What follows belongs to an exercise in optimizing a design on an open flow for small area; a production flow would make more cautious choices.
In this exercise RTL edits were held to simulation tests only and were not proved equivalent to the original.
Some runs may be left out. An edit can pass the tests and still lose a function that they never use.
Power figures rest on the tool's default switching activity, not on a simulated workload.

<file path="flow/run.sh">
#!/bin/bash
# synth_recipe.tcl (not shown) runs the flow's synth.tcl, then flattens the netlist and writes it again
# the make line also repeats each setting of config.mk as NAME=value (left out here)
make -C /OpenROAD-flow-scripts/flow DESIGN_CONFIG=/design/flow/config.mk WORK_HOME=/design/flow/orfs CLKGATE_MAP_FILE= SYNTH_SCRIPT=/design/flow/synth_recipe.tcl finish
</file>
<file path="flow/constraint.sdc">
create_clock -name core_clock -period 6.0 [get_ports {i_clk}]
set_input_delay 1.2000 -clock core_clock [delete_from_list [all_inputs] [get_ports {i_clk}]]
set_output_delay 1.2000 -clock core_clock [all_outputs]
set_load 0.01 [all_outputs]
</file>
<file path="flow/config.mk">
export PLATFORM = sky130hd
export DESIGN_NAME = sa_array_top
export DESIGN_NICKNAME = sa_array_top
export VERILOG_FILES = /design/flow/design.v
export SDC_FILE = /design/flow/constraint.sdc
export NUM_CORES = 4
export LEC_CHECK = 0
export CAP_MARGIN = 20
export CORE_MARGIN = 2
export CORE_UTILIZATION = 45
export PLACE_DENSITY = 0.6
export SLEW_MARGIN = 20
export SYNTH_HIERARCHICAL = 1
export SYNTH_MINIMUM_KEEP_SIZE = 0
</file>
<file path="flow/design.v">
module sa_mac (input [7:0] a, input [7:0] b, input [23:0] c, output [23:0] s);
  wire p1;
  assign p1 = a[0] & b[0];
  wire p2;
  assign p2 = a[0] & b[1];
  wire p3;
  assign p3 = a[0] & b[2];
  wire p4;
  assign p4 = a[0] & b[3];
  wire p5;
  assign p5 = a[0] & b[4];
  wire p6;
  assign p6 = a[0] & b[5];
  wire p7;
  assign p7 = a[0] & b[6];
  wire p8;
  assign p8 = ~(a[0] & b[7]);
  wire p9;
  assign p9 = a[1] & b[0];
  wire p10;
  assign p10 = a[1] & b[1];
  wire p11;
  assign p11 = a[1] & b[2];
  wire p12;
  assign p12 = a[1] & b[3];
  wire p13;
  assign p13 = a[1] & b[4];
  wire p14;
  assign p14 = a[1] & b[5];
  wire p15;
  assign p15 = a[1] & b[6];
  wire p16;
  assign p16 = ~(a[1] & b[7]);
  wire p17;
  assign p17 = a[2] & b[0];
  wire p18;
  assign p18 = a[2] & b[1];
  wire p19;
  assign p19 = a[2] & b[2];
  wire p20;
  assign p20 = a[2] & b[3];
  wire p21;
  assign p21 = a[2] & b[4];
  wire p22;
  assign p22 = a[2] & b[5];
  wire p23;
  assign p23 = a[2] & b[6];
  wire p24;
  assign p24 = ~(a[2] & b[7]);
  wire p25;
  assign p25 = a[3] & b[0];
  wire p26;
  assign p26 = a[3] & b[1];
  wire p27;
  assign p27 = a[3] & b[2];
  wire p28;
  assign p28 = a[3] & b[3];
  wire p29;
  assign p29 = a[3] & b[4];
  wire p30;
  assign p30 = a[3] & b[5];
  wire p31;
  assign p31 = a[3] & b[6];
  wire p32;
  assign p32 = ~(a[3] & b[7]);
  wire p33;
  assign p33 = a[4] & b[0];
  wire p34;
  assign p34 = a[4] & b[1];
  wire p35;
  assign p35 = a[4] & b[2];
  wire p36;
  assign p36 = a[4] & b[3];
  wire p37;
  assign p37 = a[4] & b[4];
  wire p38;
  assign p38 = a[4] & b[5];
  wire p39;
  assign p39 = a[4] & b[6];
  wire p40;
  assign p40 = ~(a[4] & b[7]);
  wire p41;
  assign p41 = a[5] & b[0];
  wire p42;
  assign p42 = a[5] & b[1];
  wire p43;
  assign p43 = a[5] & b[2];
  wire p44;
  assign p44 = a[5] & b[3];
  wire p45;
  assign p45 = a[5] & b[4];
  wire p46;
  assign p46 = a[5] & b[5];
  wire p47;
  assign p47 = a[5] & b[6];
  wire p48;
  assign p48 = ~(a[5] & b[7]);
  wire p49;
  assign p49 = a[6] & b[0];
  wire p50;
  assign p50 = a[6] & b[1];
  wire p51;
  assign p51 = a[6] & b[2];
  wire p52;
  assign p52 = a[6] & b[3];
  wire p53;
  assign p53 = a[6] & b[4];
  wire p54;
  assign p54 = a[6] & b[5];
  wire p55;
  assign p55 = a[6] & b[6];
  wire p56;
  assign p56 = ~(a[6] & b[7]);
  wire p57;
  assign p57 = ~(a[7] & b[0]);
  wire p58;
  assign p58 = ~(a[7] & b[1]);
  wire p59;
  assign p59 = ~(a[7] & b[2]);
  wire p60;
  assign p60 = ~(a[7] & b[3]);
  wire p61;
  assign p61 = ~(a[7] & b[4]);
  wire p62;
  assign p62 = ~(a[7] & b[5]);
  wire p63;
  assign p63 = ~(a[7] & b[6]);
  wire p64;
  assign p64 = a[7] & b[7];
  wire s65;
  wire c66;
  sa_mac_ha u_s65 (.x(p6), .y(p13), .s(s65), .co(c66));
  wire s67;
  wire c68;
  sa_mac_fa u_s67 (.x(p7), .y(p14), .z(p21), .s(s67), .co(c68));
  wire s69;
  wire c70;
  sa_mac_ha u_s69 (.x(p28), .y(p35), .s(s69), .co(c70));
  wire s71;
  wire c72;
  sa_mac_fa u_s71 (.x(p8), .y(p15), .z(p22), .s(s71), .co(c72));
  wire s73;
  wire c74;
  sa_mac_fa u_s73 (.x(p29), .y(p36), .z(p43), .s(s73), .co(c74));
  wire s75;
  wire c76;
  sa_mac_ha u_s75 (.x(p50), .y(p57), .s(s75), .co(c76));
  wire s77;
  wire c78;
  sa_mac_fa u_s77 (.x(p16), .y(p23), .z(p30), .s(s77), .co(c78));
  wire s79;
  wire c80;
  sa_mac_fa u_s79 (.x(p37), .y(p44), .z(p51), .s(s79), .co(c80));
  wire s81;
  wire c82;
  sa_mac_fa u_s81 (.x(p58), .y(1'b1), .z(c[8]), .s(s81), .co(c82));
  wire s83;
  wire c84;
  sa_mac_fa u_s83 (.x(p24), .y(p31), .z(p38), .s(s83), .co(c84));
  wire s85;
  wire c86;
  sa_mac_fa u_s85 (.x(p45), .y(p52), .z(p59), .s(s85), .co(c86));
  wire s87;
  wire c88;
  sa_mac_fa u_s87 (.x(p32), .y(p39), .z(p46), .s(s87), .co(c88));
  wire s89;
  wire c90;
  sa_mac_ha u_s89 (.x(p4), .y(p11), .s(s89), .co(c90));
  wire s91;
  wire c92;
  sa_mac_fa u_s91 (.x(p5), .y(p12), .z(p19), .s(s91), .co(c92));
  wire s93;
  wire c94;
  sa_mac_ha u_s93 (.x(p26), .y(p33), .s(s93), .co(c94));
  wire s95;
  wire c96;
  sa_mac_fa u_s95 (.x(s65), .y(p20), .z(p27), .s(s95), .co(c96));
  wire s97;
  wire c98;
  sa_mac_fa u_s97 (.x(p34), .y(p41), .z(c[5]), .s(s97), .co(c98));
  wire s99;
  wire c100;
  sa_mac_fa u_s99 (.x(s67), .y(s69), .z(p42), .s(s99), .co(c100));
  wire s101;
  wire c102;
  sa_mac_fa u_s101 (.x(p49), .y(c[6]), .z(c66), .s(s101), .co(c102));
  wire s103;
  wire c104;
  sa_mac_fa u_s103 (.x(s71), .y(s73), .z(s75), .s(s103), .co(c104));
  wire s105;
  wire c106;
  sa_mac_fa u_s105 (.x(c[7]), .y(c68), .z(c70), .s(s105), .co(c106));
  wire s107;
  wire c108;
  sa_mac_fa u_s107 (.x(s77), .y(s79), .z(s81), .s(s107), .co(c108));
  wire s109;
  wire c110;
  sa_mac_fa u_s109 (.x(c72), .y(c74), .z(c76), .s(s109), .co(c110));
  wire s111;
  wire c112;
  sa_mac_fa u_s111 (.x(s83), .y(s85), .z(c[9]), .s(s111), .co(c112));
  wire s113;
  wire c114;
  sa_mac_fa u_s113 (.x(c78), .y(c80), .z(c82), .s(s113), .co(c114));
  wire s115;
  wire c116;
  sa_mac_fa u_s115 (.x(s87), .y(p53), .z(p60), .s(s115), .co(c116));
  wire s117;
  wire c118;
  sa_mac_fa u_s117 (.x(c[10]), .y(c84), .z(c86), .s(s117), .co(c118));
  wire s119;
  wire c120;
  sa_mac_fa u_s119 (.x(p40), .y(p47), .z(p54), .s(s119), .co(c120));
  wire s121;
  wire c122;
  sa_mac_fa u_s121 (.x(p61), .y(c[11]), .z(c88), .s(s121), .co(c122));
  wire s123;
  wire c124;
  sa_mac_fa u_s123 (.x(p48), .y(p55), .z(p62), .s(s123), .co(c124));
  wire s125;
  wire c126;
  sa_mac_ha u_s125 (.x(p3), .y(p10), .s(s125), .co(c126));
  wire s127;
  wire c128;
  sa_mac_fa u_s127 (.x(s89), .y(p18), .z(p25), .s(s127), .co(c128));
  wire s129;
  wire c130;
  sa_mac_fa u_s129 (.x(s91), .y(s93), .z(c[4]), .s(s129), .co(c130));
  wire s131;
  wire c132;
  sa_mac_fa u_s131 (.x(s95), .y(s97), .z(c92), .s(s131), .co(c132));
  wire s133;
  wire c134;
  sa_mac_fa u_s133 (.x(s99), .y(s101), .z(c96), .s(s133), .co(c134));
  wire s135;
  wire c136;
  sa_mac_fa u_s135 (.x(s103), .y(s105), .z(c100), .s(s135), .co(c136));
  wire s137;
  wire c138;
  sa_mac_fa u_s137 (.x(s107), .y(s109), .z(c104), .s(s137), .co(c138));
  wire s139;
  wire c140;
  sa_mac_fa u_s139 (.x(s111), .y(s113), .z(c108), .s(s139), .co(c140));
  wire s141;
  wire c142;
  sa_mac_fa u_s141 (.x(s115), .y(s117), .z(c112), .s(s141), .co(c142));
  wire s143;
  wire c144;
  sa_mac_fa u_s143 (.x(s119), .y(s121), .z(c116), .s(s143), .co(c144));
  wire s145;
  wire c146;
  sa_mac_fa u_s145 (.x(s123), .y(c[12]), .z(c120), .s(s145), .co(c146));
  wire s147;
  wire c148;
  sa_mac_fa u_s147 (.x(p56), .y(p63), .z(c[13]), .s(s147), .co(c148));
  wire s149;
  wire c150;
  sa_mac_ha u_s149 (.x(p2), .y(p9), .s(s149), .co(c150));
  wire s151;
  wire c152;
  sa_mac_fa u_s151 (.x(s125), .y(p17), .z(c[2]), .s(s151), .co(c152));
  wire s153;
  wire c154;
  sa_mac_fa u_s153 (.x(s127), .y(c[3]), .z(c126), .s(s153), .co(c154));
  wire s155;
  wire c156;
  sa_mac_fa u_s155 (.x(s129), .y(c90), .z(c128), .s(s155), .co(c156));
  wire s157;
  wire c158;
  sa_mac_fa u_s157 (.x(s131), .y(c94), .z(c130), .s(s157), .co(c158));
  wire s159;
  wire c160;
  sa_mac_fa u_s159 (.x(s133), .y(c98), .z(c132), .s(s159), .co(c160));
  wire s161;
  wire c162;
  sa_mac_fa u_s161 (.x(s135), .y(c102), .z(c134), .s(s161), .co(c162));
  wire s163;
  wire c164;
  sa_mac_fa u_s163 (.x(s137), .y(c106), .z(c136), .s(s163), .co(c164));
  wire s165;
  wire c166;
  sa_mac_fa u_s165 (.x(s139), .y(c110), .z(c138), .s(s165), .co(c166));
  wire s167;
  wire c168;
  sa_mac_fa u_s167 (.x(s141), .y(c114), .z(c140), .s(s167), .co(c168));
  wire s169;
  wire c170;
  sa_mac_fa u_s169 (.x(s143), .y(c118), .z(c142), .s(s169), .co(c170));
  wire s171;
  wire c172;
  sa_mac_fa u_s171 (.x(s145), .y(c122), .z(c144), .s(s171), .co(c172));
  wire s173;
  wire c174;
  sa_mac_fa u_s173 (.x(s147), .y(c124), .z(c146), .s(s173), .co(c174));
  wire s175;
  wire c176;
  sa_mac_fa u_s175 (.x(p64), .y(c[14]), .z(c148), .s(s175), .co(c176));
  wire s177;
  wire c178;
  sa_mac_ha u_s177 (.x(1'b1), .y(c[15]), .s(s177), .co(c178));
  wire [15:0] r0 = {s177, s175, s173, s171, s169, s167, s165, s163, s161, s159, s157, s155, s153, s151, s149, p1};
  wire [15:0] r1 = {c176, c174, c172, c170, c168, c166, c164, c162, c160, c158, c156, c154, c152, c150, c[1], c[0]};
  wire [16:0] cy; assign cy[0] = 1'b0;
  sa_mac_ha u_cpa0 (.x(r0[0]), .y(r1[0]), .s(s[0]), .co(cy[1]));
  sa_mac_fa u_cpa1 (.x(r0[1]), .y(r1[1]), .z(cy[1]), .s(s[1]), .co(cy[2]));
  sa_mac_fa u_cpa2 (.x(r0[2]), .y(r1[2]), .z(cy[2]), .s(s[2]), .co(cy[3]));
  sa_mac_fa u_cpa3 (.x(r0[3]), .y(r1[3]), .z(cy[3]), .s(s[3]), .co(cy[4]));
  sa_mac_fa u_cpa4 (.x(r0[4]), .y(r1[4]), .z(cy[4]), .s(s[4]), .co(cy[5]));
  assign {cy[16], s[15:5]} = {1'b0, r0[15:5]} + {1'b0, r1[15:5]} + cy[5];
  wire hi_inc = (c178 & cy[16]);
  wire hi_dec = ~hi_inc & ~(c178 ^ cy[16]);
  wire [7:0] ones, zeros;    
  assign ones[0] = 1'b1; assign zeros[0] = 1'b1;
  assign ones[1] = ones[0] & c[16];
  assign zeros[1] = zeros[0] & ~c[16];
  assign ones[2] = ones[1] & c[17];
  assign zeros[2] = zeros[1] & ~c[17];
  assign ones[3] = ones[2] & c[18];
  assign zeros[3] = zeros[2] & ~c[18];
  assign ones[4] = ones[3] & c[19];
  assign zeros[4] = zeros[3] & ~c[19];
  assign ones[5] = ones[4] & c[20];
  assign zeros[5] = zeros[4] & ~c[20];
  assign ones[6] = ones[5] & c[21];
  assign zeros[6] = zeros[5] & ~c[21];
  assign ones[7] = ones[6] & c[22];
  assign zeros[7] = zeros[6] & ~c[22];
  assign s[23:16] = c[23:16] ^ ((ones & {8{hi_inc}}) | (zeros & {8{hi_dec}}));
endmodule
module sa_mac_fa (input x, input y, input z, output s, output co);
  assign s = x ^ y ^ z;
  assign co = (x & y) | (x & z) | (y & z);
endmodule
module sa_mac_ha (input x, input y, output s, output co);
  assign s = x ^ y;
  assign co = x & y;
endmodule
module sa_array_top (
    input  logic         i_clk,
    input  logic         i_rstn,
    input  logic [31:0]  i_a_arr,         
    input  logic [31:0]  i_b_arr,         
    input  logic [95:0]  i_c_arr,         
    input  logic         i_reg_clear,
    input  logic         i_pipeline_en,
    input  logic [3:0]   i_cswitch_arr,
    input  logic         i_cscan_en,
    input  logic [1:0]   i_thres,
    output logic [95:0]  o_c_arr          
);
logic pen, clr;
assign pen = i_pipeline_en;
assign clr = i_reg_clear;
logic s_ld, s_hold;
assign s_ld   =  pen & ~clr;
assign s_hold = ~pen & ~clr;
logic [3:0][4:0][7:0]  a_q;
logic [4:0][3:0][7:0]  b_q;
logic [3:0][3:0]       cs_q;
logic [3:0][3:0][23:0] mac_q;
logic [3:0][3:0][23:0] sc_q;
logic [1:0]  thr_q;
logic [3:0][3:0]       neg_q;
always_ff @(posedge i_clk or negedge i_rstn) begin
    if (~i_rstn)      thr_q <= '0;
    else if (pen)     thr_q <= i_thres;
end
function automatic logic is_small(input logic [7:0] v, input logic [1:0] t);
    case (t)
        2'd1:    is_small = (v[7:1] == 7'h00) | (v[7:1] == 7'h7f);
        2'd2:    is_small = (v[7:2] == 6'h00) | (v[7:2] == 6'h3f);
        2'd3:    is_small = (v[7:3] == 5'h00) | (v[7:3] == 5'h1f);
        default: is_small = 1'b0;
    endcase
endfunction
genvar r, c;
generate
    for (r = 0; r < 4; r++) begin : g_arow
        for (c = 0; c < 5; c++) begin : g_acol
            logic [7:0] a_in;
            if (c == 0) begin : g_in
                assign a_in = i_a_arr[(3-r)*8 +: 8];
            end else begin : g_nb
                assign a_in = a_q[r][c-1];
            end
            logic [7:0] a_d;
            sa_sel2 #(.W(8)) u_a (.x(a_in), .sx(s_ld), .y(a_q[r][c]), .sy(s_hold), .o(a_d));
            always_ff @(posedge i_clk or negedge i_rstn) begin
                if (~i_rstn) a_q[r][c] <= '0;
                else         a_q[r][c] <= a_d;
            end
        end
    end
    for (r = 0; r < 5; r++) begin : g_brow
        for (c = 0; c < 4; c++) begin : g_bcol
            logic [7:0] b_in;
            if (r == 0) begin : g_in
                assign b_in = i_b_arr[(3-c)*8 +: 8];
            end else begin : g_nb
                assign b_in = b_q[r-1][c];
            end
            logic [7:0] b_d;
            sa_sel2 #(.W(8)) u_b (.x(b_in), .sx(s_ld), .y(b_q[r][c]), .sy(s_hold), .o(b_d));
            always_ff @(posedge i_clk or negedge i_rstn) begin
                if (~i_rstn) b_q[r][c] <= '0;
                else         b_q[r][c] <= b_d;
            end
        end
    end
    for (r = 0; r < 4; r++) begin : g_row
        for (c = 0; c < 4; c++) begin : g_col
            logic        cs_in;
            logic [23:0] c_in;
            logic [7:0]  a_op, b_op;
            logic        neg;
            logic [7:0]  a_g;
            logic [23:0] acc_base, acc_sum;
            if (r == 0) begin : g_csin
                assign cs_in = i_cswitch_arr[3-c];
            end else begin : g_csnb
                assign cs_in = cs_q[r-1][c];
            end
            if (c == 3) begin : g_cin
                assign c_in = i_c_arr[(3-r)*24 +: 24];
            end else begin : g_cnb
                assign c_in = sc_q[r][c+1];
            end
            assign a_op = a_q[r][c+1];
            assign b_op = b_q[r+1][c];
            always_ff @(posedge i_clk or negedge i_rstn) begin
                if (~i_rstn)  neg_q[r][c] <= 1'b0;
                else if (pen) neg_q[r][c] <= is_small(a_q[r][c], thr_q) & is_small(b_q[r][c], thr_q);
            end
            assign neg  = neg_q[r][c];
            assign a_g  = a_op & {8{~neg}};
            sa_sel2 #(.W(24)) u_base (.x(sc_q[r][c]), .sx(cs_q[r][c]), .y(mac_q[r][c]), .sy(~cs_q[r][c]), .o(acc_base));
            sa_mac u_mac (.a(a_g), .b(b_op), .c(acc_base), .s(acc_sum));
            logic s_sc_m, s_sc_c, s_sc_h;
            assign s_sc_m = s_ld &  cs_q[r][c];
            assign s_sc_c = s_ld & ~cs_q[r][c] & i_cscan_en;
            assign s_sc_h = ~clr & ~(pen & (cs_q[r][c] | i_cscan_en));
            logic [23:0] mac_d, sc_d;
            sa_sel2 #(.W(24)) u_macd (.x(acc_sum), .sx(s_ld), .y(mac_q[r][c]), .sy(s_hold), .o(mac_d));
            sa_sel3 #(.W(24)) u_scd (.x(mac_q[r][c]), .sx(s_sc_m), .y(c_in), .sy(s_sc_c),
                                     .z(sc_q[r][c]), .sz(s_sc_h), .o(sc_d));
            always_ff @(posedge i_clk or negedge i_rstn) begin
                if (~i_rstn) begin
                    cs_q[r][c]  <= 1'b0;
                    mac_q[r][c] <= '0;
                    sc_q[r][c]  <= '0;
                end else begin
                    cs_q[r][c]  <= (cs_in & s_ld) | (cs_q[r][c] & s_hold);
                    mac_q[r][c] <= mac_d;
                    sc_q[r][c]  <= sc_d;
                end
            end
        end
        assign o_c_arr[(3-r)*24 +: 24] = sc_q[r][0];
    end
endgenerate
endmodule
module sa_sel2 #(parameter W = 8) (
    input  logic [W-1:0] x, input logic sx,
    input  logic [W-1:0] y, input logic sy,
    output logic [W-1:0] o
);
genvar i;
generate
    for (i = 0; i < W; i++) begin : g_bit
        sa_ao22 u_ao (.a(x[i]), .sa(sx), .b(y[i]), .sb(sy), .o(o[i]));
    end
endgenerate
endmodule
module sa_sel3 #(parameter W = 8) (
    input  logic [W-1:0] x, input logic sx,
    input  logic [W-1:0] y, input logic sy,
    input  logic [W-1:0] z, input logic sz,
    output logic [W-1:0] o
);
genvar i;
generate
    for (i = 0; i < W; i++) begin : g_bit
        sa_ao222 u_ao (.a(x[i]), .sa(sx), .b(y[i]), .sb(sy), .c(z[i]), .sc(sz), .o(o[i]));
    end
endgenerate
endmodule
module sa_ao22 (input logic a, sa, b, sb, output logic o);
assign o = (a & sa) | (b & sb);
endmodule
module sa_ao222 (input logic a, sa, b, sb, c, sc, output logic o);
assign o = (a & sa) | (b & sb) | (c & sc);
endmodule
</file>
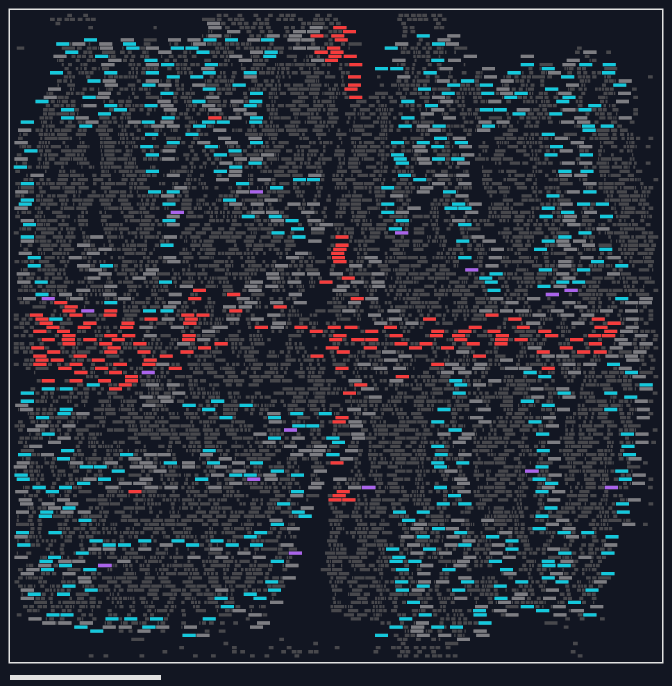
Run 1: register map, names as in the netlist
The bar under the picture is 100 microns long.
| color | name in the netlist | flops |
|---|---|---|
| red | `b_q` | 160 |
| cyan | `mac_q` | 384 |
| purple | `cs_q` | 16 |

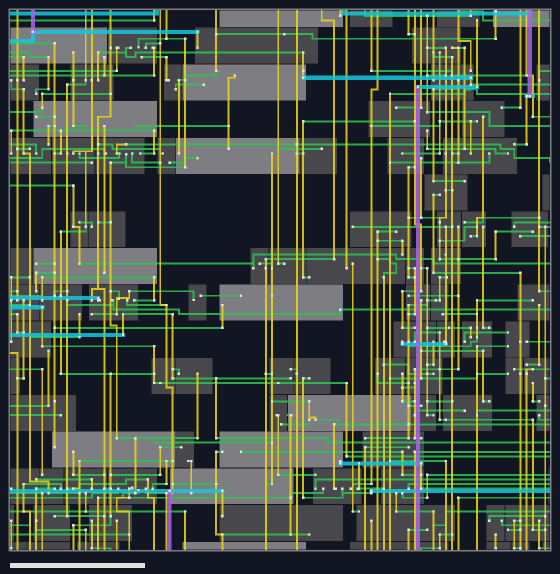
Run 1: a small window of the routed layout
The bar under the picture is 10 microns long. Window x 88 to 128, y 304 to 344 microns. Cells in gray, sequential cells in the stronger gray; small squares are vias.
| color | layer |
|---|---|
| yellow | metal 2 |
| purple | metal 4 |
| cyan | metal 3 |
| green | metal 1 |
cells with their middle in the window: 76
netlist names of flops here include: `mac_q` (5), `sc_q` (5)
most frequent: a22o_1 (10), dfrtp_1 (10), inv_1 (7)
sequential cells in the window: 10

==> flow_summary_export.csv, run 1 <==
group,metric,value,unit
yosys,synth_cell_types,55,
routing,remaining_drc_errors,0,
yosys,synth_compound_area_frac,0.210,
yosys,yosysSeqAreaShare,0.341,
global_routing,antenna_found_initial,2,
clocking,ctsResizeCount,0,
sta,fin_ws,0.251,ns
critical_path,cp-end-kind,"flip-flop",
layout,multi_input_area_share,0.547,
floorplanning,fp.dieW,432,microns
hold_path,hold_class,"primary input to async pin",
place,gp_congestion,0.891,
sta,clock_skew,0.0292,ns
clocking,path_clk_slew,0.06,ns
critical_path,r2r_slack,0.25,ns
floorplanning,start_util,0.451,
sta,tightestPinTransition,1.24,ns
layout,fillers,16100,
floorplanning,die_y,432,microns
yosys,yosys.cell_count.top_type,"dfrtp_1",
critical_path,cp-endpoint,"mac_q[23]",
power_and_ir_drop,vdd_drop_max,0.000292,V
layout,largest_cell_class,"multi-input gates",
layout,inverters,561,
global_routing,grt_max_degree,130,
sta,slew_headroom,0.173,
layout,multi_input_cells,5400,
sta,fin_tns_setup,0,ns
sta,hold_viol,0,
critical_path,cpMostUsedCell,"fa_1",
layout,final_common_cell,"dfrtp_1",
layout,drive_gt1_frac,0.0934,
place,post-dp-hpwl,187000,microns
floorplanning,ioPinCount,267,
sta,period_minus_slack,5.75,ns
layout,seq_share,0.293,
place,dp.cells,10100,
floorplanning,fp.dieArea,187000,sq um
yosys,async_flop_share,1.00,
yosys,syn_avg_cell_area,11.6,sq um
yosys,synthFlopType,"dfrtp_1",
clocking,clock-root-buffer,"clkbuf_16",
layout,buffers_excl_clock,634,
job,cap_viol_max_count,0,
critical_path,arrival,6.41,ns
sta,hold_slack,0.488,ns
routing,dr.first_iter.drc_count,6142,
layout,multi_input_area,52400,sq um
layout,clk_share,0.0474,
routing,firstDrtPassIters,14,
layout,nNetsFinal,9244,
critical_path,max_stage_delay,0.61,ns
layout,final-seq-area,28100,sq um
power_and_ir_drop,p_leak,0.0477,uW
yosys,synthMuxAreaShare,0.00270,
sta,setup_viol,0,
yosys,synth-xor-area-share,0.0277,
clocking,cts_tree,"yes",
layout,diodes,6,
global_routing,grt_pass1_vias,65800,
routing,drtAntennaViolNets,0,
yosys,synth_commonest_cells,"dfrtp_1 (1122), a22o_1 (1088), fa_1 (880), and2_1 (817), inv_1 (560)",
routing,drt_wl_total,251000,microns
yosys,yosys_warnings,7,
critical_path,worst_ep_required_time,6.66,ns
global_routing,overflow,0,
global_routing,track_usage,0.270,
clocking,cts_max_path_buffers,3,
yosys,synth_area_leaders,"dfrtp_1 (34%), fa_1 (21%), a22o_1 (12%)",
clocking,cts_setup_buffers,0,
clocking,h-tree-depth,4,
yosys,synthCells,7106,
layout,nClkBuffers,202,
floorplanning,core,182000,sq um
routing,wire_per_inst,24.2,microns
yosys,synth_edf_count,0,
sta,post-route-period-util,0.958,
layout,finalNonFillerCells,10400,
critical_path,worstPathCellList,"nor2b_1 -> buf_4 -> and2_1 -> fa_1 -> fa_1 -> fa_1 -> fa_1 -> ha_1 -> o211ai_1 -> a21oi_1 -> nor2_2 -> o21ai_1 -> a311oi_2 -> ha_2 -> nor4b_2 -> nand2b_1 -> nor4_2 -> a41oi_1 -> xnor2_1 -> a22o_1",
power_and_ir_drop,powerDensity,309,nW/um^2
routing,vias,63300,
outcome,status,"no timing/DRC/antenna violations",
routing,viasPerCell,6.11,
critical_path,reg2regPathDepth,20,
yosys,syn-cell-area,82400,sq um
sta,grt_setup_unrepaired,"true",
yosys,ys_ff_latch,1122,
sta,slew_viol_final,0,
critical_path,critPathMaxFanout,8,
place,dp_slack,0.0461,ns
critical_path,path_buf_inv,1,
floorplanning,taps,2385,
yosys,synth_top_area_frac,0.341,
layout,syn_to_final_growth,16.4,%
clocking,worstSkewPairLatency,0.79,ns
clocking,cts_sinks,1122,
sta,fmaxAchievable,174,MHz
critical_path,start_kind,"flip-flop",
yosys,synth.largest_area_cell,"dfrtp_1",
critical_path,worstSetupStartpoint,"a_q[9]",
yosys,synth_top_family_by_area,"adder cells",
yosys,synth_simple_gate_area_frac,0.125,
layout,layout.nonclk_buf_frac,0.0596,
layout,seq_cells,1122,
clocking,cts_hold_buf,0,
layout,final_cell_mix,"dfrtp_1 (1099), a22o_1 (1088), fa_1 (880)",
place,io_buffers,266,
critical_path,regToRegStartpoint,"a_q[9]",
critical_path,slowest_stage,"fa_1",
critical_path,regToRegEndpoint,"mac_q[23]",
critical_path,cpLargestDelayFamily,"adder cells",
critical_path,path_class,"flip-flop to flip-flop",
critical_path,cp.depth,20,
clocking,cts_made_buffers,138,
floorplanning,rows,157,
yosys,synth-adder-area-share,0.265,
global_routing,grt_pass1_wl,395000,microns
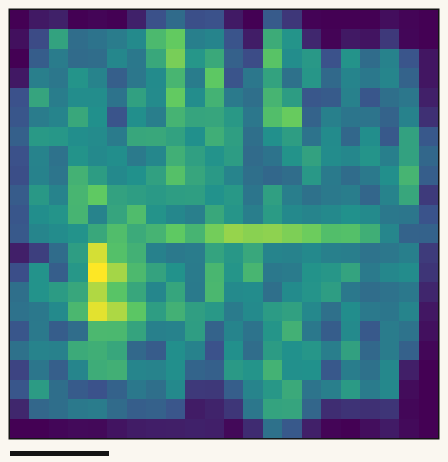
Run 1: routed metal per tile
The bar under the picture is 100 microns long. 22 x 22 tiles, from dark purple (low) to yellow (high), scaled to the fullest tile. Values are wire area over tile area, all layers added.
tiles over half the peak: 32%
fullest tile: 0.53
nearly empty tiles: 5.4%

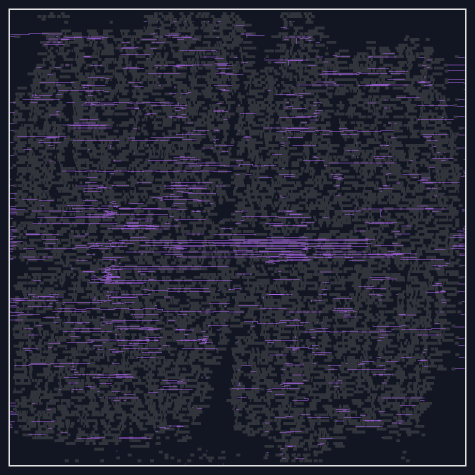
Run 1: the metal 3 layer
Cells faint in the background.
share of all routed wire: 5.4%
main direction: horizontal
wire length on this layer: 13400 microns
longest straight run: 170 microns

## run 1: per-module statistics from Yosys (local to each module, per instance), a selection
module        cell area (sq um)  flops+latches
sa_array_top              31500           1122
sa_mac                     1080              0
sa_ao22                    8.76              0
sa_mac_fa                  20.0              0
sa_ao222                   13.8              0
sa_mac_ha                  12.5              0
## run 1: routing by layer
metal  up-vias  global-route usage  wire length (microns)
met5         -                   0                      0
met4         0               0.109                  10300
met3       388              0.0357                  13400
met2      2005               0.437                 120000
met1     32900               0.369                 107000
li1      28000                   -                      -
## run 1: per-stage QoR
step / power (uW) / utilization / instance area, sq um
after floorplan: 18400 / - / 82500
after global placement: 20800 / 0.498 / 90900
after detailed placement: 21000 / 0.498 / 90900
after CTS: 29600 / 0.523 / 95500
after global routing: 31600 / 0.525 / 95900
final: 29600 / 0.526 / 95900
## run 1: registers in the layout, indices dropped and copies added (netlist names)
signal	count
a_q	160
neg_q	16
thr_q	2
cs_q	16
mac_q	384
sc_q	384
b_q	160
## run 1: power by group
group / internal [uW] / switching (uW) / leakage, uW
registers: 8360 / 797 / 0.0153
logic: 5670 / 6360 / 0.0301
clock network: 5000 / 3450 / 0.00223
==> run 2, diff against run 1 <==
--- a/flow/config.mk
+++ b/flow/config.mk
@@ -8,6 +8,9 @@
 export CAP_MARGIN = 20
 export CORE_MARGIN = 2
-export CORE_UTILIZATION = 45
-export PLACE_DENSITY = 0.6
+export CORE_UTILIZATION = 55
+export CTS_BUF_LIST = sky130_fd_sc_hd__clkbuf_8
+export CTS_CLUSTER_SIZE = 20
+export PLACE_DENSITY = 0.65
+export SETUP_SLACK_MARGIN = 0.15
 export SLEW_MARGIN = 20
 export SYNTH_HIERARCHICAL = 1
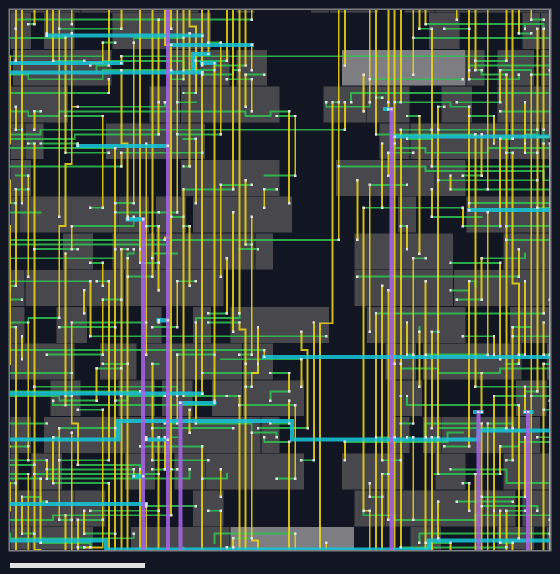
Run 2: a small window of the routed layout
The bar under the picture is 10 microns long. Window x 78 to 118, y 273 to 313 microns. Cells in gray, sequential cells in the stronger gray; small squares are vias.
| color | layer |
|---|---|
| green | metal 1 |
| purple | metal 4 |
| yellow | metal 2 |
| cyan | metal 3 |
netlist names of flops here include: `mac_q` (2)
cells with their middle in the window: 86
sequential cells in the window: 2
most frequent: and2_1 (32), fa_1 (30), nand2_1 (10)

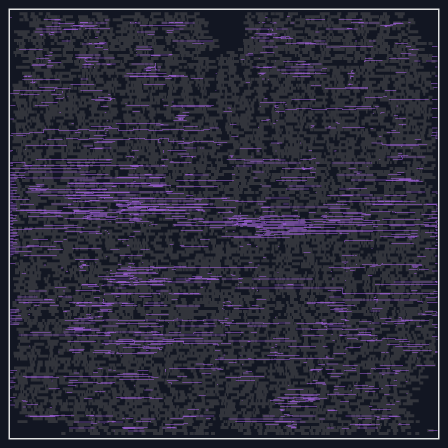
Run 2: the metal 3 layer
Cells faint in the background.
nets with wire on the layer: 831
main direction: horizontal
share of all routed wire: 7.4%
wire length on this layer: 17900 microns
longest straight run: 178 microns

==> flow_summary_export.csv, run 2 <==
group,metric,value,unit
sta,setup_viol,0,
yosys,synth_top_area_frac,0.341,
global_routing,grt_max_degree,185,
place,io_buffers,266,
sta,hold_viol,0,
layout,diodes,3,
global_routing,grt_pass1_vias,65700,
critical_path,critPathMaxFanout,9,
global_routing,track_usage,0.318,
job,cap_viol_max_count,0,
place,post-dp-hpwl,178000,microns
power_and_ir_drop,p_int,18800,uW
power_and_ir_drop,p_switching,10800,uW
clocking,cts_tree,"yes",
critical_path,arrival,6.40,ns
critical_path,regToRegEndpoint,"mac_q[383]",
sta,period_minus_slack,5.61,ns
critical_path,path_buf_inv,0,
sta,grt_setup_unrepaired,"true",
clocking,cts_sinks,1122,
yosys,synth_area_leaders,"dfrtp_1 (34%), fa_1 (21%), a22o_1 (12%)",
place,gp_congestion,0.909,
yosys,yosysSeqAreaShare,0.341,
layout,seq_share,0.295,
sta,hold_slack,0.354,ns
critical_path,reg2regPathDepth,19,
layout,largest_cell_class,"multi-input gates",
floorplanning,ioPinCount,267,
hold_path,hold_class,"primary input to async pin",
power_and_ir_drop,power_leader,"combinational cells",
clocking,ctsResizeCount,18,
layout,buffers_excl_clock,586,
routing,remaining_drc_errors,0,
power_and_ir_drop,pg_clk,8150,uW
floorplanning,die_y,391,microns
layout,final_common_cell,"dfrtp_1",
layout,finalNonFillerCells,9978,
global_routing,antenna_found_initial,2,
critical_path,cpLargestDelayFamily,"adder cells",
critical_path,slowest_stage,"dfrtp_4",
power_and_ir_drop,seq_power_share,0.310,
routing,drtAntennaViolNets,0,
critical_path,worstSetupStartpoint,"neg_q[15]",
clocking,h-tree-depth,4,
global_routing,grt_pass1_wl,383000,microns
clocking,cts_setup_buffers,0,
routing,viasPerCell,6.41,
sta,slew_viol_final,0,
power_and_ir_drop,power,29600,uW
layout,fillers,12000,
sta,tightestPinTransition,1.19,ns
clocking,cts_hold_buf,0,
layout,multi_input_cells,5400,
layout,nNetsFinal,9257,
critical_path,cp-end-kind,"flip-flop",
layout,top_regs,"mac_q x384, sc_q x384",
yosys,synth.largest_area_cell,"dfrtp_1",
floorplanning,fp.dieW,391,microns
routing,dr.first_iter.drc_count,6354,
critical_path,worst_ep_required_time,6.79,ns
floorplanning,core,149000,sq um
clocking,clock-root-buffer,"clkbuf_8",
power_and_ir_drop,p_seq,9170,uW
layout,seq_cells,1122,
layout,drive_gt1_frac,0.107,
yosys,async_flop_share,1.00,
yosys,syn-cell-area,82400,sq um
critical_path,path_class,"flip-flop to flip-flop",
layout,inverters,561,
routing,dr_wl_met3,17900,microns
outcome,status,"no timing/DRC/antenna violations",
power_and_ir_drop,comb-power,12200,uW
place,dp_slack,0.0975,ns
clocking,cts_made_buffers,199,
critical_path,cp.depth,19,
layout,final_cell_mix,"dfrtp_1 (1091), a22o_1 (1088), fa_1 (879)",
floorplanning,fp.dieArea,153000,sq um
yosys,synth_commonest_cells,"dfrtp_1 (1122), a22o_1 (1088), fa_1 (880), and2_1 (817), inv_1 (560)",
layout,syn_to_final_growth,15.6,%
power_and_ir_drop,p_sw_frac,0.365,
yosys,yosys_warnings,7,
yosys,yosys.cell_count.top_type,"dfrtp_1",
global_routing,overflow,0,
floorplanning,rows,142,
floorplanning,taps,1944,
place,dp.cells,9592,
routing,wire_per_inst,24.2,microns
critical_path,r2r_slack,0.39,ns
yosys,ys_ff_latch,1122,
critical_path,worstPathCellList,"nor2b_4 -> and2_1 -> fa_1 -> fa_1 -> fa_1 -> fa_1 -> ha_1 -> o211ai_1 -> a21oi_1 -> nor2_1 -> o21ai_2 -> a311oi_2 -> ha_1 -> nor4b_2 -> nand2b_1 -> nor4_1 -> a41oi_1 -> xnor2_1 -> a22o_1",
power_and_ir_drop,vdd_drop_max,0.000270,V
sta,fmaxAchievable,178,MHz
sta,clock_skew,0.0482,ns
layout,final-seq-area,28100,sq um
critical_path,start_kind,"flip-flop",
layout,clk_share,0.0476,
power_and_ir_drop,powerDensity,311,nW/um^2
sta,fin_tns_setup,0,ns
critical_path,cpMostUsedCell,"fa_1",
layout,nClkBuffers,254,
[run 2: changes by cell type in the layout (fill, tap and decap cells not counted), moves of 12 or more]
cell       before  now
clkbuf_1       31    0
buf_4         344  294
clkbuf_8       29  254
clkbuf_16     142    0
nor2b_1       122  110
inv_1         559  599
bufinv_16       7   19
nor2b_4        15   29
o21ai_2         5   18
[run 2: logic make-up (layout without fill, tap and decap cells)]
kind of cell	after synthesis	after routing	synth area share
fa+ha+maj	1216	1216	0.265
mux	22	22	0.00270
buf+inv	600	1509	0.0282
xor+xnor	261	261	0.0277
compound gates	2055	2055	0.210
other cells	16	35	0.000729
simple gates	1814	1814	0.125
flops	1122	1122	0.341
[run 2: worst min path at each step]
stage                           end  slack [ns]
after floorplan            a_q[112]        0.46
after global placement     a_q[118]        0.48
after detailed placement   a_q[117]        0.48
after CTS                 sc_q[284]        0.32
after global routing      sc_q[284]        0.38
final                     sc_q[284]        0.35
[run 2: metal layers]
metal | track usage | vias to the layer above
met5 | 0 | -
met4 | 0.107 | 0
met3 | 0.0579 | 426
met2 | 0.495 | 2467
met1 | 0.452 | 33100
li1 | - | 28000
==> run 3, diff against run 2 <==
--- a/flow/config.mk
+++ b/flow/config.mk
@@ -8,9 +8,11 @@
 export CAP_MARGIN = 20
 export CORE_MARGIN = 2
-export CORE_UTILIZATION = 55
-export CTS_BUF_LIST = sky130_fd_sc_hd__clkbuf_8
-export CTS_CLUSTER_SIZE = 20
-export PLACE_DENSITY = 0.65
-export SETUP_SLACK_MARGIN = 0.15
+export CORE_UTILIZATION = 65
+export CTS_BUF_LIST = sky130_fd_sc_hd__clkbuf_16
+export CTS_CLUSTER_DIAMETER = 120
+export CTS_CLUSTER_SIZE = 24
+export GPL_TIMING_DRIVEN = 0
+export PLACE_DENSITY = 0.72
+export SETUP_SLACK_MARGIN = 0.05
 export SLEW_MARGIN = 20
 export SYNTH_HIERARCHICAL = 1
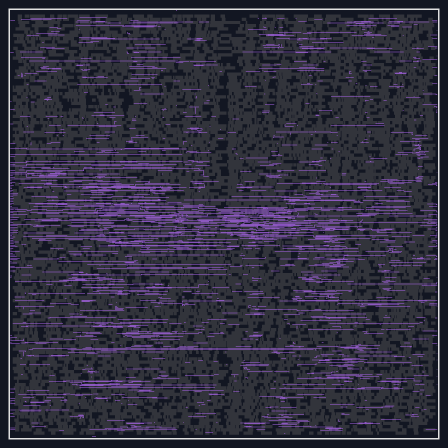
Run 3: the metal 3 layer
Cells faint in the background.
nets with wire on the layer: 1041
share of all routed wire: 9.7%
wire length on this layer: 23.0 mm
longest straight run: 207 microns

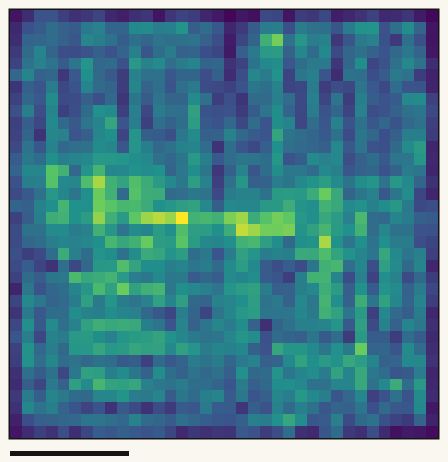
Run 3: routed metal per tile
The bar under the picture is 100 microns long. 36 x 36 tiles, from dark purple (low) to yellow (high), scaled to the fullest tile. Values are wire area over tile area, all layers added.
nearly empty tiles: 0.10%
fullest tile: 0.81
tiles over half the peak: 18%
mean over tiles: 0.31

==> flow_summary_export.csv, run 3 <==
group,metric,value,unit
routing,wire_per_inst,25.5,microns
yosys,yosysSeqAreaShare,0.341,
layout,final_cell_mix,"a22o_1 (1088), dfrtp_1 (1081), fa_1 (879)",
yosys,yosys.cell_count.top_type,"dfrtp_1",
sta,tightestPinTransition,1.18,ns
clocking,cts_tree,"yes",
clocking,cts_made_buffers,53,
power_and_ir_drop,pg_clk,4210,uW
clocking,ctsResizeCount,85,
layout,final-seq-area,28200,sq um
yosys,synthCells,7106,
critical_path,arrival,6.40,ns
global_routing,antenna_found_initial,1,
yosys,syn-cell-area,82400,sq um
clocking,path_clk_slew,0.10,ns
layout,multi_input_cells,5400,
critical_path,worst_ep_required_time,6.60,ns
floorplanning,taps,1650,
floorplanning,fp.dieW,360,microns
critical_path,r2r_slack,0.20,ns
global_routing,grt_max_degree,149,
sta,hold_slack,0.322,ns
sta,grt_setup_unrepaired,"true",
layout,buffers_excl_clock,522,
place,dp.cells,9087,
layout,syn_to_final_growth,12.5,%
floorplanning,die_y,360,microns
sta,post-route-period-util,0.966,
power_and_ir_drop,vdd_drop_max,0.000358,V
layout,diodes,0,
yosys,synth_top_area_frac,0.341,
yosys,synth_commonest_cells,"dfrtp_1 (1122), a22o_1 (1088), fa_1 (880), and2_1 (817), inv_1 (560)",
layout,largest_cell_class,"multi-input gates",
critical_path,critPathMaxFanout,8,
yosys,synth-adder-area-share,0.265,
power_and_ir_drop,comb-power,12300,uW
floorplanning,fp.dieArea,130000,sq um
layout,seq_share,0.304,
layout,fillers,8832,
power_and_ir_drop,power,25700,uW
place,gp_congestion,0.913,
layout,inverters,577,
global_routing,track_usage,0.361,
yosys,synthMuxAreaShare,0.00270,
floorplanning,rows,130,
hold_path,hold_class,"primary input to async pin",
sta,slew_viol_final,0,
layout,nNetsFinal,9063,
layout,nClkBuffers,53,
routing,drt_wl_total,238000,microns
clocking,cts_setup_buffers,56,
outcome,status,"no timing/DRC/antenna violations",
power_and_ir_drop,seq_power_share,0.359,
yosys,async_flop_share,1.00,
sta,fmaxAchievable,172,MHz
critical_path,cp-end-kind,"flip-flop",
sta,fin_tns_setup,0,ns
layout,final_common_cell,"a22o_1",
power_and_ir_drop,powerDensity,277,nW/um^2
sta,clock_skew,0.0250,ns
yosys,synth_compound_area_frac,0.210,
layout,drive_gt1_frac,0.0860,
routing,viasPerCell,6.86,
place,dp_slack,-0.977,ns
global_routing,grt_pass1_vias,64600,
sta,setup_viol,0,
clocking,clock-root-buffer,"clkbuf_16",
global_routing,overflow,0,
global_routing,grt_pass1_wl,371000,microns
clocking,cts_hold_buf,0,
critical_path,regToRegEndpoint,"mac_q[167]",
yosys,synth_top_family_by_area,"adder cells",
routing,dr_wl_met3,23000,microns
power_and_ir_drop,p_sw_frac,0.385,
yosys,ys_ff_latch,1122,
power_and_ir_drop,power_leader,"combinational cells",
yosys,yosys_warnings,7,
power_and_ir_drop,p_int,15800,uW
critical_path,path_class,"flip-flop to flip-flop",
floorplanning,start_util,0.655,
place,post-dp-hpwl,167000,microns
place,io_buffers,266,
routing,dr.first_iter.drc_count,8229,
job,cap_viol_max_count,0,
floorplanning,ioPinCount,267,
sta,hold_viol,0,
clocking,h-tree-depth,2,
layout,clk_share,0.0153,
layout,finalNonFillerCells,9336,
routing,drtAntennaViolNets,0,
routing,remaining_drc_errors,0,
sta,period_minus_slack,5.80,ns
layout,seq_cells,1122,
critical_path,start_kind,"flip-flop",
floorplanning,core,126000,sq um
power_and_ir_drop,p_seq,9210,uW
clocking,cts_sinks,1122,
yosys,synth_simple_gate_area_frac,0.125,
layout,top_regs,"mac_q x384, sc_q x384",
run 3: worst max-delay path by stage:
stage / slack, ns / depth (start not counted) / start / end
after floorplan: 0.09 / 5 / i_pipeline_en / sc_q[0]
final: 0.20 / 19 / neg_q[6] / mac_q[167]
after detailed placement: -0.98 / 19 / cs_q[2] / mac_q[71]
after global placement: -46.62 / 1 / i_rstn / mac_q[90]
after global routing: -0.02 / 20 / neg_q[6] / mac_q[167]
after CTS: 0.03 / 19 / neg_q[6] / mac_q[167]
run 3: per-layer routing:
metal / track usage / vias up
li1: - / 27500
met1: 0.511 / 33000
met2: 0.562 / 3161
met3: 0.0733 / 408
met4: 0.124 / 2
met5: 0.00148 / -
run 3: critical path: stages, from the launching register on:
cell and delay, ns:
dfrtp_4 0.59, buf_4 0.22, nor2b_4 0.24, and2_1 0.22, fa_1 0.43, fa_1 0.56, fa_1 0.43, fa_1 0.44
ha_1 0.36, a21o_1 0.22, nor2_2 0.17, o21ai_2 0.14, a311oi_2 0.33, ha_1 0.25, nor4b_4 0.23, nand2b_1 0.14
nor4_1 0.21, a41oi_1 0.10, xnor2_1 0.16, a22o_1 0.24
--- run 4 (changed files replaced; the others as in run 3) ---
==> flow/design.v <==
module sa_mac (input [7:0] a, input [7:0] b, input en, input [23:0] c, output [23:0] s);
  wire p1;
  sa_mac_pp u_p1 (.a(a[0]), .b(b[0]), .en(en), .p(p1));
  wire p2;
  sa_mac_pp u_p2 (.a(a[0]), .b(b[1]), .en(en), .p(p2));
  wire p3;
  sa_mac_pp u_p3 (.a(a[0]), .b(b[2]), .en(en), .p(p3));
  wire p4;
  sa_mac_pp u_p4 (.a(a[0]), .b(b[3]), .en(en), .p(p4));
  wire p5;
  sa_mac_pp u_p5 (.a(a[0]), .b(b[4]), .en(en), .p(p5));
  wire p6;
  sa_mac_pp u_p6 (.a(a[0]), .b(b[5]), .en(en), .p(p6));
  wire p7;
  sa_mac_pp u_p7 (.a(a[0]), .b(b[6]), .en(en), .p(p7));
  wire p8;
  sa_mac_ppn u_p8 (.a(a[0]), .b(b[7]), .en(en), .p(p8));
  wire p9;
  sa_mac_pp u_p9 (.a(a[1]), .b(b[0]), .en(en), .p(p9));
  wire p10;
  sa_mac_pp u_p10 (.a(a[1]), .b(b[1]), .en(en), .p(p10));
  wire p11;
  sa_mac_pp u_p11 (.a(a[1]), .b(b[2]), .en(en), .p(p11));
  wire p12;
  sa_mac_pp u_p12 (.a(a[1]), .b(b[3]), .en(en), .p(p12));
  wire p13;
  sa_mac_pp u_p13 (.a(a[1]), .b(b[4]), .en(en), .p(p13));
  wire p14;
  sa_mac_pp u_p14 (.a(a[1]), .b(b[5]), .en(en), .p(p14));
  wire p15;
  sa_mac_pp u_p15 (.a(a[1]), .b(b[6]), .en(en), .p(p15));
  wire p16;
  sa_mac_ppn u_p16 (.a(a[1]), .b(b[7]), .en(en), .p(p16));
  wire p17;
  sa_mac_pp u_p17 (.a(a[2]), .b(b[0]), .en(en), .p(p17));
  wire p18;
  sa_mac_pp u_p18 (.a(a[2]), .b(b[1]), .en(en), .p(p18));
  wire p19;
  sa_mac_pp u_p19 (.a(a[2]), .b(b[2]), .en(en), .p(p19));
  wire p20;
  sa_mac_pp u_p20 (.a(a[2]), .b(b[3]), .en(en), .p(p20));
  wire p21;
  sa_mac_pp u_p21 (.a(a[2]), .b(b[4]), .en(en), .p(p21));
  wire p22;
  sa_mac_pp u_p22 (.a(a[2]), .b(b[5]), .en(en), .p(p22));
  wire p23;
  sa_mac_pp u_p23 (.a(a[2]), .b(b[6]), .en(en), .p(p23));
  wire p24;
  sa_mac_ppn u_p24 (.a(a[2]), .b(b[7]), .en(en), .p(p24));
  wire p25;
  sa_mac_pp u_p25 (.a(a[3]), .b(b[0]), .en(en), .p(p25));
  wire p26;
  sa_mac_pp u_p26 (.a(a[3]), .b(b[1]), .en(en), .p(p26));
  wire p27;
  sa_mac_pp u_p27 (.a(a[3]), .b(b[2]), .en(en), .p(p27));
  wire p28;
  sa_mac_pp u_p28 (.a(a[3]), .b(b[3]), .en(en), .p(p28));
  wire p29;
  sa_mac_pp u_p29 (.a(a[3]), .b(b[4]), .en(en), .p(p29));
  wire p30;
  sa_mac_pp u_p30 (.a(a[3]), .b(b[5]), .en(en), .p(p30));
  wire p31;
  sa_mac_pp u_p31 (.a(a[3]), .b(b[6]), .en(en), .p(p31));
  wire p32;
  sa_mac_ppn u_p32 (.a(a[3]), .b(b[7]), .en(en), .p(p32));
  wire p33;
  sa_mac_pp u_p33 (.a(a[4]), .b(b[0]), .en(en), .p(p33));
  wire p34;
  sa_mac_pp u_p34 (.a(a[4]), .b(b[1]), .en(en), .p(p34));
  wire p35;
  sa_mac_pp u_p35 (.a(a[4]), .b(b[2]), .en(en), .p(p35));
  wire p36;
  sa_mac_pp u_p36 (.a(a[4]), .b(b[3]), .en(en), .p(p36));
  wire p37;
  sa_mac_pp u_p37 (.a(a[4]), .b(b[4]), .en(en), .p(p37));
  wire p38;
  sa_mac_pp u_p38 (.a(a[4]), .b(b[5]), .en(en), .p(p38));
  wire p39;
  sa_mac_pp u_p39 (.a(a[4]), .b(b[6]), .en(en), .p(p39));
  wire p40;
  sa_mac_ppn u_p40 (.a(a[4]), .b(b[7]), .en(en), .p(p40));
  wire p41;
  sa_mac_pp u_p41 (.a(a[5]), .b(b[0]), .en(en), .p(p41));
  wire p42;
  sa_mac_pp u_p42 (.a(a[5]), .b(b[1]), .en(en), .p(p42));
  wire p43;
  sa_mac_pp u_p43 (.a(a[5]), .b(b[2]), .en(en), .p(p43));
  wire p44;
  sa_mac_pp u_p44 (.a(a[5]), .b(b[3]), .en(en), .p(p44));
  wire p45;
  sa_mac_pp u_p45 (.a(a[5]), .b(b[4]), .en(en), .p(p45));
  wire p46;
  sa_mac_pp u_p46 (.a(a[5]), .b(b[5]), .en(en), .p(p46));
  wire p47;
  sa_mac_pp u_p47 (.a(a[5]), .b(b[6]), .en(en), .p(p47));
  wire p48;
  sa_mac_ppn u_p48 (.a(a[5]), .b(b[7]), .en(en), .p(p48));
  wire p49;
  sa_mac_pp u_p49 (.a(a[6]), .b(b[0]), .en(en), .p(p49));
  wire p50;
  sa_mac_pp u_p50 (.a(a[6]), .b(b[1]), .en(en), .p(p50));
  wire p51;
  sa_mac_pp u_p51 (.a(a[6]), .b(b[2]), .en(en), .p(p51));
  wire p52;
  sa_mac_pp u_p52 (.a(a[6]), .b(b[3]), .en(en), .p(p52));
  wire p53;
  sa_mac_pp u_p53 (.a(a[6]), .b(b[4]), .en(en), .p(p53));
  wire p54;
  sa_mac_pp u_p54 (.a(a[6]), .b(b[5]), .en(en), .p(p54));
  wire p55;
  sa_mac_pp u_p55 (.a(a[6]), .b(b[6]), .en(en), .p(p55));
  wire p56;
  sa_mac_ppn u_p56 (.a(a[6]), .b(b[7]), .en(en), .p(p56));
  wire p57;
  sa_mac_ppn u_p57 (.a(a[7]), .b(b[0]), .en(en), .p(p57));
  wire p58;
  sa_mac_ppn u_p58 (.a(a[7]), .b(b[1]), .en(en), .p(p58));
  wire p59;
  sa_mac_ppn u_p59 (.a(a[7]), .b(b[2]), .en(en), .p(p59));
  wire p60;
  sa_mac_ppn u_p60 (.a(a[7]), .b(b[3]), .en(en), .p(p60));
  wire p61;
  sa_mac_ppn u_p61 (.a(a[7]), .b(b[4]), .en(en), .p(p61));
  wire p62;
  sa_mac_ppn u_p62 (.a(a[7]), .b(b[5]), .en(en), .p(p62));
  wire p63;
  sa_mac_ppn u_p63 (.a(a[7]), .b(b[6]), .en(en), .p(p63));
  wire p64;
  sa_mac_pp u_p64 (.a(a[7]), .b(b[7]), .en(en), .p(p64));
  wire s65;
  wire c66;
  sa_mac_ha u_s65 (.x(p6), .y(p13), .s(s65), .co(c66));
  wire s67;
  wire c68;
  sa_mac_fa u_s67 (.x(p7), .y(p14), .z(p21), .s(s67), .co(c68));
  wire s69;
  wire c70;
  sa_mac_ha u_s69 (.x(p28), .y(p35), .s(s69), .co(c70));
  wire s71;
  wire c72;
  sa_mac_fa u_s71 (.x(p8), .y(p15), .z(p22), .s(s71), .co(c72));
  wire s73;
  wire c74;
  sa_mac_fa u_s73 (.x(p29), .y(p36), .z(p43), .s(s73), .co(c74));
  wire s75;
  wire c76;
  sa_mac_ha u_s75 (.x(p50), .y(p57), .s(s75), .co(c76));
  wire s77;
  wire c78;
  sa_mac_fa u_s77 (.x(p16), .y(p23), .z(p30), .s(s77), .co(c78));
  wire s79;
  wire c80;
  sa_mac_fa u_s79 (.x(p37), .y(p44), .z(p51), .s(s79), .co(c80));
  wire s81;
  wire c82;
  sa_mac_fa1 u_s81 (.x(p58), .y(c[8]), .s(s81), .co(c82));
  wire s83;
  wire c84;
  sa_mac_fa u_s83 (.x(p24), .y(p31), .z(p38), .s(s83), .co(c84));
  wire s85;
  wire c86;
  sa_mac_fa u_s85 (.x(p45), .y(p52), .z(p59), .s(s85), .co(c86));
  wire s87;
  wire c88;
  sa_mac_fa u_s87 (.x(p32), .y(p39), .z(p46), .s(s87), .co(c88));
  wire s89;
  wire c90;
  sa_mac_ha u_s89 (.x(p4), .y(p11), .s(s89), .co(c90));
  wire s91;
  wire c92;
  sa_mac_fa u_s91 (.x(p5), .y(p12), .z(p19), .s(s91), .co(c92));
  wire s93;
  wire c94;
  sa_mac_ha u_s93 (.x(p26), .y(p33), .s(s93), .co(c94));
  wire s95;
  wire c96;
  sa_mac_fa u_s95 (.x(s65), .y(p20), .z(p27), .s(s95), .co(c96));
  wire s97;
  wire c98;
  sa_mac_fa u_s97 (.x(p34), .y(p41), .z(c[5]), .s(s97), .co(c98));
  wire s99;
  wire c100;
  sa_mac_fa u_s99 (.x(s67), .y(s69), .z(p42), .s(s99), .co(c100));
  wire s101;
  wire c102;
  sa_mac_fa u_s101 (.x(p49), .y(c[6]), .z(c66), .s(s101), .co(c102));
  wire s103;
  wire c104;
  sa_mac_fa u_s103 (.x(s71), .y(s73), .z(s75), .s(s103), .co(c104));
  wire s105;
  wire c106;
  sa_mac_fa u_s105 (.x(c[7]), .y(c68), .z(c70), .s(s105), .co(c106));
  wire s107;
  wire c108;
  sa_mac_fa u_s107 (.x(s77), .y(s79), .z(s81), .s(s107), .co(c108));
  wire s109;
  wire c110;
  sa_mac_fa u_s109 (.x(c72), .y(c74), .z(c76), .s(s109), .co(c110));
  wire s111;
  wire c112;
  sa_mac_fa u_s111 (.x(s83), .y(s85), .z(c[9]), .s(s111), .co(c112));
  wire s113;
  wire c114;
  sa_mac_fa u_s113 (.x(c78), .y(c80), .z(c82), .s(s113), .co(c114));
  wire s115;
  wire c116;
  sa_mac_fa u_s115 (.x(s87), .y(p53), .z(p60), .s(s115), .co(c116));
  wire s117;
  wire c118;
  sa_mac_fa u_s117 (.x(c[10]), .y(c84), .z(c86), .s(s117), .co(c118));
  wire s119;
  wire c120;
  sa_mac_fa u_s119 (.x(p40), .y(p47), .z(p54), .s(s119), .co(c120));
  wire s121;
  wire c122;
  sa_mac_fa u_s121 (.x(p61), .y(c[11]), .z(c88), .s(s121), .co(c122));
  wire s123;
  wire c124;
  sa_mac_fa u_s123 (.x(p48), .y(p55), .z(p62), .s(s123), .co(c124));
  wire s125;
  wire c126;
  sa_mac_ha u_s125 (.x(p3), .y(p10), .s(s125), .co(c126));
  wire s127;
  wire c128;
  sa_mac_fa u_s127 (.x(s89), .y(p18), .z(p25), .s(s127), .co(c128));
  wire s129;
  wire c130;
  sa_mac_fa u_s129 (.x(s91), .y(s93), .z(c[4]), .s(s129), .co(c130));
  wire s131;
  wire c132;
  sa_mac_fa u_s131 (.x(s95), .y(s97), .z(c92), .s(s131), .co(c132));
  wire s133;
  wire c134;
  sa_mac_fa u_s133 (.x(s99), .y(s101), .z(c96), .s(s133), .co(c134));
  wire s135;
  wire c136;
  sa_mac_fa u_s135 (.x(s103), .y(s105), .z(c100), .s(s135), .co(c136));
  wire s137;
  wire c138;
  sa_mac_fa u_s137 (.x(s107), .y(s109), .z(c104), .s(s137), .co(c138));
  wire s139;
  wire c140;
  sa_mac_fa u_s139 (.x(s111), .y(s113), .z(c108), .s(s139), .co(c140));
  wire s141;
  wire c142;
  sa_mac_fa u_s141 (.x(s115), .y(s117), .z(c112), .s(s141), .co(c142));
  wire s143;
  wire c144;
  sa_mac_fa u_s143 (.x(s119), .y(s121), .z(c116), .s(s143), .co(c144));
  wire s145;
  wire c146;
  sa_mac_fa u_s145 (.x(s123), .y(c[12]), .z(c120), .s(s145), .co(c146));
  wire s147;
  wire c148;
  sa_mac_fa u_s147 (.x(p56), .y(p63), .z(c[13]), .s(s147), .co(c148));
  wire s149;
  wire c150;
  sa_mac_ha u_s149 (.x(p2), .y(p9), .s(s149), .co(c150));
  wire s151;
  wire c152;
  sa_mac_fa u_s151 (.x(s125), .y(p17), .z(c[2]), .s(s151), .co(c152));
  wire s153;
  wire c154;
  sa_mac_fa u_s153 (.x(s127), .y(c[3]), .z(c126), .s(s153), .co(c154));
  wire s155;
  wire c156;
  sa_mac_fa u_s155 (.x(s129), .y(c90), .z(c128), .s(s155), .co(c156));
  wire s157;
  wire c158;
  sa_mac_fa u_s157 (.x(s131), .y(c94), .z(c130), .s(s157), .co(c158));
  wire s159;
  wire c160;
  sa_mac_fa u_s159 (.x(s133), .y(c98), .z(c132), .s(s159), .co(c160));
  wire s161;
  wire c162;
  sa_mac_fa u_s161 (.x(s135), .y(c102), .z(c134), .s(s161), .co(c162));
  wire s163;
  wire c164;
  sa_mac_fa u_s163 (.x(s137), .y(c106), .z(c136), .s(s163), .co(c164));
  wire s165;
  wire c166;
  sa_mac_fa u_s165 (.x(s139), .y(c110), .z(c138), .s(s165), .co(c166));
  wire s167;
  wire c168;
  sa_mac_fa u_s167 (.x(s141), .y(c114), .z(c140), .s(s167), .co(c168));
  wire s169;
  wire c170;
  sa_mac_fa u_s169 (.x(s143), .y(c118), .z(c142), .s(s169), .co(c170));
  wire s171;
  wire c172;
  sa_mac_fa u_s171 (.x(s145), .y(c122), .z(c144), .s(s171), .co(c172));
  wire s173;
  wire c174;
  sa_mac_fa u_s173 (.x(s147), .y(c124), .z(c146), .s(s173), .co(c174));
  wire s175;
  wire c176;
  sa_mac_fa u_s175 (.x(p64), .y(c[14]), .z(c148), .s(s175), .co(c176));
  wire s177;
  wire c178;
  assign s177 = ~c[15];
  assign c178 = c[15];
  wire [15:0] r0 = {s177, s175, s173, s171, s169, s167, s165, s163, s161, s159, s157, s155, s153, s151, s149, p1};
  wire [15:0] r1 = {c176, c174, c172, c170, c168, c166, c164, c162, c160, c158, c156, c154, c152, c150, c[1], c[0]};
  wire [16:0] cy; assign cy[0] = 1'b0;
  sa_mac_ha u_cpa0 (.x(r0[0]), .y(r1[0]), .s(s[0]), .co(cy[1]));
  sa_mac_fa u_cpa1 (.x(r0[1]), .y(r1[1]), .z(cy[1]), .s(s[1]), .co(cy[2]));
  sa_mac_fa u_cpa2 (.x(r0[2]), .y(r1[2]), .z(cy[2]), .s(s[2]), .co(cy[3]));
  sa_mac_fa u_cpa3 (.x(r0[3]), .y(r1[3]), .z(cy[3]), .s(s[3]), .co(cy[4]));
  sa_mac_fa u_cpa4 (.x(r0[4]), .y(r1[4]), .z(cy[4]), .s(s[4]), .co(cy[5]));
  sa_mac_fa u_cpa5 (.x(r0[5]), .y(r1[5]), .z(cy[5]), .s(s[5]), .co(cy[6]));
  wire pp6, gg6;
  sa_mac_ha u_pg6 (.x(r0[6]), .y(r1[6]), .s(pp6), .co(gg6));
  wire pp7, gg7;
  sa_mac_ha u_pg7 (.x(r0[7]), .y(r1[7]), .s(pp7), .co(gg7));
  wire pp8, gg8;
  sa_mac_ha u_pg8 (.x(r0[8]), .y(r1[8]), .s(pp8), .co(gg8));
  wire pp9, gg9;
  sa_mac_ha u_pg9 (.x(r0[9]), .y(r1[9]), .s(pp9), .co(gg9));
  wire pp10, gg10;
  sa_mac_ha u_pg10 (.x(r0[10]), .y(r1[10]), .s(pp10), .co(gg10));
  wire pp11, gg11;
  sa_mac_ha u_pg11 (.x(r0[11]), .y(r1[11]), .s(pp11), .co(gg11));
  wire pp12, gg12;
  sa_mac_ha u_pg12 (.x(r0[12]), .y(r1[12]), .s(pp12), .co(gg12));
  wire pp13, gg13;
  sa_mac_ha u_pg13 (.x(r0[13]), .y(r1[13]), .s(pp13), .co(gg13));
  wire pp14, gg14;
  sa_mac_ha u_pg14 (.x(r0[14]), .y(r1[14]), .s(pp14), .co(gg14));
  wire pp15, gg15;
  sa_mac_ha u_pg15 (.x(r0[15]), .y(r1[15]), .s(pp15), .co(gg15));
  wire G0_1;
  sa_mac_g u_G0_1 (.gh(gg6), .ph(pp6), .gl(cy[6]), .g(G0_1));
  wire G0_3;
  wire P0_3;
  sa_mac_gp u_G0_3 (.gh(gg8), .ph(pp8), .gl(gg7), .pl(pp7), .g(G0_3), .p(P0_3));
  wire G0_5;
  wire P0_5;
  sa_mac_gp u_G0_5 (.gh(gg10), .ph(pp10), .gl(gg9), .pl(pp9), .g(G0_5), .p(P0_5));
  wire G0_7;
  wire P0_7;
  sa_mac_gp u_G0_7 (.gh(gg12), .ph(pp12), .gl(gg11), .pl(pp11), .g(G0_7), .p(P0_7));
  wire G0_9;
  wire P0_9;
  sa_mac_gp u_G0_9 (.gh(gg14), .ph(pp14), .gl(gg13), .pl(pp13), .g(G0_9), .p(P0_9));
  wire G1_2;
  sa_mac_g u_G1_2 (.gh(gg7), .ph(pp7), .gl(G0_1), .g(G1_2));
  wire G1_3;
  sa_mac_g u_G1_3 (.gh(G0_3), .ph(P0_3), .gl(G0_1), .g(G1_3));
  wire G1_6;
  wire P1_6;
  sa_mac_gp u_G1_6 (.gh(gg11), .ph(pp11), .gl(G0_5), .pl(P0_5), .g(G1_6), .p(P1_6));
  wire G1_7;
  wire P1_7;
  sa_mac_gp u_G1_7 (.gh(G0_7), .ph(P0_7), .gl(G0_5), .pl(P0_5), .g(G1_7), .p(P1_7));
  wire G1_10;
  wire P1_10;
  sa_mac_gp u_G1_10 (.gh(gg15), .ph(pp15), .gl(G0_9), .pl(P0_9), .g(G1_10), .p(P1_10));
  wire G2_4;
  sa_mac_g u_G2_4 (.gh(gg9), .ph(pp9), .gl(G1_3), .g(G2_4));
  wire G2_5;
  sa_mac_g u_G2_5 (.gh(G0_5), .ph(P0_5), .gl(G1_3), .g(G2_5));
  wire G2_6;
  sa_mac_g u_G2_6 (.gh(G1_6), .ph(P1_6), .gl(G1_3), .g(G2_6));
  wire G2_7;
  sa_mac_g u_G2_7 (.gh(G1_7), .ph(P1_7), .gl(G1_3), .g(G2_7));
  wire G3_8;
  sa_mac_g u_G3_8 (.gh(gg13), .ph(pp13), .gl(G2_7), .g(G3_8));
  wire G3_9;
  sa_mac_g u_G3_9 (.gh(G0_9), .ph(P0_9), .gl(G2_7), .g(G3_9));
  wire G3_10;
  sa_mac_g u_G3_10 (.gh(G1_10), .ph(P1_10), .gl(G2_7), .g(G3_10));
  assign s[6] = pp6 ^ cy[6];
  assign s[7] = pp7 ^ G0_1;
  assign s[8] = pp8 ^ G1_2;
  assign s[9] = pp9 ^ G1_3;
  assign s[10] = pp10 ^ G2_4;
  assign s[11] = pp11 ^ G2_5;
  assign s[12] = pp12 ^ G2_6;
  assign s[13] = pp13 ^ G2_7;
  assign s[14] = pp14 ^ G3_8;
  assign s[15] = pp15 ^ G3_9;
  assign cy[16] = G3_10;
  wire hi_inc, hi_dec;
  sa_mac_hc u_hc (.x(c178), .y(cy[16]), .inc(hi_inc), .dec(hi_dec));
  wire [7:0] ones, zeros;
  sa_mac_oz u_oz (.c(c[23:16]), .ones(ones), .zeros(zeros));
  sa_mac_hs u_hs0 (.c(c[16]), .one(ones[0]), .zero(zeros[0]), .inc(hi_inc), .dec(hi_dec), .s(s[16]));
  sa_mac_hs u_hs1 (.c(c[17]), .one(ones[1]), .zero(zeros[1]), .inc(hi_inc), .dec(hi_dec), .s(s[17]));
  sa_mac_hs u_hs2 (.c(c[18]), .one(ones[2]), .zero(zeros[2]), .inc(hi_inc), .dec(hi_dec), .s(s[18]));
  sa_mac_hs u_hs3 (.c(c[19]), .one(ones[3]), .zero(zeros[3]), .inc(hi_inc), .dec(hi_dec), .s(s[19]));
  sa_mac_hs u_hs4 (.c(c[20]), .one(ones[4]), .zero(zeros[4]), .inc(hi_inc), .dec(hi_dec), .s(s[20]));
  sa_mac_hs u_hs5 (.c(c[21]), .one(ones[5]), .zero(zeros[5]), .inc(hi_inc), .dec(hi_dec), .s(s[21]));
  sa_mac_hs u_hs6 (.c(c[22]), .one(ones[6]), .zero(zeros[6]), .inc(hi_inc), .dec(hi_dec), .s(s[22]));
  sa_mac_hs u_hs7 (.c(c[23]), .one(ones[7]), .zero(zeros[7]), .inc(hi_inc), .dec(hi_dec), .s(s[23]));
endmodule
module sa_mac_fa (input x, input y, input z, output s, output co);
  assign s = x ^ y ^ z;
  assign co = (x & y) | (x & z) | (y & z);
endmodule
module sa_mac_fa1 (input x, input y, output s, output co);
  assign s = ~(x ^ y);
  assign co = x | y;
endmodule
module sa_mac_gp (input gh, input ph, input gl, input pl, output g, output p);
  assign g = gh | (ph & gl);
  assign p = ph & pl;
endmodule
module sa_mac_g (input gh, input ph, input gl, output g);
  assign g = gh | (ph & gl);
endmodule
module sa_mac_hc (input x, input y, output inc, output dec);
  assign inc = x & y;
  assign dec = ~(x | y);
endmodule
module sa_mac_oz (input [7:0] c, output [7:0] ones, output [7:0] zeros);
  assign ones[0] = 1'b1;
  assign zeros[0] = 1'b1;
  genvar k;
  generate for (k = 1; k < 8; k++) begin : g_ch
    assign ones[k] = ones[k-1] & c[k-1];
    assign zeros[k] = zeros[k-1] & ~c[k-1];
  end endgenerate
endmodule
module sa_mac_hs (input c, input one, input zero, input inc, input dec, output s);
  assign s = c ^ ((one & inc) | (zero & dec));
endmodule
module sa_mac_pp (input a, input b, input en, output p);
  assign p = a & b & en;
endmodule
module sa_mac_ppn (input a, input b, input en, output p);
  assign p = ~(a & b & en);
endmodule
module sa_mac_ha (input x, input y, output s, output co);
  assign s = x ^ y;
  assign co = x & y;
endmodule
module sa_array_top (
    input  logic         i_clk,
    input  logic         i_rstn,
    input  logic [31:0]  i_a_arr,         
    input  logic [31:0]  i_b_arr,         
    input  logic [95:0]  i_c_arr,         
    input  logic         i_reg_clear,
    input  logic         i_pipeline_en,
    input  logic [3:0]   i_cswitch_arr,
    input  logic         i_cscan_en,
    input  logic [1:0]   i_thres,
    output logic [95:0]  o_c_arr          
);
logic pen, clr;
assign pen = i_pipeline_en;
assign clr = i_reg_clear;
logic s_ld, s_hold;
assign s_ld   =  pen & ~clr;
assign s_hold = ~pen & ~clr;
logic [3:0][4:0][7:0]  a_q;
logic [4:0][3:0][7:0]  b_q;
logic [3:0][3:0]       cs_q;
logic [3:0][3:0][23:0] mac_q;
logic [3:0][3:0][23:0] sc_q;
logic [1:0]  thr_q;
logic [3:0][3:0]       use_q;    
always_ff @(posedge i_clk or negedge i_rstn) begin
    if (~i_rstn)      thr_q <= '0;
    else if (pen)     thr_q <= i_thres;
end
function automatic logic is_small(input logic [7:0] v, input logic [1:0] t);
    case (t)
        2'd1:    is_small = (v[7:1] == 7'h00) | (v[7:1] == 7'h7f);
        2'd2:    is_small = (v[7:2] == 6'h00) | (v[7:2] == 6'h3f);
        2'd3:    is_small = (v[7:3] == 5'h00) | (v[7:3] == 5'h1f);
        default: is_small = 1'b0;
    endcase
endfunction
genvar r, c;
generate
    for (r = 0; r < 4; r++) begin : g_arow
        for (c = 0; c < 5; c++) begin : g_acol
            logic [7:0] a_in;
            if (c == 0) begin : g_in
                assign a_in = i_a_arr[(3-r)*8 +: 8];
            end else begin : g_nb
                assign a_in = a_q[r][c-1];
            end
            logic [7:0] a_d;
            sa_sel2 #(.W(8)) u_a (.x(a_in), .sx(s_ld), .y(a_q[r][c]), .sy(s_hold), .o(a_d));
            always_ff @(posedge i_clk or negedge i_rstn) begin
                if (~i_rstn) a_q[r][c] <= '0;
                else         a_q[r][c] <= a_d;
            end
        end
    end
    for (r = 0; r < 5; r++) begin : g_brow
        for (c = 0; c < 4; c++) begin : g_bcol
            logic [7:0] b_in;
            if (r == 0) begin : g_in
                assign b_in = i_b_arr[(3-c)*8 +: 8];
            end else begin : g_nb
                assign b_in = b_q[r-1][c];
            end
            logic [7:0] b_d;
            sa_sel2 #(.W(8)) u_b (.x(b_in), .sx(s_ld), .y(b_q[r][c]), .sy(s_hold), .o(b_d));
            always_ff @(posedge i_clk or negedge i_rstn) begin
                if (~i_rstn) b_q[r][c] <= '0;
                else         b_q[r][c] <= b_d;
            end
        end
    end
    for (r = 0; r < 4; r++) begin : g_row
        for (c = 0; c < 4; c++) begin : g_col
            logic        cs_in;
            logic [23:0] c_in;
            logic [7:0]  a_op, b_op;
            logic [23:0] acc_base, acc_sum;
            if (r == 0) begin : g_csin
                assign cs_in = i_cswitch_arr[3-c];
            end else begin : g_csnb
                assign cs_in = cs_q[r-1][c];
            end
            if (c == 3) begin : g_cin
                assign c_in = i_c_arr[(3-r)*24 +: 24];
            end else begin : g_cnb
                assign c_in = sc_q[r][c+1];
            end
            assign a_op = a_q[r][c+1];
            assign b_op = b_q[r+1][c];
            always_ff @(posedge i_clk or negedge i_rstn) begin
                if (~i_rstn)  use_q[r][c] <= 1'b0;
                else if (pen) use_q[r][c] <= ~(is_small(a_q[r][c], thr_q) & is_small(b_q[r][c], thr_q));
            end
            sa_sel2 #(.W(24)) u_base (.x(sc_q[r][c]), .sx(cs_q[r][c]), .y(mac_q[r][c]), .sy(~cs_q[r][c]), .o(acc_base));
            sa_mac u_mac (.a(a_op), .b(b_op), .en(use_q[r][c]), .c(acc_base), .s(acc_sum));
            logic s_sc_m, s_sc_c, s_sc_h;
            assign s_sc_m = s_ld &  cs_q[r][c];
            assign s_sc_c = s_ld & ~cs_q[r][c] & i_cscan_en;
            assign s_sc_h = ~clr & ~(pen & (cs_q[r][c] | i_cscan_en));
            logic [23:0] mac_d, sc_d;
            sa_sel2 #(.W(24)) u_macd (.x(acc_sum), .sx(s_ld), .y(mac_q[r][c]), .sy(s_hold), .o(mac_d));
            sa_sel3 #(.W(24)) u_scd (.x(mac_q[r][c]), .sx(s_sc_m), .y(c_in), .sy(s_sc_c),
                                     .z(sc_q[r][c]), .sz(s_sc_h), .o(sc_d));
            always_ff @(posedge i_clk or negedge i_rstn) begin
                if (~i_rstn) begin
                    cs_q[r][c]  <= 1'b0;
                    mac_q[r][c] <= '0;
                    sc_q[r][c]  <= '0;
                end else begin
                    cs_q[r][c]  <= (cs_in & s_ld) | (cs_q[r][c] & s_hold);
                    mac_q[r][c] <= mac_d;
                    sc_q[r][c]  <= sc_d;
                end
            end
        end
        assign o_c_arr[(3-r)*24 +: 24] = sc_q[r][0];
    end
endgenerate
endmodule
module sa_sel2 #(parameter W = 8) (
    input  logic [W-1:0] x, input logic sx,
    input  logic [W-1:0] y, input logic sy,
    output logic [W-1:0] o
);
genvar i;
generate
    for (i = 0; i < W; i++) begin : g_bit
        sa_ao22 u_ao (.a(x[i]), .sa(sx), .b(y[i]), .sb(sy), .o(o[i]));
    end
endgenerate
endmodule
module sa_sel3 #(parameter W = 8) (
    input  logic [W-1:0] x, input logic sx,
    input  logic [W-1:0] y, input logic sy,
    input  logic [W-1:0] z, input logic sz,
    output logic [W-1:0] o
);
genvar i;
generate
    for (i = 0; i < W; i++) begin : g_bit
        sa_ao222 u_ao (.a(x[i]), .sa(sx), .b(y[i]), .sb(sy), .c(z[i]), .sc(sz), .o(o[i]));
    end
endgenerate
endmodule
module sa_ao22 (input logic a, sa, b, sb, output logic o);
assign o = (a & sa) | (b & sb);
endmodule
module sa_ao222 (input logic a, sa, b, sb, c, sc, output logic o);
assign o = (a & sa) | (b & sb) | (c & sc);
endmodule
==> flow/config.mk <==
export PLATFORM = sky130hd
export DESIGN_NAME = sa_array_top
export DESIGN_NICKNAME = sa_array_top
export VERILOG_FILES = /design/flow/design.v
export SDC_FILE = /design/flow/constraint.sdc
export NUM_CORES = 4
export LEC_CHECK = 0
export CAP_MARGIN = 20
export CORE_MARGIN = 2
export CORE_UTILIZATION = 75
export CTS_BUF_LIST = sky130_fd_sc_hd__clkbuf_16
export CTS_CLUSTER_DIAMETER = 100
export CTS_CLUSTER_SIZE = 24
export GPL_TIMING_DRIVEN = 0
export PLACE_DENSITY = 0.8
export SETUP_SLACK_MARGIN = 0.05
export SLEW_MARGIN = 20
export SYNTH_HIERARCHICAL = 1
export SYNTH_MINIMUM_KEEP_SIZE = 0
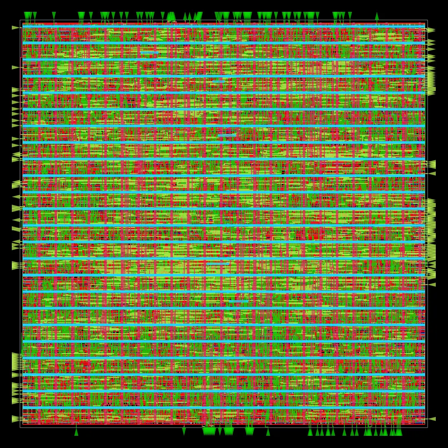
Run 4: finished layout with every layer on
die height: 334 microns
Total Wirelength: 239000 microns
Final Core Density: 0.823

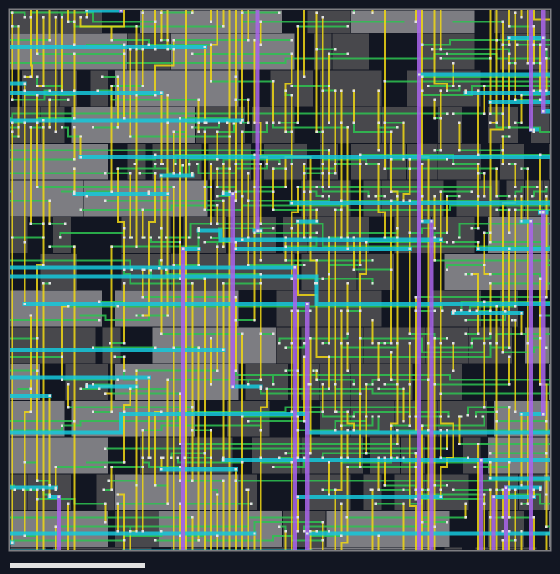
Run 4: a small window of the routed layout
The bar under the picture is 10 microns long. Window x 64 to 104, y 231 to 271 microns. Cells in gray, sequential cells in the stronger gray; small squares are vias.
| color | layer |
|---|---|
| purple | metal 4 |
| green | metal 1 |
| yellow | metal 2 |
| cyan | metal 3 |
most frequent: dfrtp_1 (20), a22o_1 (17), inv_1 (12)
netlist names of flops here include: `mac_q` (10), `sc_q` (9)
sequential cells in the window: 22
cells with their middle in the window: 117

==> flow_summary_export.csv, run 4 <==
group,metric,value,unit
sta,fmaxAchievable,171,MHz
clocking,cts_sinks,1122,
yosys,async_flop_share,1.00,
yosys,synth_edf_count,0,
clocking,cts_made_buffers,54,
layout,nClkBuffers,55,
routing,highest_layer,"met5",
critical_path,cpLargestDelayFamily,"adder cells",
critical_path,cpMostUsedCell,"fa_1",
critical_path,cp-end-kind,"flip-flop",
global_routing,track_usage,0.431,
layout,finalNonFillerCells,8593,
clocking,worstSkewPairLatency,0.74,ns
layout,multi_input_area_share,0.578,
outcome,status,"no timing/DRC/antenna violations",
layout,nNetsFinal,8475,
yosys,yosysSeqAreaShare,0.343,
yosys,syn_avg_cell_area,12.1,sq um
global_routing,grt_pass1_wl,378000,microns
global_routing,use_met3,0.124,
clocking,clock-root-buffer,"clkbuf_16",
layout,final-seq-area,28200,sq um
yosys,synth_top_area_frac,0.343,
layout,syn_to_final_growth,9.15,%
floorplanning,ioPinCount,267,
layout,inverters,529,
routing,vias,65100,
critical_path,max_stage_delay,0.76,ns
sta,setup_viol,0,
global_routing,overflow,0,
yosys,synth_commonest_cells,"dfrtp_1 (1122), a22o_1 (1088), fa_1 (848), and3_1 (819), inv_1 (513)",
floorplanning,fp.dieW,334,microns
routing,drtAntennaViolNets,0,
clocking,cts_tree,"yes",
global_routing,grt_max_degree,176,
layout,largest_cell_class,"multi-input gates",
critical_path,worstPathCellList,"clkinvlp_4 -> buf_4 -> a22o_1 -> ha_1 -> fa_1 -> fa_1 -> fa_1 -> fa_1 -> fa_1 -> a21o_1 -> a21o_1 -> a21o_1 -> a21o_1 -> nor2_2 -> a22oi_2 -> xnor2_1 -> a22o_1",
sta,clock_skew,0.0330,ns
clocking,cts_hold_buf,0,
sta,post-route-period-util,0.975,
place,place_area,87400,sq um
place,io_buffers,265,
layout,seq_cells,1122,
routing,firstDrtPassIters,14,
layout,top_regs,"mac_q x384, sc_q x384",
sta,tightestPinTransition,1.26,ns
yosys,synthCells,6745,
layout,multi_input_cells,5053,
global_routing,grt_pass1_vias,66700,
critical_path,critPathMaxFanout,30,
critical_path,start_kind,"flip-flop",
layout,clk_share,0.0171,
layout,drive_gt1_frac,0.0782,
routing,dr.first_iter.drc_count,10500,
layout,buffers_excl_clock,392,
yosys,synth_area_leaders,"dfrtp_1 (34%), fa_1 (21%), a22o_1 (12%)",
place,post-dp-hpwl,164000,microns
yosys,ys_ff_latch,1122,
floorplanning,core,109000,sq um
sta,grt_setup_unrepaired,"false",
critical_path,arrival,6.45,ns
yosys,yosys.cell_count.top_type,"dfrtp_1",
floorplanning,taps,1414,
job,cap_viol_max_count,0,
routing,viasPerCell,7.57,
yosys,yosys_warnings,7,
layout,diodes,4,
power_and_ir_drop,p_leak,0.0479,uW
sta,slew_headroom,0.160,
routing,wl_met2,108000,microns
layout,fillers,6490,
routing,remaining_drc_errors,0,
yosys,syn-cell-area,81900,sq um
global_routing,met2_usage,0.641,
hold_path,hold_class,"primary input to async pin",
layout,final_cell_mix,"dfrtp_1 (1090), a22o_1 (1088), fa_1 (848)",
floorplanning,start_util,0.754,
global_routing,met1_usage,0.596,
power_and_ir_drop,vdd_drop_max,0.000348,V
routing,wl_met1,88900,microns
routing,dr_wl_met3,30600,microns
power_and_ir_drop,powerDensity,246,nW/um^2
routing,wire_per_inst,27.8,microns
layout,seq_share,0.315,
global_routing,antenna_found_initial,10,
yosys,synth.largest_area_cell,"dfrtp_1",
layout,design_area,89400,sq um
clocking,path_clk_slew,0.10,ns
clocking,cts_max_path_buffers,3,
floorplanning,fp.dieArea,112000,sq um
yosys,synthFlopType,"dfrtp_1",
sta,fin_ws,0.149,ns
sta,period_minus_slack,5.85,ns
sta,hold_viol,0,
place,dp.cells,8486,
place,gp_congestion,0.925,
critical_path,path_buf_inv,2,
place,dp_slack,-0.819,ns
sta,hold_slack,0.336,ns
sta,slew_viol_final,0,
global_routing,grt_busiest_layer,"met2",
sta,fin_tns_setup,0,ns
layout,layout.nonclk_buf_frac,0.0465,
clocking,h-tree-depth,2,
floorplanning,rows,121,
yosys,synth_cell_types,45,
power_and_ir_drop,power,22000,uW
critical_path,slowest_stage,"dfrtp_4",
critical_path,worst_ep_required_time,6.60,ns
critical_path,path_class,"flip-flop to flip-flop",
layout,multi_input_area,51700,sq um
layout,final_common_cell,"dfrtp_1",
## run 4: cells by family after synthesis
group / Yosys count / share of synthesized area
simple gates: 1545 / 0.118
compound gates: 2014 / 0.221
fa+ha+maj: 1152 / 0.254
xor+xnor: 289 / 0.0309
other cells: 16 / 0.000734
flops: 1122 / 0.343
mux: 21 / 0.00260
buf+inv: 586 / 0.0295
## run 4: worst paths after layout
| check | startpoint | to | slack [ns] | depth (start not counted) |
|---|---|---|---|---|
| max | cs_q[4] | mac_q[115] | 0.15 | 17 |
| min | i_rstn | mac_q[378] | 0.34 | 1 |
| max reg2reg | cs_q[4] | mac_q[115] | 0.15 | 17 |
| min reg2reg | b_q[24] | b_q[24] | 0.51 | 1 |
| max in group asynchronous | i_rstn | use_q[7] | 3.57 | 4 |
| min in group core_clock | b_q[24] | b_q[24] | 0.51 | 1 |
## run 4: timing repair
action,in CTS,in global routing
buffers inserted,0,8
setup endpoints to repair,144,113
cloned,16,0
gates resized for setup,52,18
## run 4: where the power goes
group | internal, uW | switching [uW] | total [uW]
combinational | 4100 | 4500 | 8600
sequential | 8120 | 920 | 9040
clock | 1720 | 2600 | 4320
==> run 5, diff against run 4 <==
--- a/flow/config.mk
+++ b/flow/config.mk
@@ -8,10 +8,10 @@
 export CAP_MARGIN = 20
 export CORE_MARGIN = 2
-export CORE_UTILIZATION = 75
+export CORE_UTILIZATION = 65
 export CTS_BUF_LIST = sky130_fd_sc_hd__clkbuf_16
-export CTS_CLUSTER_DIAMETER = 100
+export CTS_CLUSTER_DIAMETER = 120
 export CTS_CLUSTER_SIZE = 24
 export GPL_TIMING_DRIVEN = 0
-export PLACE_DENSITY = 0.8
+export PLACE_DENSITY = 0.72
 export SETUP_SLACK_MARGIN = 0.05
 export SLEW_MARGIN = 20
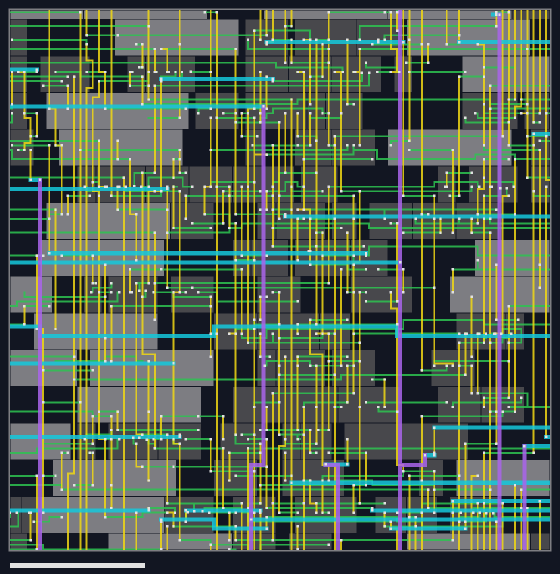
Run 5: a small window of the routed layout
The bar under the picture is 10 microns long. Window x 70 to 110, y 249 to 289 microns. Cells in gray, sequential cells in the stronger gray; small squares are vias.
| color | layer |
|---|---|
| purple | metal 4 |
| green | metal 1 |
| yellow | metal 2 |
| cyan | metal 3 |
cells with their middle in the window: 94
netlist names of flops here include: `sc_q` (11), `mac_q` (5)
most frequent: dfrtp_1 (16), a22o_1 (15), inv_1 (10)
sequential cells in the window: 17

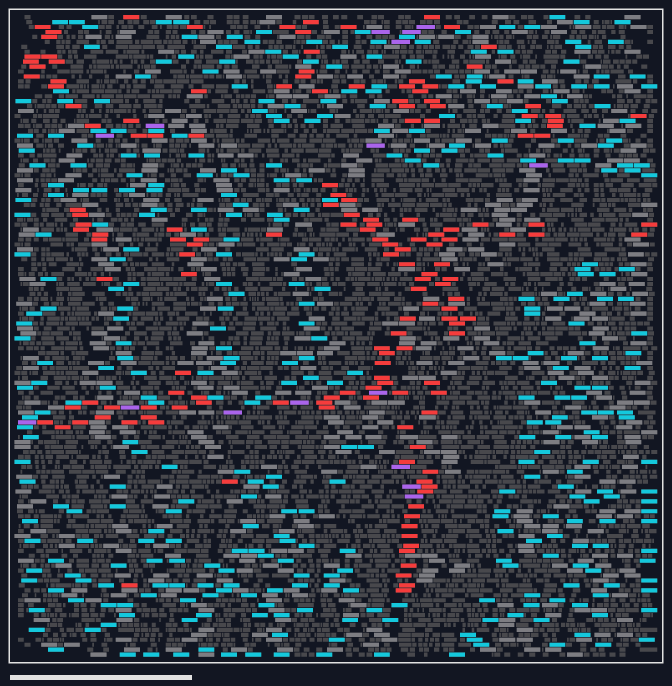
Run 5: register map, names as in the netlist
The bar under the picture is 100 microns long.
| color | name in the netlist | flops |
|---|---|---|
| red | `b_q` | 160 |
| purple | `cs_q` | 16 |
| cyan | `mac_q` | 384 |
not colored: 562

==> flow_summary_export.csv, run 5 <==
group,metric,value,unit
layout,nNetsFinal,8494,
routing,remaining_drc_errors,0,
sta,fin_ws,0.283,ns
critical_path,worstPathCellList,"and3_1 -> ha_1 -> fa_1 -> fa_1 -> fa_1 -> fa_1 -> fa_1 -> a21o_1 -> a21o_1 -> a21o_1 -> a21o_1 -> nor2_2 -> a22oi_2 -> xnor2_1 -> a22o_1",
power_and_ir_drop,p_int,13800,uW
power_and_ir_drop,powerDensity,243,nW/um^2
layout,inverters,529,
clocking,cts_max_path_buffers,3,
sta,clock_skew,0.0435,ns
floorplanning,fp.dieArea,129000,sq um
critical_path,cpMostUsedCell,"fa_1",
routing,vias,63300,
clocking,cts_tree,"yes",
power_and_ir_drop,power_leader,"sequential cells",
yosys,ys_ff_latch,1122,
clocking,cts_hold_buf,0,
sta,tightestPinTransition,1.24,ns
sta,setup_viol,0,
layout,drive_gt1_frac,0.0800,
sta,fmaxAchievable,175,MHz
yosys,synth_edf_count,0,
power_and_ir_drop,seq_power_share,0.413,
clocking,cts_made_buffers,53,
sta,slew_viol_final,0,
yosys,synth-xor-area-share,0.0309,
power_and_ir_drop,comb-power,8580,uW
critical_path,slowest_stage,"dfrtp_1",
yosys,syn_avg_cell_area,12.1,sq um
routing,wire_per_inst,27.1,microns
clocking,path_clk_slew,0.11,ns
routing,firstDrtPassIters,15,
critical_path,critPathMaxFanout,15,
critical_path,cp-end-kind,"flip-flop",
power_and_ir_drop,pg_clk,4200,uW
floorplanning,core,125000,sq um
routing,drtAntennaViolNets,0,
yosys,synth-adder-area-share,0.254,
yosys,synthMuxAreaShare,0.00260,
floorplanning,taps,1650,
sta,hold_viol,0,
critical_path,path_buf_inv,0,
floorplanning,rows,130,
power_and_ir_drop,pwr-share-clk,0.193,
place,io_buffers,265,
power_and_ir_drop,p_switching,7940,uW
clocking,cts_sinks,1122,
layout,fillers,9028,
routing,dr.first_iter.drc_count,8996,
yosys,synth_area_leaders,"dfrtp_1 (34%), fa_1 (21%), a22o_1 (12%)",
global_routing,grt_pass1_vias,63600,
sta,slew_headroom,0.172,
layout,multi_input_area_share,0.576,
yosys,syn-cell-area,81900,sq um
sta,post-route-period-util,0.953,
power_and_ir_drop,p_leak,0.0480,uW
sta,hold_slack,0.360,ns
layout,seq_share,0.314,
yosys,yosysSeqAreaShare,0.343,
outcome,status,"no timing/DRC/antenna violations",
global_routing,overflow,0,
layout,clk_share,0.0159,
floorplanning,ioPinCount,267,
layout,multi_input_area,51700,sq um
yosys,synth_top_family_by_area,"adder cells",
layout,nClkBuffers,53,
layout,finalNonFillerCells,8843,
yosys,yosys.cell_count.top_type,"dfrtp_1",
sta,period_minus_slack,5.72,ns
layout,top_regs,"mac_q x384, sc_q x384",
layout,layout.nonclk_buf_frac,0.0485,
global_routing,track_usage,0.371,
layout,final_cell_mix,"dfrtp_1 (1090), a22o_1 (1088), fa_1 (848)",
critical_path,worst_ep_required_time,6.59,ns
layout,multi_input_cells,5053,
layout,buffers_excl_clock,412,
layout,largest_cell_class,"multi-input gates",
layout,final-seq-area,28200,sq um
critical_path,path_class,"flip-flop to flip-flop",
layout,seq_cells,1122,
clocking,h-tree-depth,2,
place,gp_congestion,0.905,
yosys,synthFlopType,"dfrtp_1",
critical_path,cpLargestDelayFamily,"adder cells",
critical_path,max_stage_delay,0.96,ns
yosys,synthCells,6745,
critical_path,start_kind,"flip-flop",
run 5: cell counts after synthesis:
Identical to the previous run, type by type.
run 5: layer usage:
layer	share of wire	wire length (microns)	GRT usage
met5	0.00026	62	0
met4	0.034	8170	0.121
met3	0.10	24100	0.0785
met2	0.45	108000	0.552
met1	0.41	99000	0.547
run 5: stage by stage:
| stage | TNS [ns] | instance area [sq um] | utilization |
|---|---|---|---|
| 6_report | 0 | 89800 | 0.717 |
| 5_1_grt | 0 | 89800 | 0.717 |
| 4_1_cts | 0 | 89500 | 0.714 |
| 3_5_place_dp | -75.87 | 87800 | 0.701 |
| 3_3_place_gp | - | 86700 | 0.692 |
| 2_1_floorplan | 0 | 81900 | - |
run 5: path summary, 6_finish.rpt:
| path | from | to | slack (ns) | cells past startpoint |
|---|---|---|---|---|
| worst max-delay path | b_q[123] | mac_q[281] | 0.28 | 15 |
| min in group core_clock | b_q[0] | b_q[0] | 0.51 | 1 |
| worst min register to register | b_q[0] | b_q[0] | 0.51 | 1 |
| max in group asynchronous | i_rstn | cs_q[1] | 3.16 | 4 |
| worst min-delay path | i_rstn | mac_q[377] | 0.36 | 1 |
| worst max register to register | b_q[123] | mac_q[281] | 0.28 | 15 |
==> run 6, diff against run 5 <==
--- a/flow/design.v
+++ b/flow/design.v
@@ -154,5 +154,5 @@
   wire s81;
   wire c82;
-  sa_mac_fa1 u_s81 (.x(p58), .y(c[8]), .s(s81), .co(c82));
+  sa_mac_fa u_s81 (.x(p58), .y(c[8]), .z(1'b1), .s(s81), .co(c82));
   wire s83;
   wire c84;
@@ -381,16 +381,38 @@
   assign s[15] = pp15 ^ G3_9;
   assign cy[16] = G3_10;
-  wire hi_inc, hi_dec;
-  sa_mac_hc u_hc (.x(c178), .y(cy[16]), .inc(hi_inc), .dec(hi_dec));
-  wire [7:0] ones, zeros;
-  sa_mac_oz u_oz (.c(c[23:16]), .ones(ones), .zeros(zeros));
-  sa_mac_hs u_hs0 (.c(c[16]), .one(ones[0]), .zero(zeros[0]), .inc(hi_inc), .dec(hi_dec), .s(s[16]));
-  sa_mac_hs u_hs1 (.c(c[17]), .one(ones[1]), .zero(zeros[1]), .inc(hi_inc), .dec(hi_dec), .s(s[17]));
-  sa_mac_hs u_hs2 (.c(c[18]), .one(ones[2]), .zero(zeros[2]), .inc(hi_inc), .dec(hi_dec), .s(s[18]));
-  sa_mac_hs u_hs3 (.c(c[19]), .one(ones[3]), .zero(zeros[3]), .inc(hi_inc), .dec(hi_dec), .s(s[19]));
-  sa_mac_hs u_hs4 (.c(c[20]), .one(ones[4]), .zero(zeros[4]), .inc(hi_inc), .dec(hi_dec), .s(s[20]));
-  sa_mac_hs u_hs5 (.c(c[21]), .one(ones[5]), .zero(zeros[5]), .inc(hi_inc), .dec(hi_dec), .s(s[21]));
-  sa_mac_hs u_hs6 (.c(c[22]), .one(ones[6]), .zero(zeros[6]), .inc(hi_inc), .dec(hi_dec), .s(s[22]));
-  sa_mac_hs u_hs7 (.c(c[23]), .one(ones[7]), .zero(zeros[7]), .inc(hi_inc), .dec(hi_dec), .s(s[23]));
+  wire hi_inc, hi_decn;
+  sa_mac_and2 u_inc (.a(c178), .b(cy[16]), .y(hi_inc));
+  sa_mac_or2 u_decn (.a(c178), .b(cy[16]), .y(hi_decn));
+  wire [7:0] ones, nz, t;
+  assign ones[1] = c[16];
+  assign nz[1] = c[16];
+  sa_mac_and2 u_o2 (.a(ones[1]), .b(c[17]), .y(ones[2]));
+  sa_mac_or2 u_z2 (.a(nz[1]), .b(c[17]), .y(nz[2]));
+  sa_mac_and2 u_o3 (.a(ones[2]), .b(c[18]), .y(ones[3]));
+  sa_mac_or2 u_z3 (.a(nz[2]), .b(c[18]), .y(nz[3]));
+  sa_mac_and2 u_o4 (.a(ones[3]), .b(c[19]), .y(ones[4]));
+  sa_mac_or2 u_z4 (.a(nz[3]), .b(c[19]), .y(nz[4]));
+  sa_mac_and2 u_o5 (.a(ones[4]), .b(c[20]), .y(ones[5]));
+  sa_mac_or2 u_z5 (.a(nz[4]), .b(c[20]), .y(nz[5]));
+  sa_mac_and2 u_o6 (.a(ones[5]), .b(c[21]), .y(ones[6]));
+  sa_mac_or2 u_z6 (.a(nz[5]), .b(c[21]), .y(nz[6]));
+  sa_mac_and2 u_o7 (.a(ones[6]), .b(c[22]), .y(ones[7]));
+  sa_mac_or2 u_z7 (.a(nz[6]), .b(c[22]), .y(nz[7]));
+  sa_mac_xnor2 u_t0 (.a(c178), .b(cy[16]), .y(t[0]));
+  sa_mac_sel u_t1 (.one(ones[1]), .inc(hi_inc), .nz(nz[1]), .decn(hi_decn), .t(t[1]));
+  sa_mac_sel u_t2 (.one(ones[2]), .inc(hi_inc), .nz(nz[2]), .decn(hi_decn), .t(t[2]));
+  sa_mac_sel u_t3 (.one(ones[3]), .inc(hi_inc), .nz(nz[3]), .decn(hi_decn), .t(t[3]));
+  sa_mac_sel u_t4 (.one(ones[4]), .inc(hi_inc), .nz(nz[4]), .decn(hi_decn), .t(t[4]));
+  sa_mac_sel u_t5 (.one(ones[5]), .inc(hi_inc), .nz(nz[5]), .decn(hi_decn), .t(t[5]));
+  sa_mac_sel u_t6 (.one(ones[6]), .inc(hi_inc), .nz(nz[6]), .decn(hi_decn), .t(t[6]));
+  sa_mac_sel u_t7 (.one(ones[7]), .inc(hi_inc), .nz(nz[7]), .decn(hi_decn), .t(t[7]));
+  sa_mac_xor2 u_x0 (.a(c[16]), .b(t[0]), .y(s[16]));
+  sa_mac_xor2 u_x1 (.a(c[17]), .b(t[1]), .y(s[17]));
+  sa_mac_xor2 u_x2 (.a(c[18]), .b(t[2]), .y(s[18]));
+  sa_mac_xor2 u_x3 (.a(c[19]), .b(t[3]), .y(s[19]));
+  sa_mac_xor2 u_x4 (.a(c[20]), .b(t[4]), .y(s[20]));
+  sa_mac_xor2 u_x5 (.a(c[21]), .b(t[5]), .y(s[21]));
+  sa_mac_xor2 u_x6 (.a(c[22]), .b(t[6]), .y(s[22]));
+  sa_mac_xor2 u_x7 (.a(c[23]), .b(t[7]), .y(s[23]));
 endmodule
 module sa_mac_fa (input x, input y, input z, output s, output co);
@@ -398,8 +420,4 @@
   assign co = (x & y) | (x & z) | (y & z);
 endmodule
-module sa_mac_fa1 (input x, input y, output s, output co);
-  assign s = ~(x ^ y);
-  assign co = x | y;
-endmodule
 module sa_mac_gp (input gh, input ph, input gl, input pl, output g, output p);
   assign g = gh | (ph & gl);
@@ -409,19 +427,18 @@
   assign g = gh | (ph & gl);
 endmodule
-module sa_mac_hc (input x, input y, output inc, output dec);
-  assign inc = x & y;
-  assign dec = ~(x | y);
+module sa_mac_sel (input one, input inc, input nz, input decn, output t);
+  assign t = (one & inc) | (~nz & ~decn);
+endmodule
+module sa_mac_and2 (input a, input b, output y);
+  assign y = a & b;
+endmodule
+module sa_mac_or2 (input a, input b, output y);
+  assign y = a | b;
 endmodule
-module sa_mac_oz (input [7:0] c, output [7:0] ones, output [7:0] zeros);
-  assign ones[0] = 1'b1;
-  assign zeros[0] = 1'b1;
-  genvar k;
-  generate for (k = 1; k < 8; k++) begin : g_ch
-    assign ones[k] = ones[k-1] & c[k-1];
-    assign zeros[k] = zeros[k-1] & ~c[k-1];
-  end endgenerate
+module sa_mac_xor2 (input a, input b, output y);
+  assign y = a ^ b;
 endmodule
-module sa_mac_hs (input c, input one, input zero, input inc, input dec, output s);
-  assign s = c ^ ((one & inc) | (zero & dec));
+module sa_mac_xnor2 (input a, input b, output y);
+  assign y = ~(a ^ b);
 endmodule
 module sa_mac_pp (input a, input b, input en, output p);
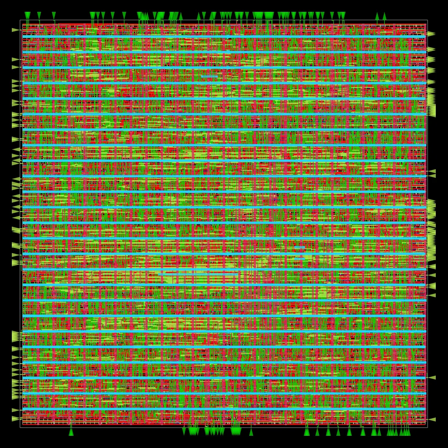
Run 6: finished layout with every layer on
cell row count: 129
die height: 357 microns
die area: 128000 sq um
post-route cell area: 88800 sq um

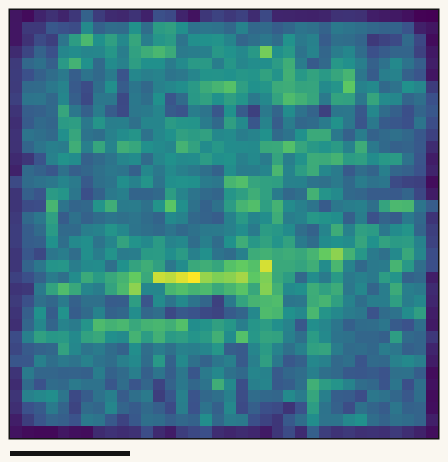
Run 6: routed metal per tile
The bar under the picture is 100 microns long. 36 x 36 tiles, from dark purple (low) to yellow (high), scaled to the fullest tile. Values are wire area over tile area, all layers added.
fullest tile: 0.79
nearly empty tiles: 0.20%
tiles over half the peak: 24%

==> flow_summary_export.csv, run 6 <==
group,metric,value,unit
yosys,syn-cell-area,81100,sq um
routing,dr.first_iter.drc_count,8764,
layout,final_cell_mix,"dfrtp_1 (1090), a22o_1 (1088), fa_1 (864)",
clocking,ctsResizeCount,33,
sta,clock_skew,0.0243,ns
yosys,yosys_warnings,7,
outcome,status,"no timing/DRC/antenna violations",
sta,fin_ws,0.230,ns
sta,post-route-period-util,0.962,
global_routing,antenna_found_initial,4,
global_routing,grt_pass1_vias,63100,
routing,highest_layer,"met5",
routing,vias,62200,
clocking,clock-root-buffer,"clkbuf_16",
place,dp.cells,8549,
critical_path,worstPathCellList,"and3_1 -> ha_1 -> fa_1 -> fa_1 -> fa_1 -> fa_1 -> fa_1 -> a21o_1 -> a21o_1 -> a21o_1 -> a21o_1 -> or2_1 -> o2bb2ai_2 -> xor2_1 -> a22o_1",
yosys,synthCells,6601,
sta,hold_viol,0,
place,place_area,86900,sq um
clocking,cts_made_buffers,52,
sta,fmaxAchievable,173,MHz
routing,wire_per_inst,27.3,microns
yosys,synth_top_area_frac,0.346,
power_and_ir_drop,p_int,15700,uW
clocking,worstSkewPairLatency,0.72,ns
yosys,synth_area_leaders,"dfrtp_1 (35%), fa_1 (21%), a22o_1 (12%)",
layout,nNetsFinal,8327,
yosys,yosys.cell_count.top_type,"dfrtp_1",
critical_path,slowest_stage,"dfrtp_1",
yosys,yosysSeqAreaShare,0.346,
clocking,cts_setup_buffers,0,
routing,drtAntennaViolNets,0,
power_and_ir_drop,vdd_drop_max,0.000309,V
critical_path,critPathMaxFanout,13,
clocking,h-tree-depth,2,
critical_path,arrival,6.37,ns
yosys,async_flop_share,1.00,
yosys,synth_edf_count,0,
yosys,synth-xor-area-share,0.0329,
routing,firstDrtPassIters,30,
layout,final_common_cell,"dfrtp_1",
global_routing,grt_max_degree,155,
power_and_ir_drop,power,25600,uW
sta,tightestPinTransition,1.27,ns
power_and_ir_drop,p_sw_frac,0.387,
routing,wl_met1,96500,microns
yosys,synthMuxAreaShare,0.00262,
yosys,synth_compound_area_frac,0.224,
layout,top_regs,"mac_q x384, sc_q x384",
hold_path,hold_class,"primary input to async pin",
clocking,cts_tree,"yes",
layout,drive_gt1_frac,0.0561,
critical_path,path_buf_inv,0,
sta,setup_viol,0,
layout,finalNonFillerCells,8662,
global_routing,grt_pass1_wl,370000,microns
yosys,synthFlopType,"dfrtp_1",
power_and_ir_drop,p_seq,9470,uW
critical_path,path_class,"flip-flop to flip-flop",
layout,syn_to_final_growth,9.50,%
routing,drt_wl_total,237000,microns
place,dp_slack,-0.626,ns
power_and_ir_drop,pg_clk,4160,uW
global_routing,grt_busiest_layer,"met2",
clocking,cts_max_path_buffers,3,
job,cap_viol_max_count,0,
clocking,cts_sinks,1122,
clocking,cts_hold_buf,0,
sta,hold_slack,0.360,ns
critical_path,cpLargestDelayFamily,"adder cells",
floorplanning,ioPinCount,267,
power_and_ir_drop,seq_power_share,0.370,
place,io_buffers,265,
power_and_ir_drop,pwr-share-clk,0.163,
global_routing,met2_usage,0.554,
yosys,ys_ff_latch,1122,
routing,dr_wl_met3,24200,microns
routing,remaining_drc_errors,0,
layout,fin_util,0.717,
floorplanning,fp.dieW,357,microns
critical_path,worst_ep_required_time,6.60,ns
critical_path,cp-end-kind,"flip-flop",
routing,viasPerCell,7.18,
routing,wl_met2,107000,microns
global_routing,met1_usage,0.538,
place,post-dp-hpwl,162000,microns
yosys,synth_simple_gate_area_frac,0.115,
clocking,path_clk_slew,0.10,ns
sta,period_minus_slack,5.77,ns
critical_path,start_kind,"flip-flop",
critical_path,max_stage_delay,1.02,ns
sta,slew_viol_final,0,
global_routing,track_usage,0.371,
sta,grt_setup_unrepaired,"false",
power_and_ir_drop,powerDensity,288,nW/um^2
yosys,synth_top_family_by_area,"adder cells",
power_and_ir_drop,p_leak,0.0486,uW
power_and_ir_drop,power_leader,"combinational cells",
sta,slew_headroom,0.156,
yosys,synth_commonest_cells,"dfrtp_1 (1122), a22o_1 (1088), fa_1 (864), and3_1 (803), inv_1 (417)",
floorplanning,core,124000,sq um
sta,fin_tns_setup,0,ns
global_routing,use_met3,0.0863,
yosys,synth-adder-area-share,0.258,
place,gp_congestion,0.895,
power_and_ir_drop,p_comb_frac,0.467,
yosys,synth_cell_types,40,
power_and_ir_drop,p_switching,9900,uW
global_routing,overflow,0,
power_and_ir_drop,comb-power,11900,uW
yosys,syn_avg_cell_area,12.3,sq um
critical_path,cpMostUsedCell,"fa_1",
yosys,synth.largest_area_cell,"dfrtp_1",
floorplanning,start_util,0.655,
[run 6: layout make-up]
class                           instances  area [sq um]
Multi-Input combinational cell       5037         51500
Fill cell                            8937         35000
Clock buffer                           53          1330
Timing Repair Buffer                  333          3800
Inverter                              417          1630
Buffer                                 25           166
Tap cell                             1637          2050
Antenna cell                            1          2.50
Timing Repair inverter                 16          80.1
Sequential cell                      1122         28200
Clock inverter                         21          90.1
[run 6: modules after synthesis (local to each module, per instance), a selection]
module,flops+latches,copies in the design
sa_mac_ppn,0,224
sa_mac_ha,0,288
sa_mac,0,16
sa_mac_g,0,160
sa_mac_xor2,0,128
sa_mac_gp,0,112
sa_array_top,1122,1
sa_mac_or2,0,112
sa_mac_and2,0,112
sa_mac_fa,0,864
sa_mac_pp,0,800
sa_mac_xnor2,0,16
[run 6: final timing paths]
check	from	to	slack, ns	depth (start not counted)
hold / removal	i_rstn	mac_q[381]	0.36	1
min in group core_clock	b_q[24]	b_q[24]	0.51	1
setup / recovery	b_q[122]	mac_q[285]	0.23	15
hold reg to reg	b_q[24]	b_q[24]	0.51	1
setup reg to reg	b_q[122]	mac_q[285]	0.23	15
max in group asynchronous	i_rstn	cs_q[7]	3.21	4
==> run 7, diff against run 6 <==
==> flow/flow/run.sh (new file) <==
#!/bin/bash
# The standard layout flow, with the port buffers made from the smallest
# buffer cell (buf_1) instead of the flow's default choice.
set -e
export BUFFER_PORTS_ARGS="-buffer_cell sky130_fd_sc_hd__buf_1"
bash standard.sh > standard.log 2>&1
==> flow/standard.sh (new file) <==
#!/bin/bash
# synth_recipe.tcl (not shown) runs the flow's synth.tcl, then flattens the netlist and writes it again
# the make line also repeats each setting of config.mk as NAME=value (left out here)
make -C /OpenROAD-flow-scripts/flow DESIGN_CONFIG=/design/flow/config.mk WORK_HOME=/design/flow/orfs CLKGATE_MAP_FILE= SYNTH_SCRIPT=/design/flow/synth_recipe.tcl "${@:-finish}"
--- a/flow/config.mk
+++ b/flow/config.mk
@@ -8,10 +8,10 @@
 export CAP_MARGIN = 20
 export CORE_MARGIN = 2
-export CORE_UTILIZATION = 65
+export CORE_UTILIZATION = 58
 export CTS_BUF_LIST = sky130_fd_sc_hd__clkbuf_16
 export CTS_CLUSTER_DIAMETER = 120
 export CTS_CLUSTER_SIZE = 24
 export GPL_TIMING_DRIVEN = 0
-export PLACE_DENSITY = 0.72
+export PLACE_DENSITY = 0.66
 export SETUP_SLACK_MARGIN = 0.05
 export SLEW_MARGIN = 20
removed: flow/run.sh
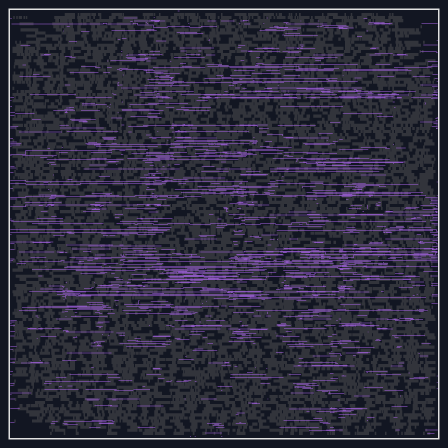
Run 7: the metal 3 layer
Cells faint in the background.
share of all routed wire: 9.2%
wire length on this layer: 22.4 mm

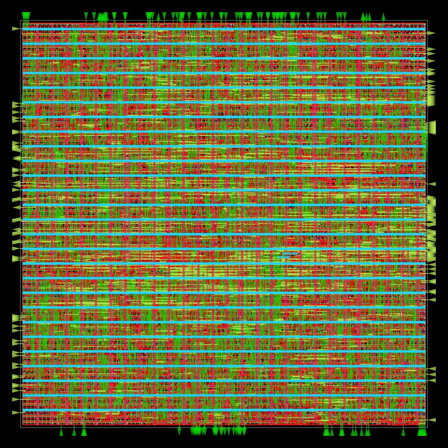
Run 7: finished layout with every layer on
Total Wirelength: 243000 microns
cell row count: 137
IO Pins: 267
post-route cell area: 88500 sq um
die area: 143000 sq um

==> flow_summary_export.csv, run 7 <==
group,metric,value,unit
routing,wire_per_inst,27.1,microns
layout,fin_util,0.636,
floorplanning,fp.dieW,378,microns
layout,final_cell_mix,"dfrtp_1 (1090), a22o_1 (1088), fa_1 (864)",
layout,clk_share,0.0167,
yosys,synth_compound_area_frac,0.224,
yosys,synthCells,6601,
sta,period_minus_slack,5.73,ns
layout,final_common_cell,"dfrtp_1",
place,dp.cells,8833,
clocking,path_clk_slew,0.10,ns
layout,multi_input_area,51500,sq um
critical_path,worst_ep_required_time,6.60,ns
yosys,ys_ff_latch,1122,
floorplanning,die_y,378,microns
place,post-dp-hpwl,168000,microns
yosys,yosysSeqAreaShare,0.346,
yosys,yosys_warnings,7,
power_and_ir_drop,pwr-share-clk,0.167,
critical_path,worstSetupStartpoint,"use_q[13]",
critical_path,arrival,6.33,ns
routing,remaining_drc_errors,0,
layout,nClkBuffers,55,
layout,fillers,11100,
power_and_ir_drop,p_seq,9400,uW
power_and_ir_drop,p_switching,9930,uW
critical_path,path_class,"flip-flop to flip-flop",
critical_path,critPathMaxFanout,65,
hold_path,hold_class,"primary input to async pin",
clocking,cts_made_buffers,53,
sta,grt_setup_unrepaired,"false",
critical_path,cp-end-kind,"flip-flop",
yosys,synth_commonest_cells,"dfrtp_1 (1122), a22o_1 (1088), fa_1 (864), and3_1 (803), inv_1 (417)",
routing,viasPerCell,6.88,
sta,fin_ws,0.273,ns
yosys,synth_top_family_by_area,"adder cells",
layout,seq_cells,1122,
layout,buffers_excl_clock,414,
place,gp_congestion,0.882,
clocking,clock-root-buffer,"clkbuf_16",
yosys,synth.largest_area_cell,"dfrtp_1",
global_routing,antenna_found_initial,4,
sta,post-route-period-util,0.954,
yosys,synth_edf_count,0,
routing,vias,61600,
critical_path,start_kind,"flip-flop",
floorplanning,start_util,0.583,
global_routing,overflow,0,
clocking,cts_max_path_buffers,3,
clocking,h-tree-depth,2,
global_routing,track_usage,0.342,
power_and_ir_drop,p_int,15700,uW
yosys,syn_avg_cell_area,12.3,sq um
layout,diodes,2,
layout,nNetsFinal,8384,
yosys,synth-xor-area-share,0.0329,
yosys,syn-cell-area,81100,sq um
sta,hold_slack,0.457,ns
power_and_ir_drop,power_leader,"combinational cells",
sta,hold_viol,0,
floorplanning,core,139000,sq um
routing,firstDrtPassIters,13,
critical_path,reg2regPathDepth,15,
global_routing,use_met3,0.0728,
sta,clock_skew,0.0303,ns
layout,drive_gt1_frac,0.0637,
clocking,cts_sinks,1122,
layout,layout.nonclk_buf_frac,0.0375,
layout,top_regs,"mac_q x384, sc_q x384",
yosys,synth_top_area_frac,0.346,
sta,tightestPinTransition,1.13,ns
routing,wl_met2,109000,microns
routing,dr.first_iter.drc_count,7641,
floorplanning,taps,1876,
global_routing,grt_max_degree,140,
layout,seq_share,0.318,
layout,inverters,433,
global_routing,grt_pass1_wl,380000,microns
yosys,synthFlopType,"dfrtp_1",
layout,final-seq-area,28200,sq um
clocking,worstSkewPairLatency,0.72,ns
place,dp_slack,-0.663,ns
global_routing,grt_busiest_layer,"met2",
power_and_ir_drop,pg_clk,4290,uW
sta,slew_headroom,0.247,
routing,highest_layer,"met5",
power_and_ir_drop,powerDensity,290,nW/um^2
layout,multi_input_cells,5037,
global_routing,grt_pass1_vias,62600,
sta,slew_viol_final,0,
power_and_ir_drop,vdd_drop_max,0.000298,V
yosys,synth_area_leaders,"dfrtp_1 (35%), fa_1 (21%), a22o_1 (12%)",
power_and_ir_drop,p_sw_frac,0.387,
routing,dr_wl_met3,22400,microns
clocking,cts_hold_buf,0,
routing,wl_met1,103000,microns
outcome,status,"no timing/DRC/antenna violations",
layout,finalNonFillerCells,8961,
place,io_buffers,265,
power_and_ir_drop,comb-power,12000,uW
power_and_ir_drop,seq_power_share,0.366,
power_and_ir_drop,p_leak,0.0484,uW
sta,setup_viol,0,
routing,drtAntennaViolNets,0,
layout,multi_input_area_share,0.582,
job,cap_viol_max_count,0,
critical_path,cp-endpoint,"mac_q[335]",
critical_path,regToRegStartpoint,"use_q[13]",
## run 7: cell families after synthesis
family,after synthesis
xor gates and xnor gates,305
buffers and inverters,442
DFF,1122
AOI/OAI and AO/OA,1998
other,16
muxes,21
adders and majority gates,1152
and+or+nand+nor,1545
## run 7: what timing repair did
action	in CTS	in global routing
buffers inserted	0	32
resized for setup	35	5
endpoints found under the setup margin	129	100
gates cloned	16	0
## run 7: worst max-delay path: stages (launching register included)
cell and delay, ns:
dfrtp_2 0.96, and3_1 0.28, ha_1 0.25, fa_1 0.51, fa_1 0.44, fa_1 0.42
fa_1 0.43, fa_1 0.46, a21o_1 0.22, a21o_1 0.23, a21o_1 0.25, a21o_1 0.22
or2_1 0.38, o2bb2ai_2 0.22, xor2_1 0.09, a22o_1 0.23
## run 7: through the flow
stage          power, uW  TNS, ns  instance area (sq um)
5_1_grt            27500        0                  88500
3_5_place_dp       21300   -34.76                  86600
6_report           25700        0                  88500
4_1_cts            25700        0                  88200
3_3_place_gp       20900        -                  84500
2_1_floorplan      18700        0                  81100
==> run 8, diff against run 7 <==
--- a/flow/config.mk
+++ b/flow/config.mk
@@ -6,5 +6,5 @@
 export NUM_CORES = 4
 export LEC_CHECK = 0
-export CAP_MARGIN = 20
+export CAP_MARGIN = 10
 export CORE_MARGIN = 2
 export CORE_UTILIZATION = 58
@@ -15,5 +15,5 @@
 export PLACE_DENSITY = 0.66
 export SETUP_SLACK_MARGIN = 0.05
-export SLEW_MARGIN = 20
+export SLEW_MARGIN = 10
 export SYNTH_HIERARCHICAL = 1
 export SYNTH_MINIMUM_KEEP_SIZE = 0
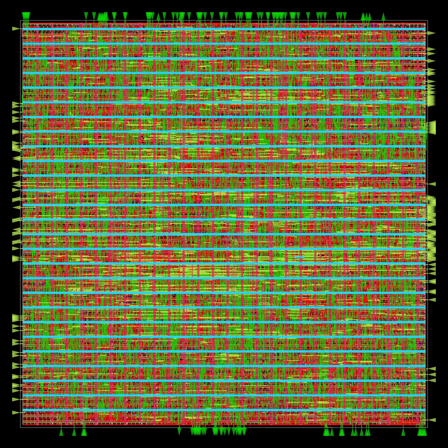
Run 8: finished layout with every layer on
die height: 378 microns
Final Core Density: 0.634
post-route cell area: 88300 sq um

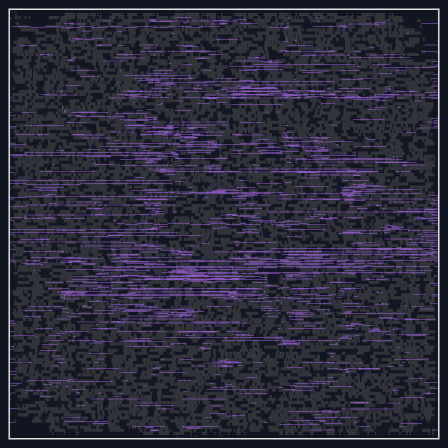
Run 8: the metal 3 layer
Cells faint in the background.
main direction: horizontal
nets with wire on the layer: 832
longest straight run: 190 microns
wire length on this layer: 21.4 mm

==> flow_summary_export.csv, run 8 <==
group,metric,value,unit
clocking,path_clk_slew,0.11,ns
layout,nClkBuffers,57,
layout,inverters,433,
layout,multi_input_area,51500,sq um
critical_path,cpMostUsedCell,"fa_1",
routing,drtAntennaViolNets,0,
routing,dr.first_iter.drc_count,7817,
floorplanning,rows,137,
yosys,async_flop_share,1.00,
critical_path,r2r_slack,0.27,ns
sta,post-route-period-util,0.955,
power_and_ir_drop,p_sw_frac,0.386,
floorplanning,taps,1876,
floorplanning,fp.dieW,378,microns
routing,wire_per_inst,27.1,microns
yosys,synth_top_area_frac,0.346,
yosys,synth-xor-area-share,0.0329,
layout,syn_to_final_growth,8.82,%
yosys,synth_top_family_by_area,"adder cells",
layout,buffers_excl_clock,404,
layout,clk_share,0.0180,
clocking,cts_made_buffers,54,
power_and_ir_drop,power,25800,uW
sta,setup_viol,0,
layout,multi_input_area_share,0.583,
floorplanning,core,139000,sq um
yosys,synth_commonest_cells,"dfrtp_1 (1122), a22o_1 (1088), fa_1 (864), and3_1 (803), inv_1 (417)",
outcome,status,"no timing/DRC/antenna violations",
power_and_ir_drop,p_leak,0.0483,uW
critical_path,worstPathCellList,"and3_1 -> ha_1 -> fa_1 -> fa_1 -> fa_1 -> fa_1 -> fa_1 -> a21o_1 -> a21o_1 -> a21o_1 -> a21o_1 -> or2_1 -> o2bb2ai_2 -> xor2_1 -> a22o_1",
yosys,synthFlopType,"dfrtp_1",
yosys,synth_edf_count,0,
critical_path,max_stage_delay,0.95,ns
yosys,yosys_warnings,7,
clocking,clock-root-buffer,"clkbuf_16",
global_routing,overflow,0,
yosys,syn_avg_cell_area,12.3,sq um
critical_path,cp-end-kind,"flip-flop",
yosys,synth_cell_types,40,
critical_path,path_class,"flip-flop to flip-flop",
global_routing,track_usage,0.342,
sta,fmaxAchievable,175,MHz
yosys,synthCells,6601,
yosys,yosysSeqAreaShare,0.346,
sta,hold_viol,0,
layout,final_cell_mix,"dfrtp_1 (1090), a22o_1 (1088), fa_1 (864)",
layout,largest_cell_class,"multi-input gates",
job,cap_viol_max_count,0,
floorplanning,fp.dieArea,143000,sq um
place,place_area,86200,sq um
clocking,cts_tree,"yes",
global_routing,grt_pass1_wl,380000,microns
yosys,synth_compound_area_frac,0.224,
sta,slew_viol_final,0,
layout,top_regs,"mac_q x384, sc_q x384",
yosys,syn-cell-area,81100,sq um
routing,firstDrtPassIters,13,
power_and_ir_drop,p_switching,9970,uW
critical_path,slowest_stage,"dfrtp_2",
layout,seq_cells,1122,
critical_path,arrival,6.34,ns
critical_path,worst_ep_required_time,6.62,ns
floorplanning,start_util,0.583,
power_and_ir_drop,p_int,15800,uW
sta,slew_headroom,0.0766,
layout,layout.nonclk_buf_frac,0.0340,
yosys,synth-adder-area-share,0.258,
power_and_ir_drop,pwr-share-clk,0.173,
routing,viasPerCell,6.88,
hold_path,hold_class,"primary input to async pin",
global_routing,grt_max_degree,140,
sta,tightestPinTransition,1.39,ns
place,post-dp-hpwl,168000,microns
yosys,ys_ff_latch,1122,
floorplanning,ioPinCount,267,
critical_path,path_buf_inv,0,
yosys,yosys.cell_count.top_type,"dfrtp_1",
layout,final-seq-area,28200,sq um
clocking,worstSkewPairLatency,0.73,ns
layout,nNetsFinal,8375,
critical_path,start_kind,"flip-flop",
yosys,synth.largest_area_cell,"dfrtp_1",
critical_path,reg2regPathDepth,15,
layout,drive_gt1_frac,0.0623,
global_routing,grt_pass1_vias,62600,
routing,drt_wl_total,243000,microns
critical_path,worstSetupStartpoint,"use_q[13]",
place,gp_congestion,0.882,
clocking,cts_max_path_buffers,3,
sta,clock_skew,0.0320,ns
layout,multi_input_cells,5037,
power_and_ir_drop,p_comb_frac,0.459,
layout,final_common_cell,"dfrtp_1",
global_routing,antenna_found_initial,5,
sta,grt_setup_unrepaired,"false",
routing,vias,61600,
routing,remaining_drc_errors,0,
yosys,synth_area_leaders,"dfrtp_1 (35%), fa_1 (21%), a22o_1 (12%)",
power_and_ir_drop,vdd_drop_max,0.000312,V
layout,fillers,11100,
critical_path,regToRegStartpoint,"use_q[13]",
sta,period_minus_slack,5.73,ns
critical_path,cp.depth,15,
power_and_ir_drop,powerDensity,292,nW/um^2
clocking,h-tree-depth,2,
clocking,cts_sinks,1122,
critical_path,regToRegEndpoint,"mac_q[335]",
yosys,synth_simple_gate_area_frac,0.115,
layout,seq_share,0.319,
place,io_buffers,265,
critical_path,cpLargestDelayFamily,"adder cells",
critical_path,cp-endpoint,"mac_q[335]",
clocking,cts_hold_buf,0,
yosys,synthMuxAreaShare,0.00262,
layout,diodes,1,
power_and_ir_drop,seq_power_share,0.368,
critical_path,critPathMaxFanout,65,
-- run 8: per-stage QoR --
step           hold WS (ns)  instances   util  setup TNS (ns)  worst slack [ns]
5_1_grt               0.411       8949  0.634               0            0.0523
4_1_cts               0.375       8914  0.632               0            0.0793
3_5_place_dp          0.483       8821  0.619          -75.10            -0.752
3_3_place_gp          0.484       8742  0.607               -            -56.89
2_1_floorplan         0.467       6601      -               0             0.235
6_report              0.411       8950  0.634               0             0.271
-- run 8: repair_timing --
item	4_1_cts	5_1_grt
gates resized for setup	45	4
cloned	16	0
setup endpoints to repair	168	108
setup buffers	0	35
-- run 8: metal layers --
layer / track usage / up-vias / part of all wire / wire (microns)
li1: - / 26500 / - / -
met2: 0.516 / 2547 / 0.45 / 110000
met3: 0.0677 / 335 / 0.088 / 21400
met1: 0.502 / 32200 / 0.43 / 104000
met4: 0.103 / 2 / 0.031 / 7590
met5: 0 / - / 0.000029 / 7
-- run 8: power groups by stage --
stage | combinational, uW | clock (uW) | sequential (uW)
floorplan | 9480 | 0 | 9190
global placement | 11300 | 0 | 9580
detailed placement | 11700 | 0 | 9580
CTS | 11800 | 4580 | 9450
global route | 13100 | 4820 | 9620
finish | 11800 | 4460 | 9490
==> run 9, diff against run 8 <==
--- a/flow/config.mk
+++ b/flow/config.mk
@@ -6,5 +6,5 @@
 export NUM_CORES = 4
 export LEC_CHECK = 0
-export CAP_MARGIN = 10
+export CAP_MARGIN = 0
 export CORE_MARGIN = 2
 export CORE_UTILIZATION = 58
@@ -15,5 +15,5 @@
 export PLACE_DENSITY = 0.66
 export SETUP_SLACK_MARGIN = 0.05
-export SLEW_MARGIN = 10
+export SLEW_MARGIN = 0
 export SYNTH_HIERARCHICAL = 1
 export SYNTH_MINIMUM_KEEP_SIZE = 0
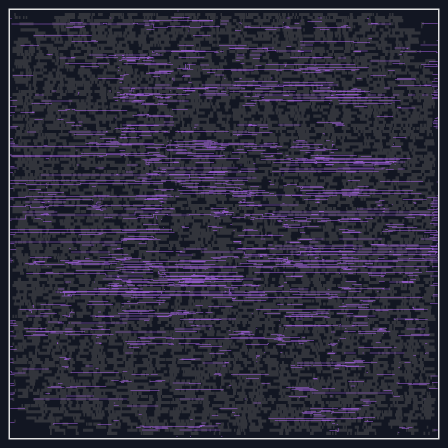
Run 9: the metal 3 layer
Cells faint in the background.
nets with wire on the layer: 842
share of all routed wire: 8.9%
main direction: horizontal

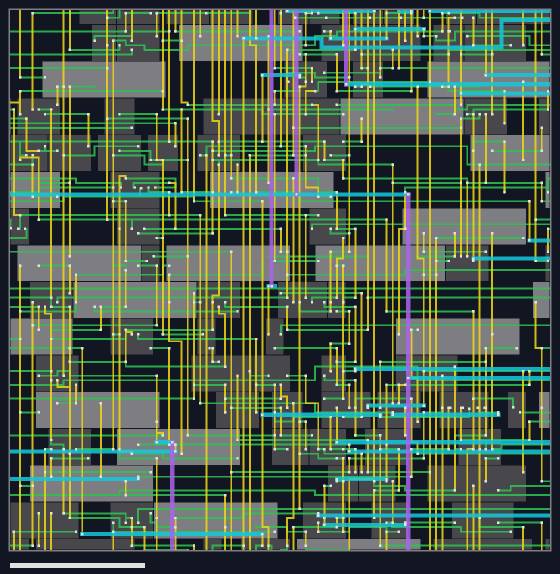
Run 9: a small window of the routed layout
The bar under the picture is 10 microns long. Window x 74 to 114, y 263 to 303 microns. Cells in gray, sequential cells in the stronger gray; small squares are vias.
| color | layer |
|---|---|
| cyan | metal 3 |
| purple | metal 4 |
| green | metal 1 |
| yellow | metal 2 |
most frequent: a22o_1 (16), dfrtp_1 (15), a21o_1 (5)
cells with their middle in the window: 70
sequential cells in the window: 17
netlist names of flops here include: `b_q` (10), `mac_q` (3), `sc_q` (2)

==> flow_summary_export.csv, run 9 <==
group,metric,value,unit
outcome,status,"failed layout checks",
outcome,violations,"capacitance limit, slew limit",
critical_path,cpMostUsedCell,"fa_1",
clocking,cts_sinks,1122,
yosys,synth_area_leaders,"dfrtp_1 (35%), fa_1 (21%), a22o_1 (12%)",
critical_path,worstPathCellList,"and3_1 -> ha_1 -> fa_1 -> fa_1 -> fa_1 -> fa_1 -> fa_1 -> a21o_1 -> a21o_1 -> a21o_1 -> a21o_1 -> or2_1 -> o2bb2ai_2 -> xor2_1 -> a22o_1",
critical_path,start_kind,"flip-flop",
yosys,synth_top_family_by_area,"adder cells",
power_and_ir_drop,p_leak,0.0482,uW
floorplanning,core,139000,sq um
yosys,synthCells,6601,
layout,finalNonFillerCells,8943,
global_routing,grt_busiest_layer,"met2",
sta,clock_skew,0.0240,ns
routing,dr_wl_met3,21500,microns
yosys,yosys.cell_count.top_type,"dfrtp_1",
routing,highest_layer,"met5",
power_and_ir_drop,p_seq,9480,uW
power_and_ir_drop,pwr-share-clk,0.166,
routing,drtAntennaViolNets,0,
sta,setup_viol,0,
power_and_ir_drop,power_leader,"combinational cells",
clocking,worstSkewPairLatency,0.72,ns
routing,wire_per_inst,27.1,microns
yosys,ys_ff_latch,1122,
yosys,synth-adder-area-share,0.258,
yosys,synth_cell_types,40,
power_and_ir_drop,seq_power_share,0.371,
place,dp.cells,8814,
layout,drive_gt1_frac,0.0613,
clocking,cts_setup_buffers,3,
clocking,path_clk_slew,0.11,ns
yosys,synthMuxAreaShare,0.00262,
routing,remaining_drc_errors,0,
power_and_ir_drop,vdd_drop_max,0.000327,V
layout,final_common_cell,"dfrtp_1",
global_routing,antenna_found_initial,5,
yosys,synth-xor-area-share,0.0329,
global_routing,grt_pass1_vias,62300,
power_and_ir_drop,p_switching,9880,uW
global_routing,met1_usage,0.499,
critical_path,r2r_slack,0.28,ns
yosys,synth.largest_area_cell,"dfrtp_1",
global_routing,overflow,0,
clocking,clock-root-buffer,"clkbuf_16",
layout,final-seq-area,28200,sq um
yosys,yosys_warnings,7,
power_and_ir_drop,p_int,15700,uW
yosys,async_flop_share,1.00,
sta,period_minus_slack,5.72,ns
layout,nNetsFinal,8376,
clocking,ctsResizeCount,55,
critical_path,critPathMaxFanout,65,
floorplanning,die_y,378,microns
sta,hold_viol,0,
routing,drt_wl_total,242000,microns
place,io_buffers,265,
routing,dr.first_iter.drc_count,7636,
clocking,cts_max_path_buffers,3,
place,post-dp-hpwl,167000,microns
floorplanning,ioPinCount,267,
critical_path,path_buf_inv,0,
routing,wl_met1,104000,microns
layout,multi_input_area,51400,sq um
layout,final_cell_mix,"dfrtp_1 (1090), a22o_1 (1088), fa_1 (864)",
global_routing,track_usage,0.341,
routing,vias,61500,
clocking,cts_made_buffers,53,
yosys,yosysSeqAreaShare,0.346,
critical_path,arrival,6.32,ns
layout,syn_to_final_growth,8.54,%
sta,slew_headroom,-0.0102,
critical_path,worst_ep_required_time,6.60,ns
clocking,cts_hold_buf,0,
layout,top_regs,"mac_q x384, sc_q x384",
critical_path,slowest_stage,"dfrtp_2",
yosys,synth_compound_area_frac,0.224,
sta,fmaxAchievable,175,MHz
job,cap_viol_max_count,1,
layout,fillers,11200,
place,gp_congestion,0.882,
clocking,h-tree-depth,2,
yosys,synth_commonest_cells,"dfrtp_1 (1122), a22o_1 (1088), fa_1 (864), and3_1 (803), inv_1 (417)",
global_routing,grt_max_degree,191,
routing,firstDrtPassIters,13,
clocking,cts_tree,"yes",
floorplanning,start_util,0.583,
yosys,syn-cell-area,81100,sq um
sta,slew_viol_final,11,
yosys,synth_edf_count,0,
global_routing,met2_usage,0.515,
yosys,syn_avg_cell_area,12.3,sq um
hold_path,hold_class,"flip-flop to flip-flop",
sta,grt_setup_unrepaired,"false",
sta,post-route-period-util,0.953,
place,place_area,86000,sq um
yosys,synthFlopType,"dfrtp_1",
critical_path,cp-end-kind,"flip-flop",
power_and_ir_drop,pg_clk,4230,uW
routing,wl_met2,110000,microns
floorplanning,fp.dieW,378,microns
critical_path,cpLargestDelayFamily,"adder cells",
yosys,synth_top_area_frac,0.346,
floorplanning,fp.dieArea,143000,sq um
critical_path,path_class,"flip-flop to flip-flop",
yosys,synth_simple_gate_area_frac,0.115,
floorplanning,rows,137,
power_and_ir_drop,powerDensity,290,nW/um^2
sta,tightestPinTransition,1.52,ns
critical_path,max_stage_delay,0.99,ns
power_and_ir_drop,p_sw_frac,0.387,
global_routing,grt_pass1_wl,379000,microns
-- run 9: stage by stage --
stage | hold slack, ns | util | worst slack [ns] | power, uW | setup TNS, ns
2_1_floorplan | 0.467 | - | 0.235 | 18700 | 0
3_3_place_gp | 0.484 | 0.607 | -56.89 | 20900 | -
3_5_place_dp | 0.483 | 0.618 | -0.761 | 21300 | -77.95
4_1_cts | 0.517 | 0.630 | 0.0689 | 25600 | 0
5_1_grt | 0.536 | 0.632 | 0.0502 | 27300 | 0
6_report | 0.515 | 0.633 | 0.282 | 25500 | 0
-- run 9: final timing paths --
path / start / end / cells past startpoint
max in group asynchronous: i_rstn / sc_q[95] / 9
min reg2reg: a_q[0] / a_q[0] / 1
min in group asynchronous: i_rstn / mac_q[374] / 1
max reg2reg: use_q[6] / mac_q[164] / 15
min: a_q[0] / a_q[0] / 1
max: use_q[6] / mac_q[164] / 15
-- run 9: cell type report --
type / instances / share of cell area
multi-input cells: 5037 / 0.584
clock inverters: 14 / 0.00108
diodes: 2 / 0.0000568
plain buffers: 25 / 0.00180
repair buffers: 381 / 0.0317
flip-flops and latches: 1122 / 0.320
clock buffers: 53 / 0.0151
well taps: 1876 / 0.0267
inverters: 417 / 0.0185
repair inverters: 16 / 0.000910

==> what the ideal ports hide <==
The flow's constraints put no driver on any port. The routed layouts listed below were extracted and timed again, unchanged, in two steps. Step 1 (the two cells are an assumption about what drives the block):
set clk [get_ports {i_clk}]
set_driving_cell -lib_cell sky130_fd_sc_hd__clkbuf_16 $clk
set_driving_cell -lib_cell sky130_fd_sc_hd__buf_2 [delete_from_list [all_inputs] $clk]
Step 2 adds t to the input delays and takes it off the output delays; t is the mean of the earliest and latest rising clock arrival at the registers after step 1. Input paths then give back, and output paths get back, about the clock's delay inside the block. Slacks: ideal / step 1 / step 2; pairs: ideal / step 1.
run | t (ns) | setup WS [ns] | hold WS [ns] | latest minus earliest clock arrival (ns) | worst slew at a driven data input, ns
run 1 | 0.867 | 0.251 / 0.251 / 0.251 | 0.488 / 0.444 / 0.491 | 0.033 / 0.033 | 0.13
run 2 | 0.997 | 0.389 / 0.389 / 0.389 | 0.354 / 0.322 / 0.492 | 0.051 / 0.052 | 0.07
run 3 | 0.802 | 0.201 / 0.201 / 0.178 | 0.322 / 0.315 / 0.509 | 0.030 / 0.030 | 0.08
run 4 | 0.799 | 0.149 / 0.149 / 0.068 | 0.336 / 0.345 / 0.510 | 0.037 / 0.038 | 0.15
run 5 | 0.780 | 0.283 / 0.283 / -0.094 | 0.360 / 0.365 / 0.514 | 0.047 / 0.047 | 0.16
run 6 | 0.792 | 0.230 / 0.230 / -0.151 | 0.360 / 0.363 / 0.515 | 0.030 / 0.030 | 0.14
run 7 | 0.797 | 0.273 / 0.273 / 0.273 | 0.457 / 0.395 / 0.510 | 0.031 / 0.032 | 0.17
run 8 | 0.804 | 0.271 / 0.271 / 0.271 | 0.411 / 0.344 / 0.515 | 0.035 / 0.035 | 0.14
run 9 | 0.794 | 0.282 / 0.282 / 0.282 | 0.515 / 0.489 / 0.515 | 0.029 / 0.030 | 0.16
Met with ideal ports but missed after step 2: setup timing in run 5 and run 6. The setup slack of run 6, which loses most, moves by 0.000 ns with the drivers and by -0.381 ns with both steps.
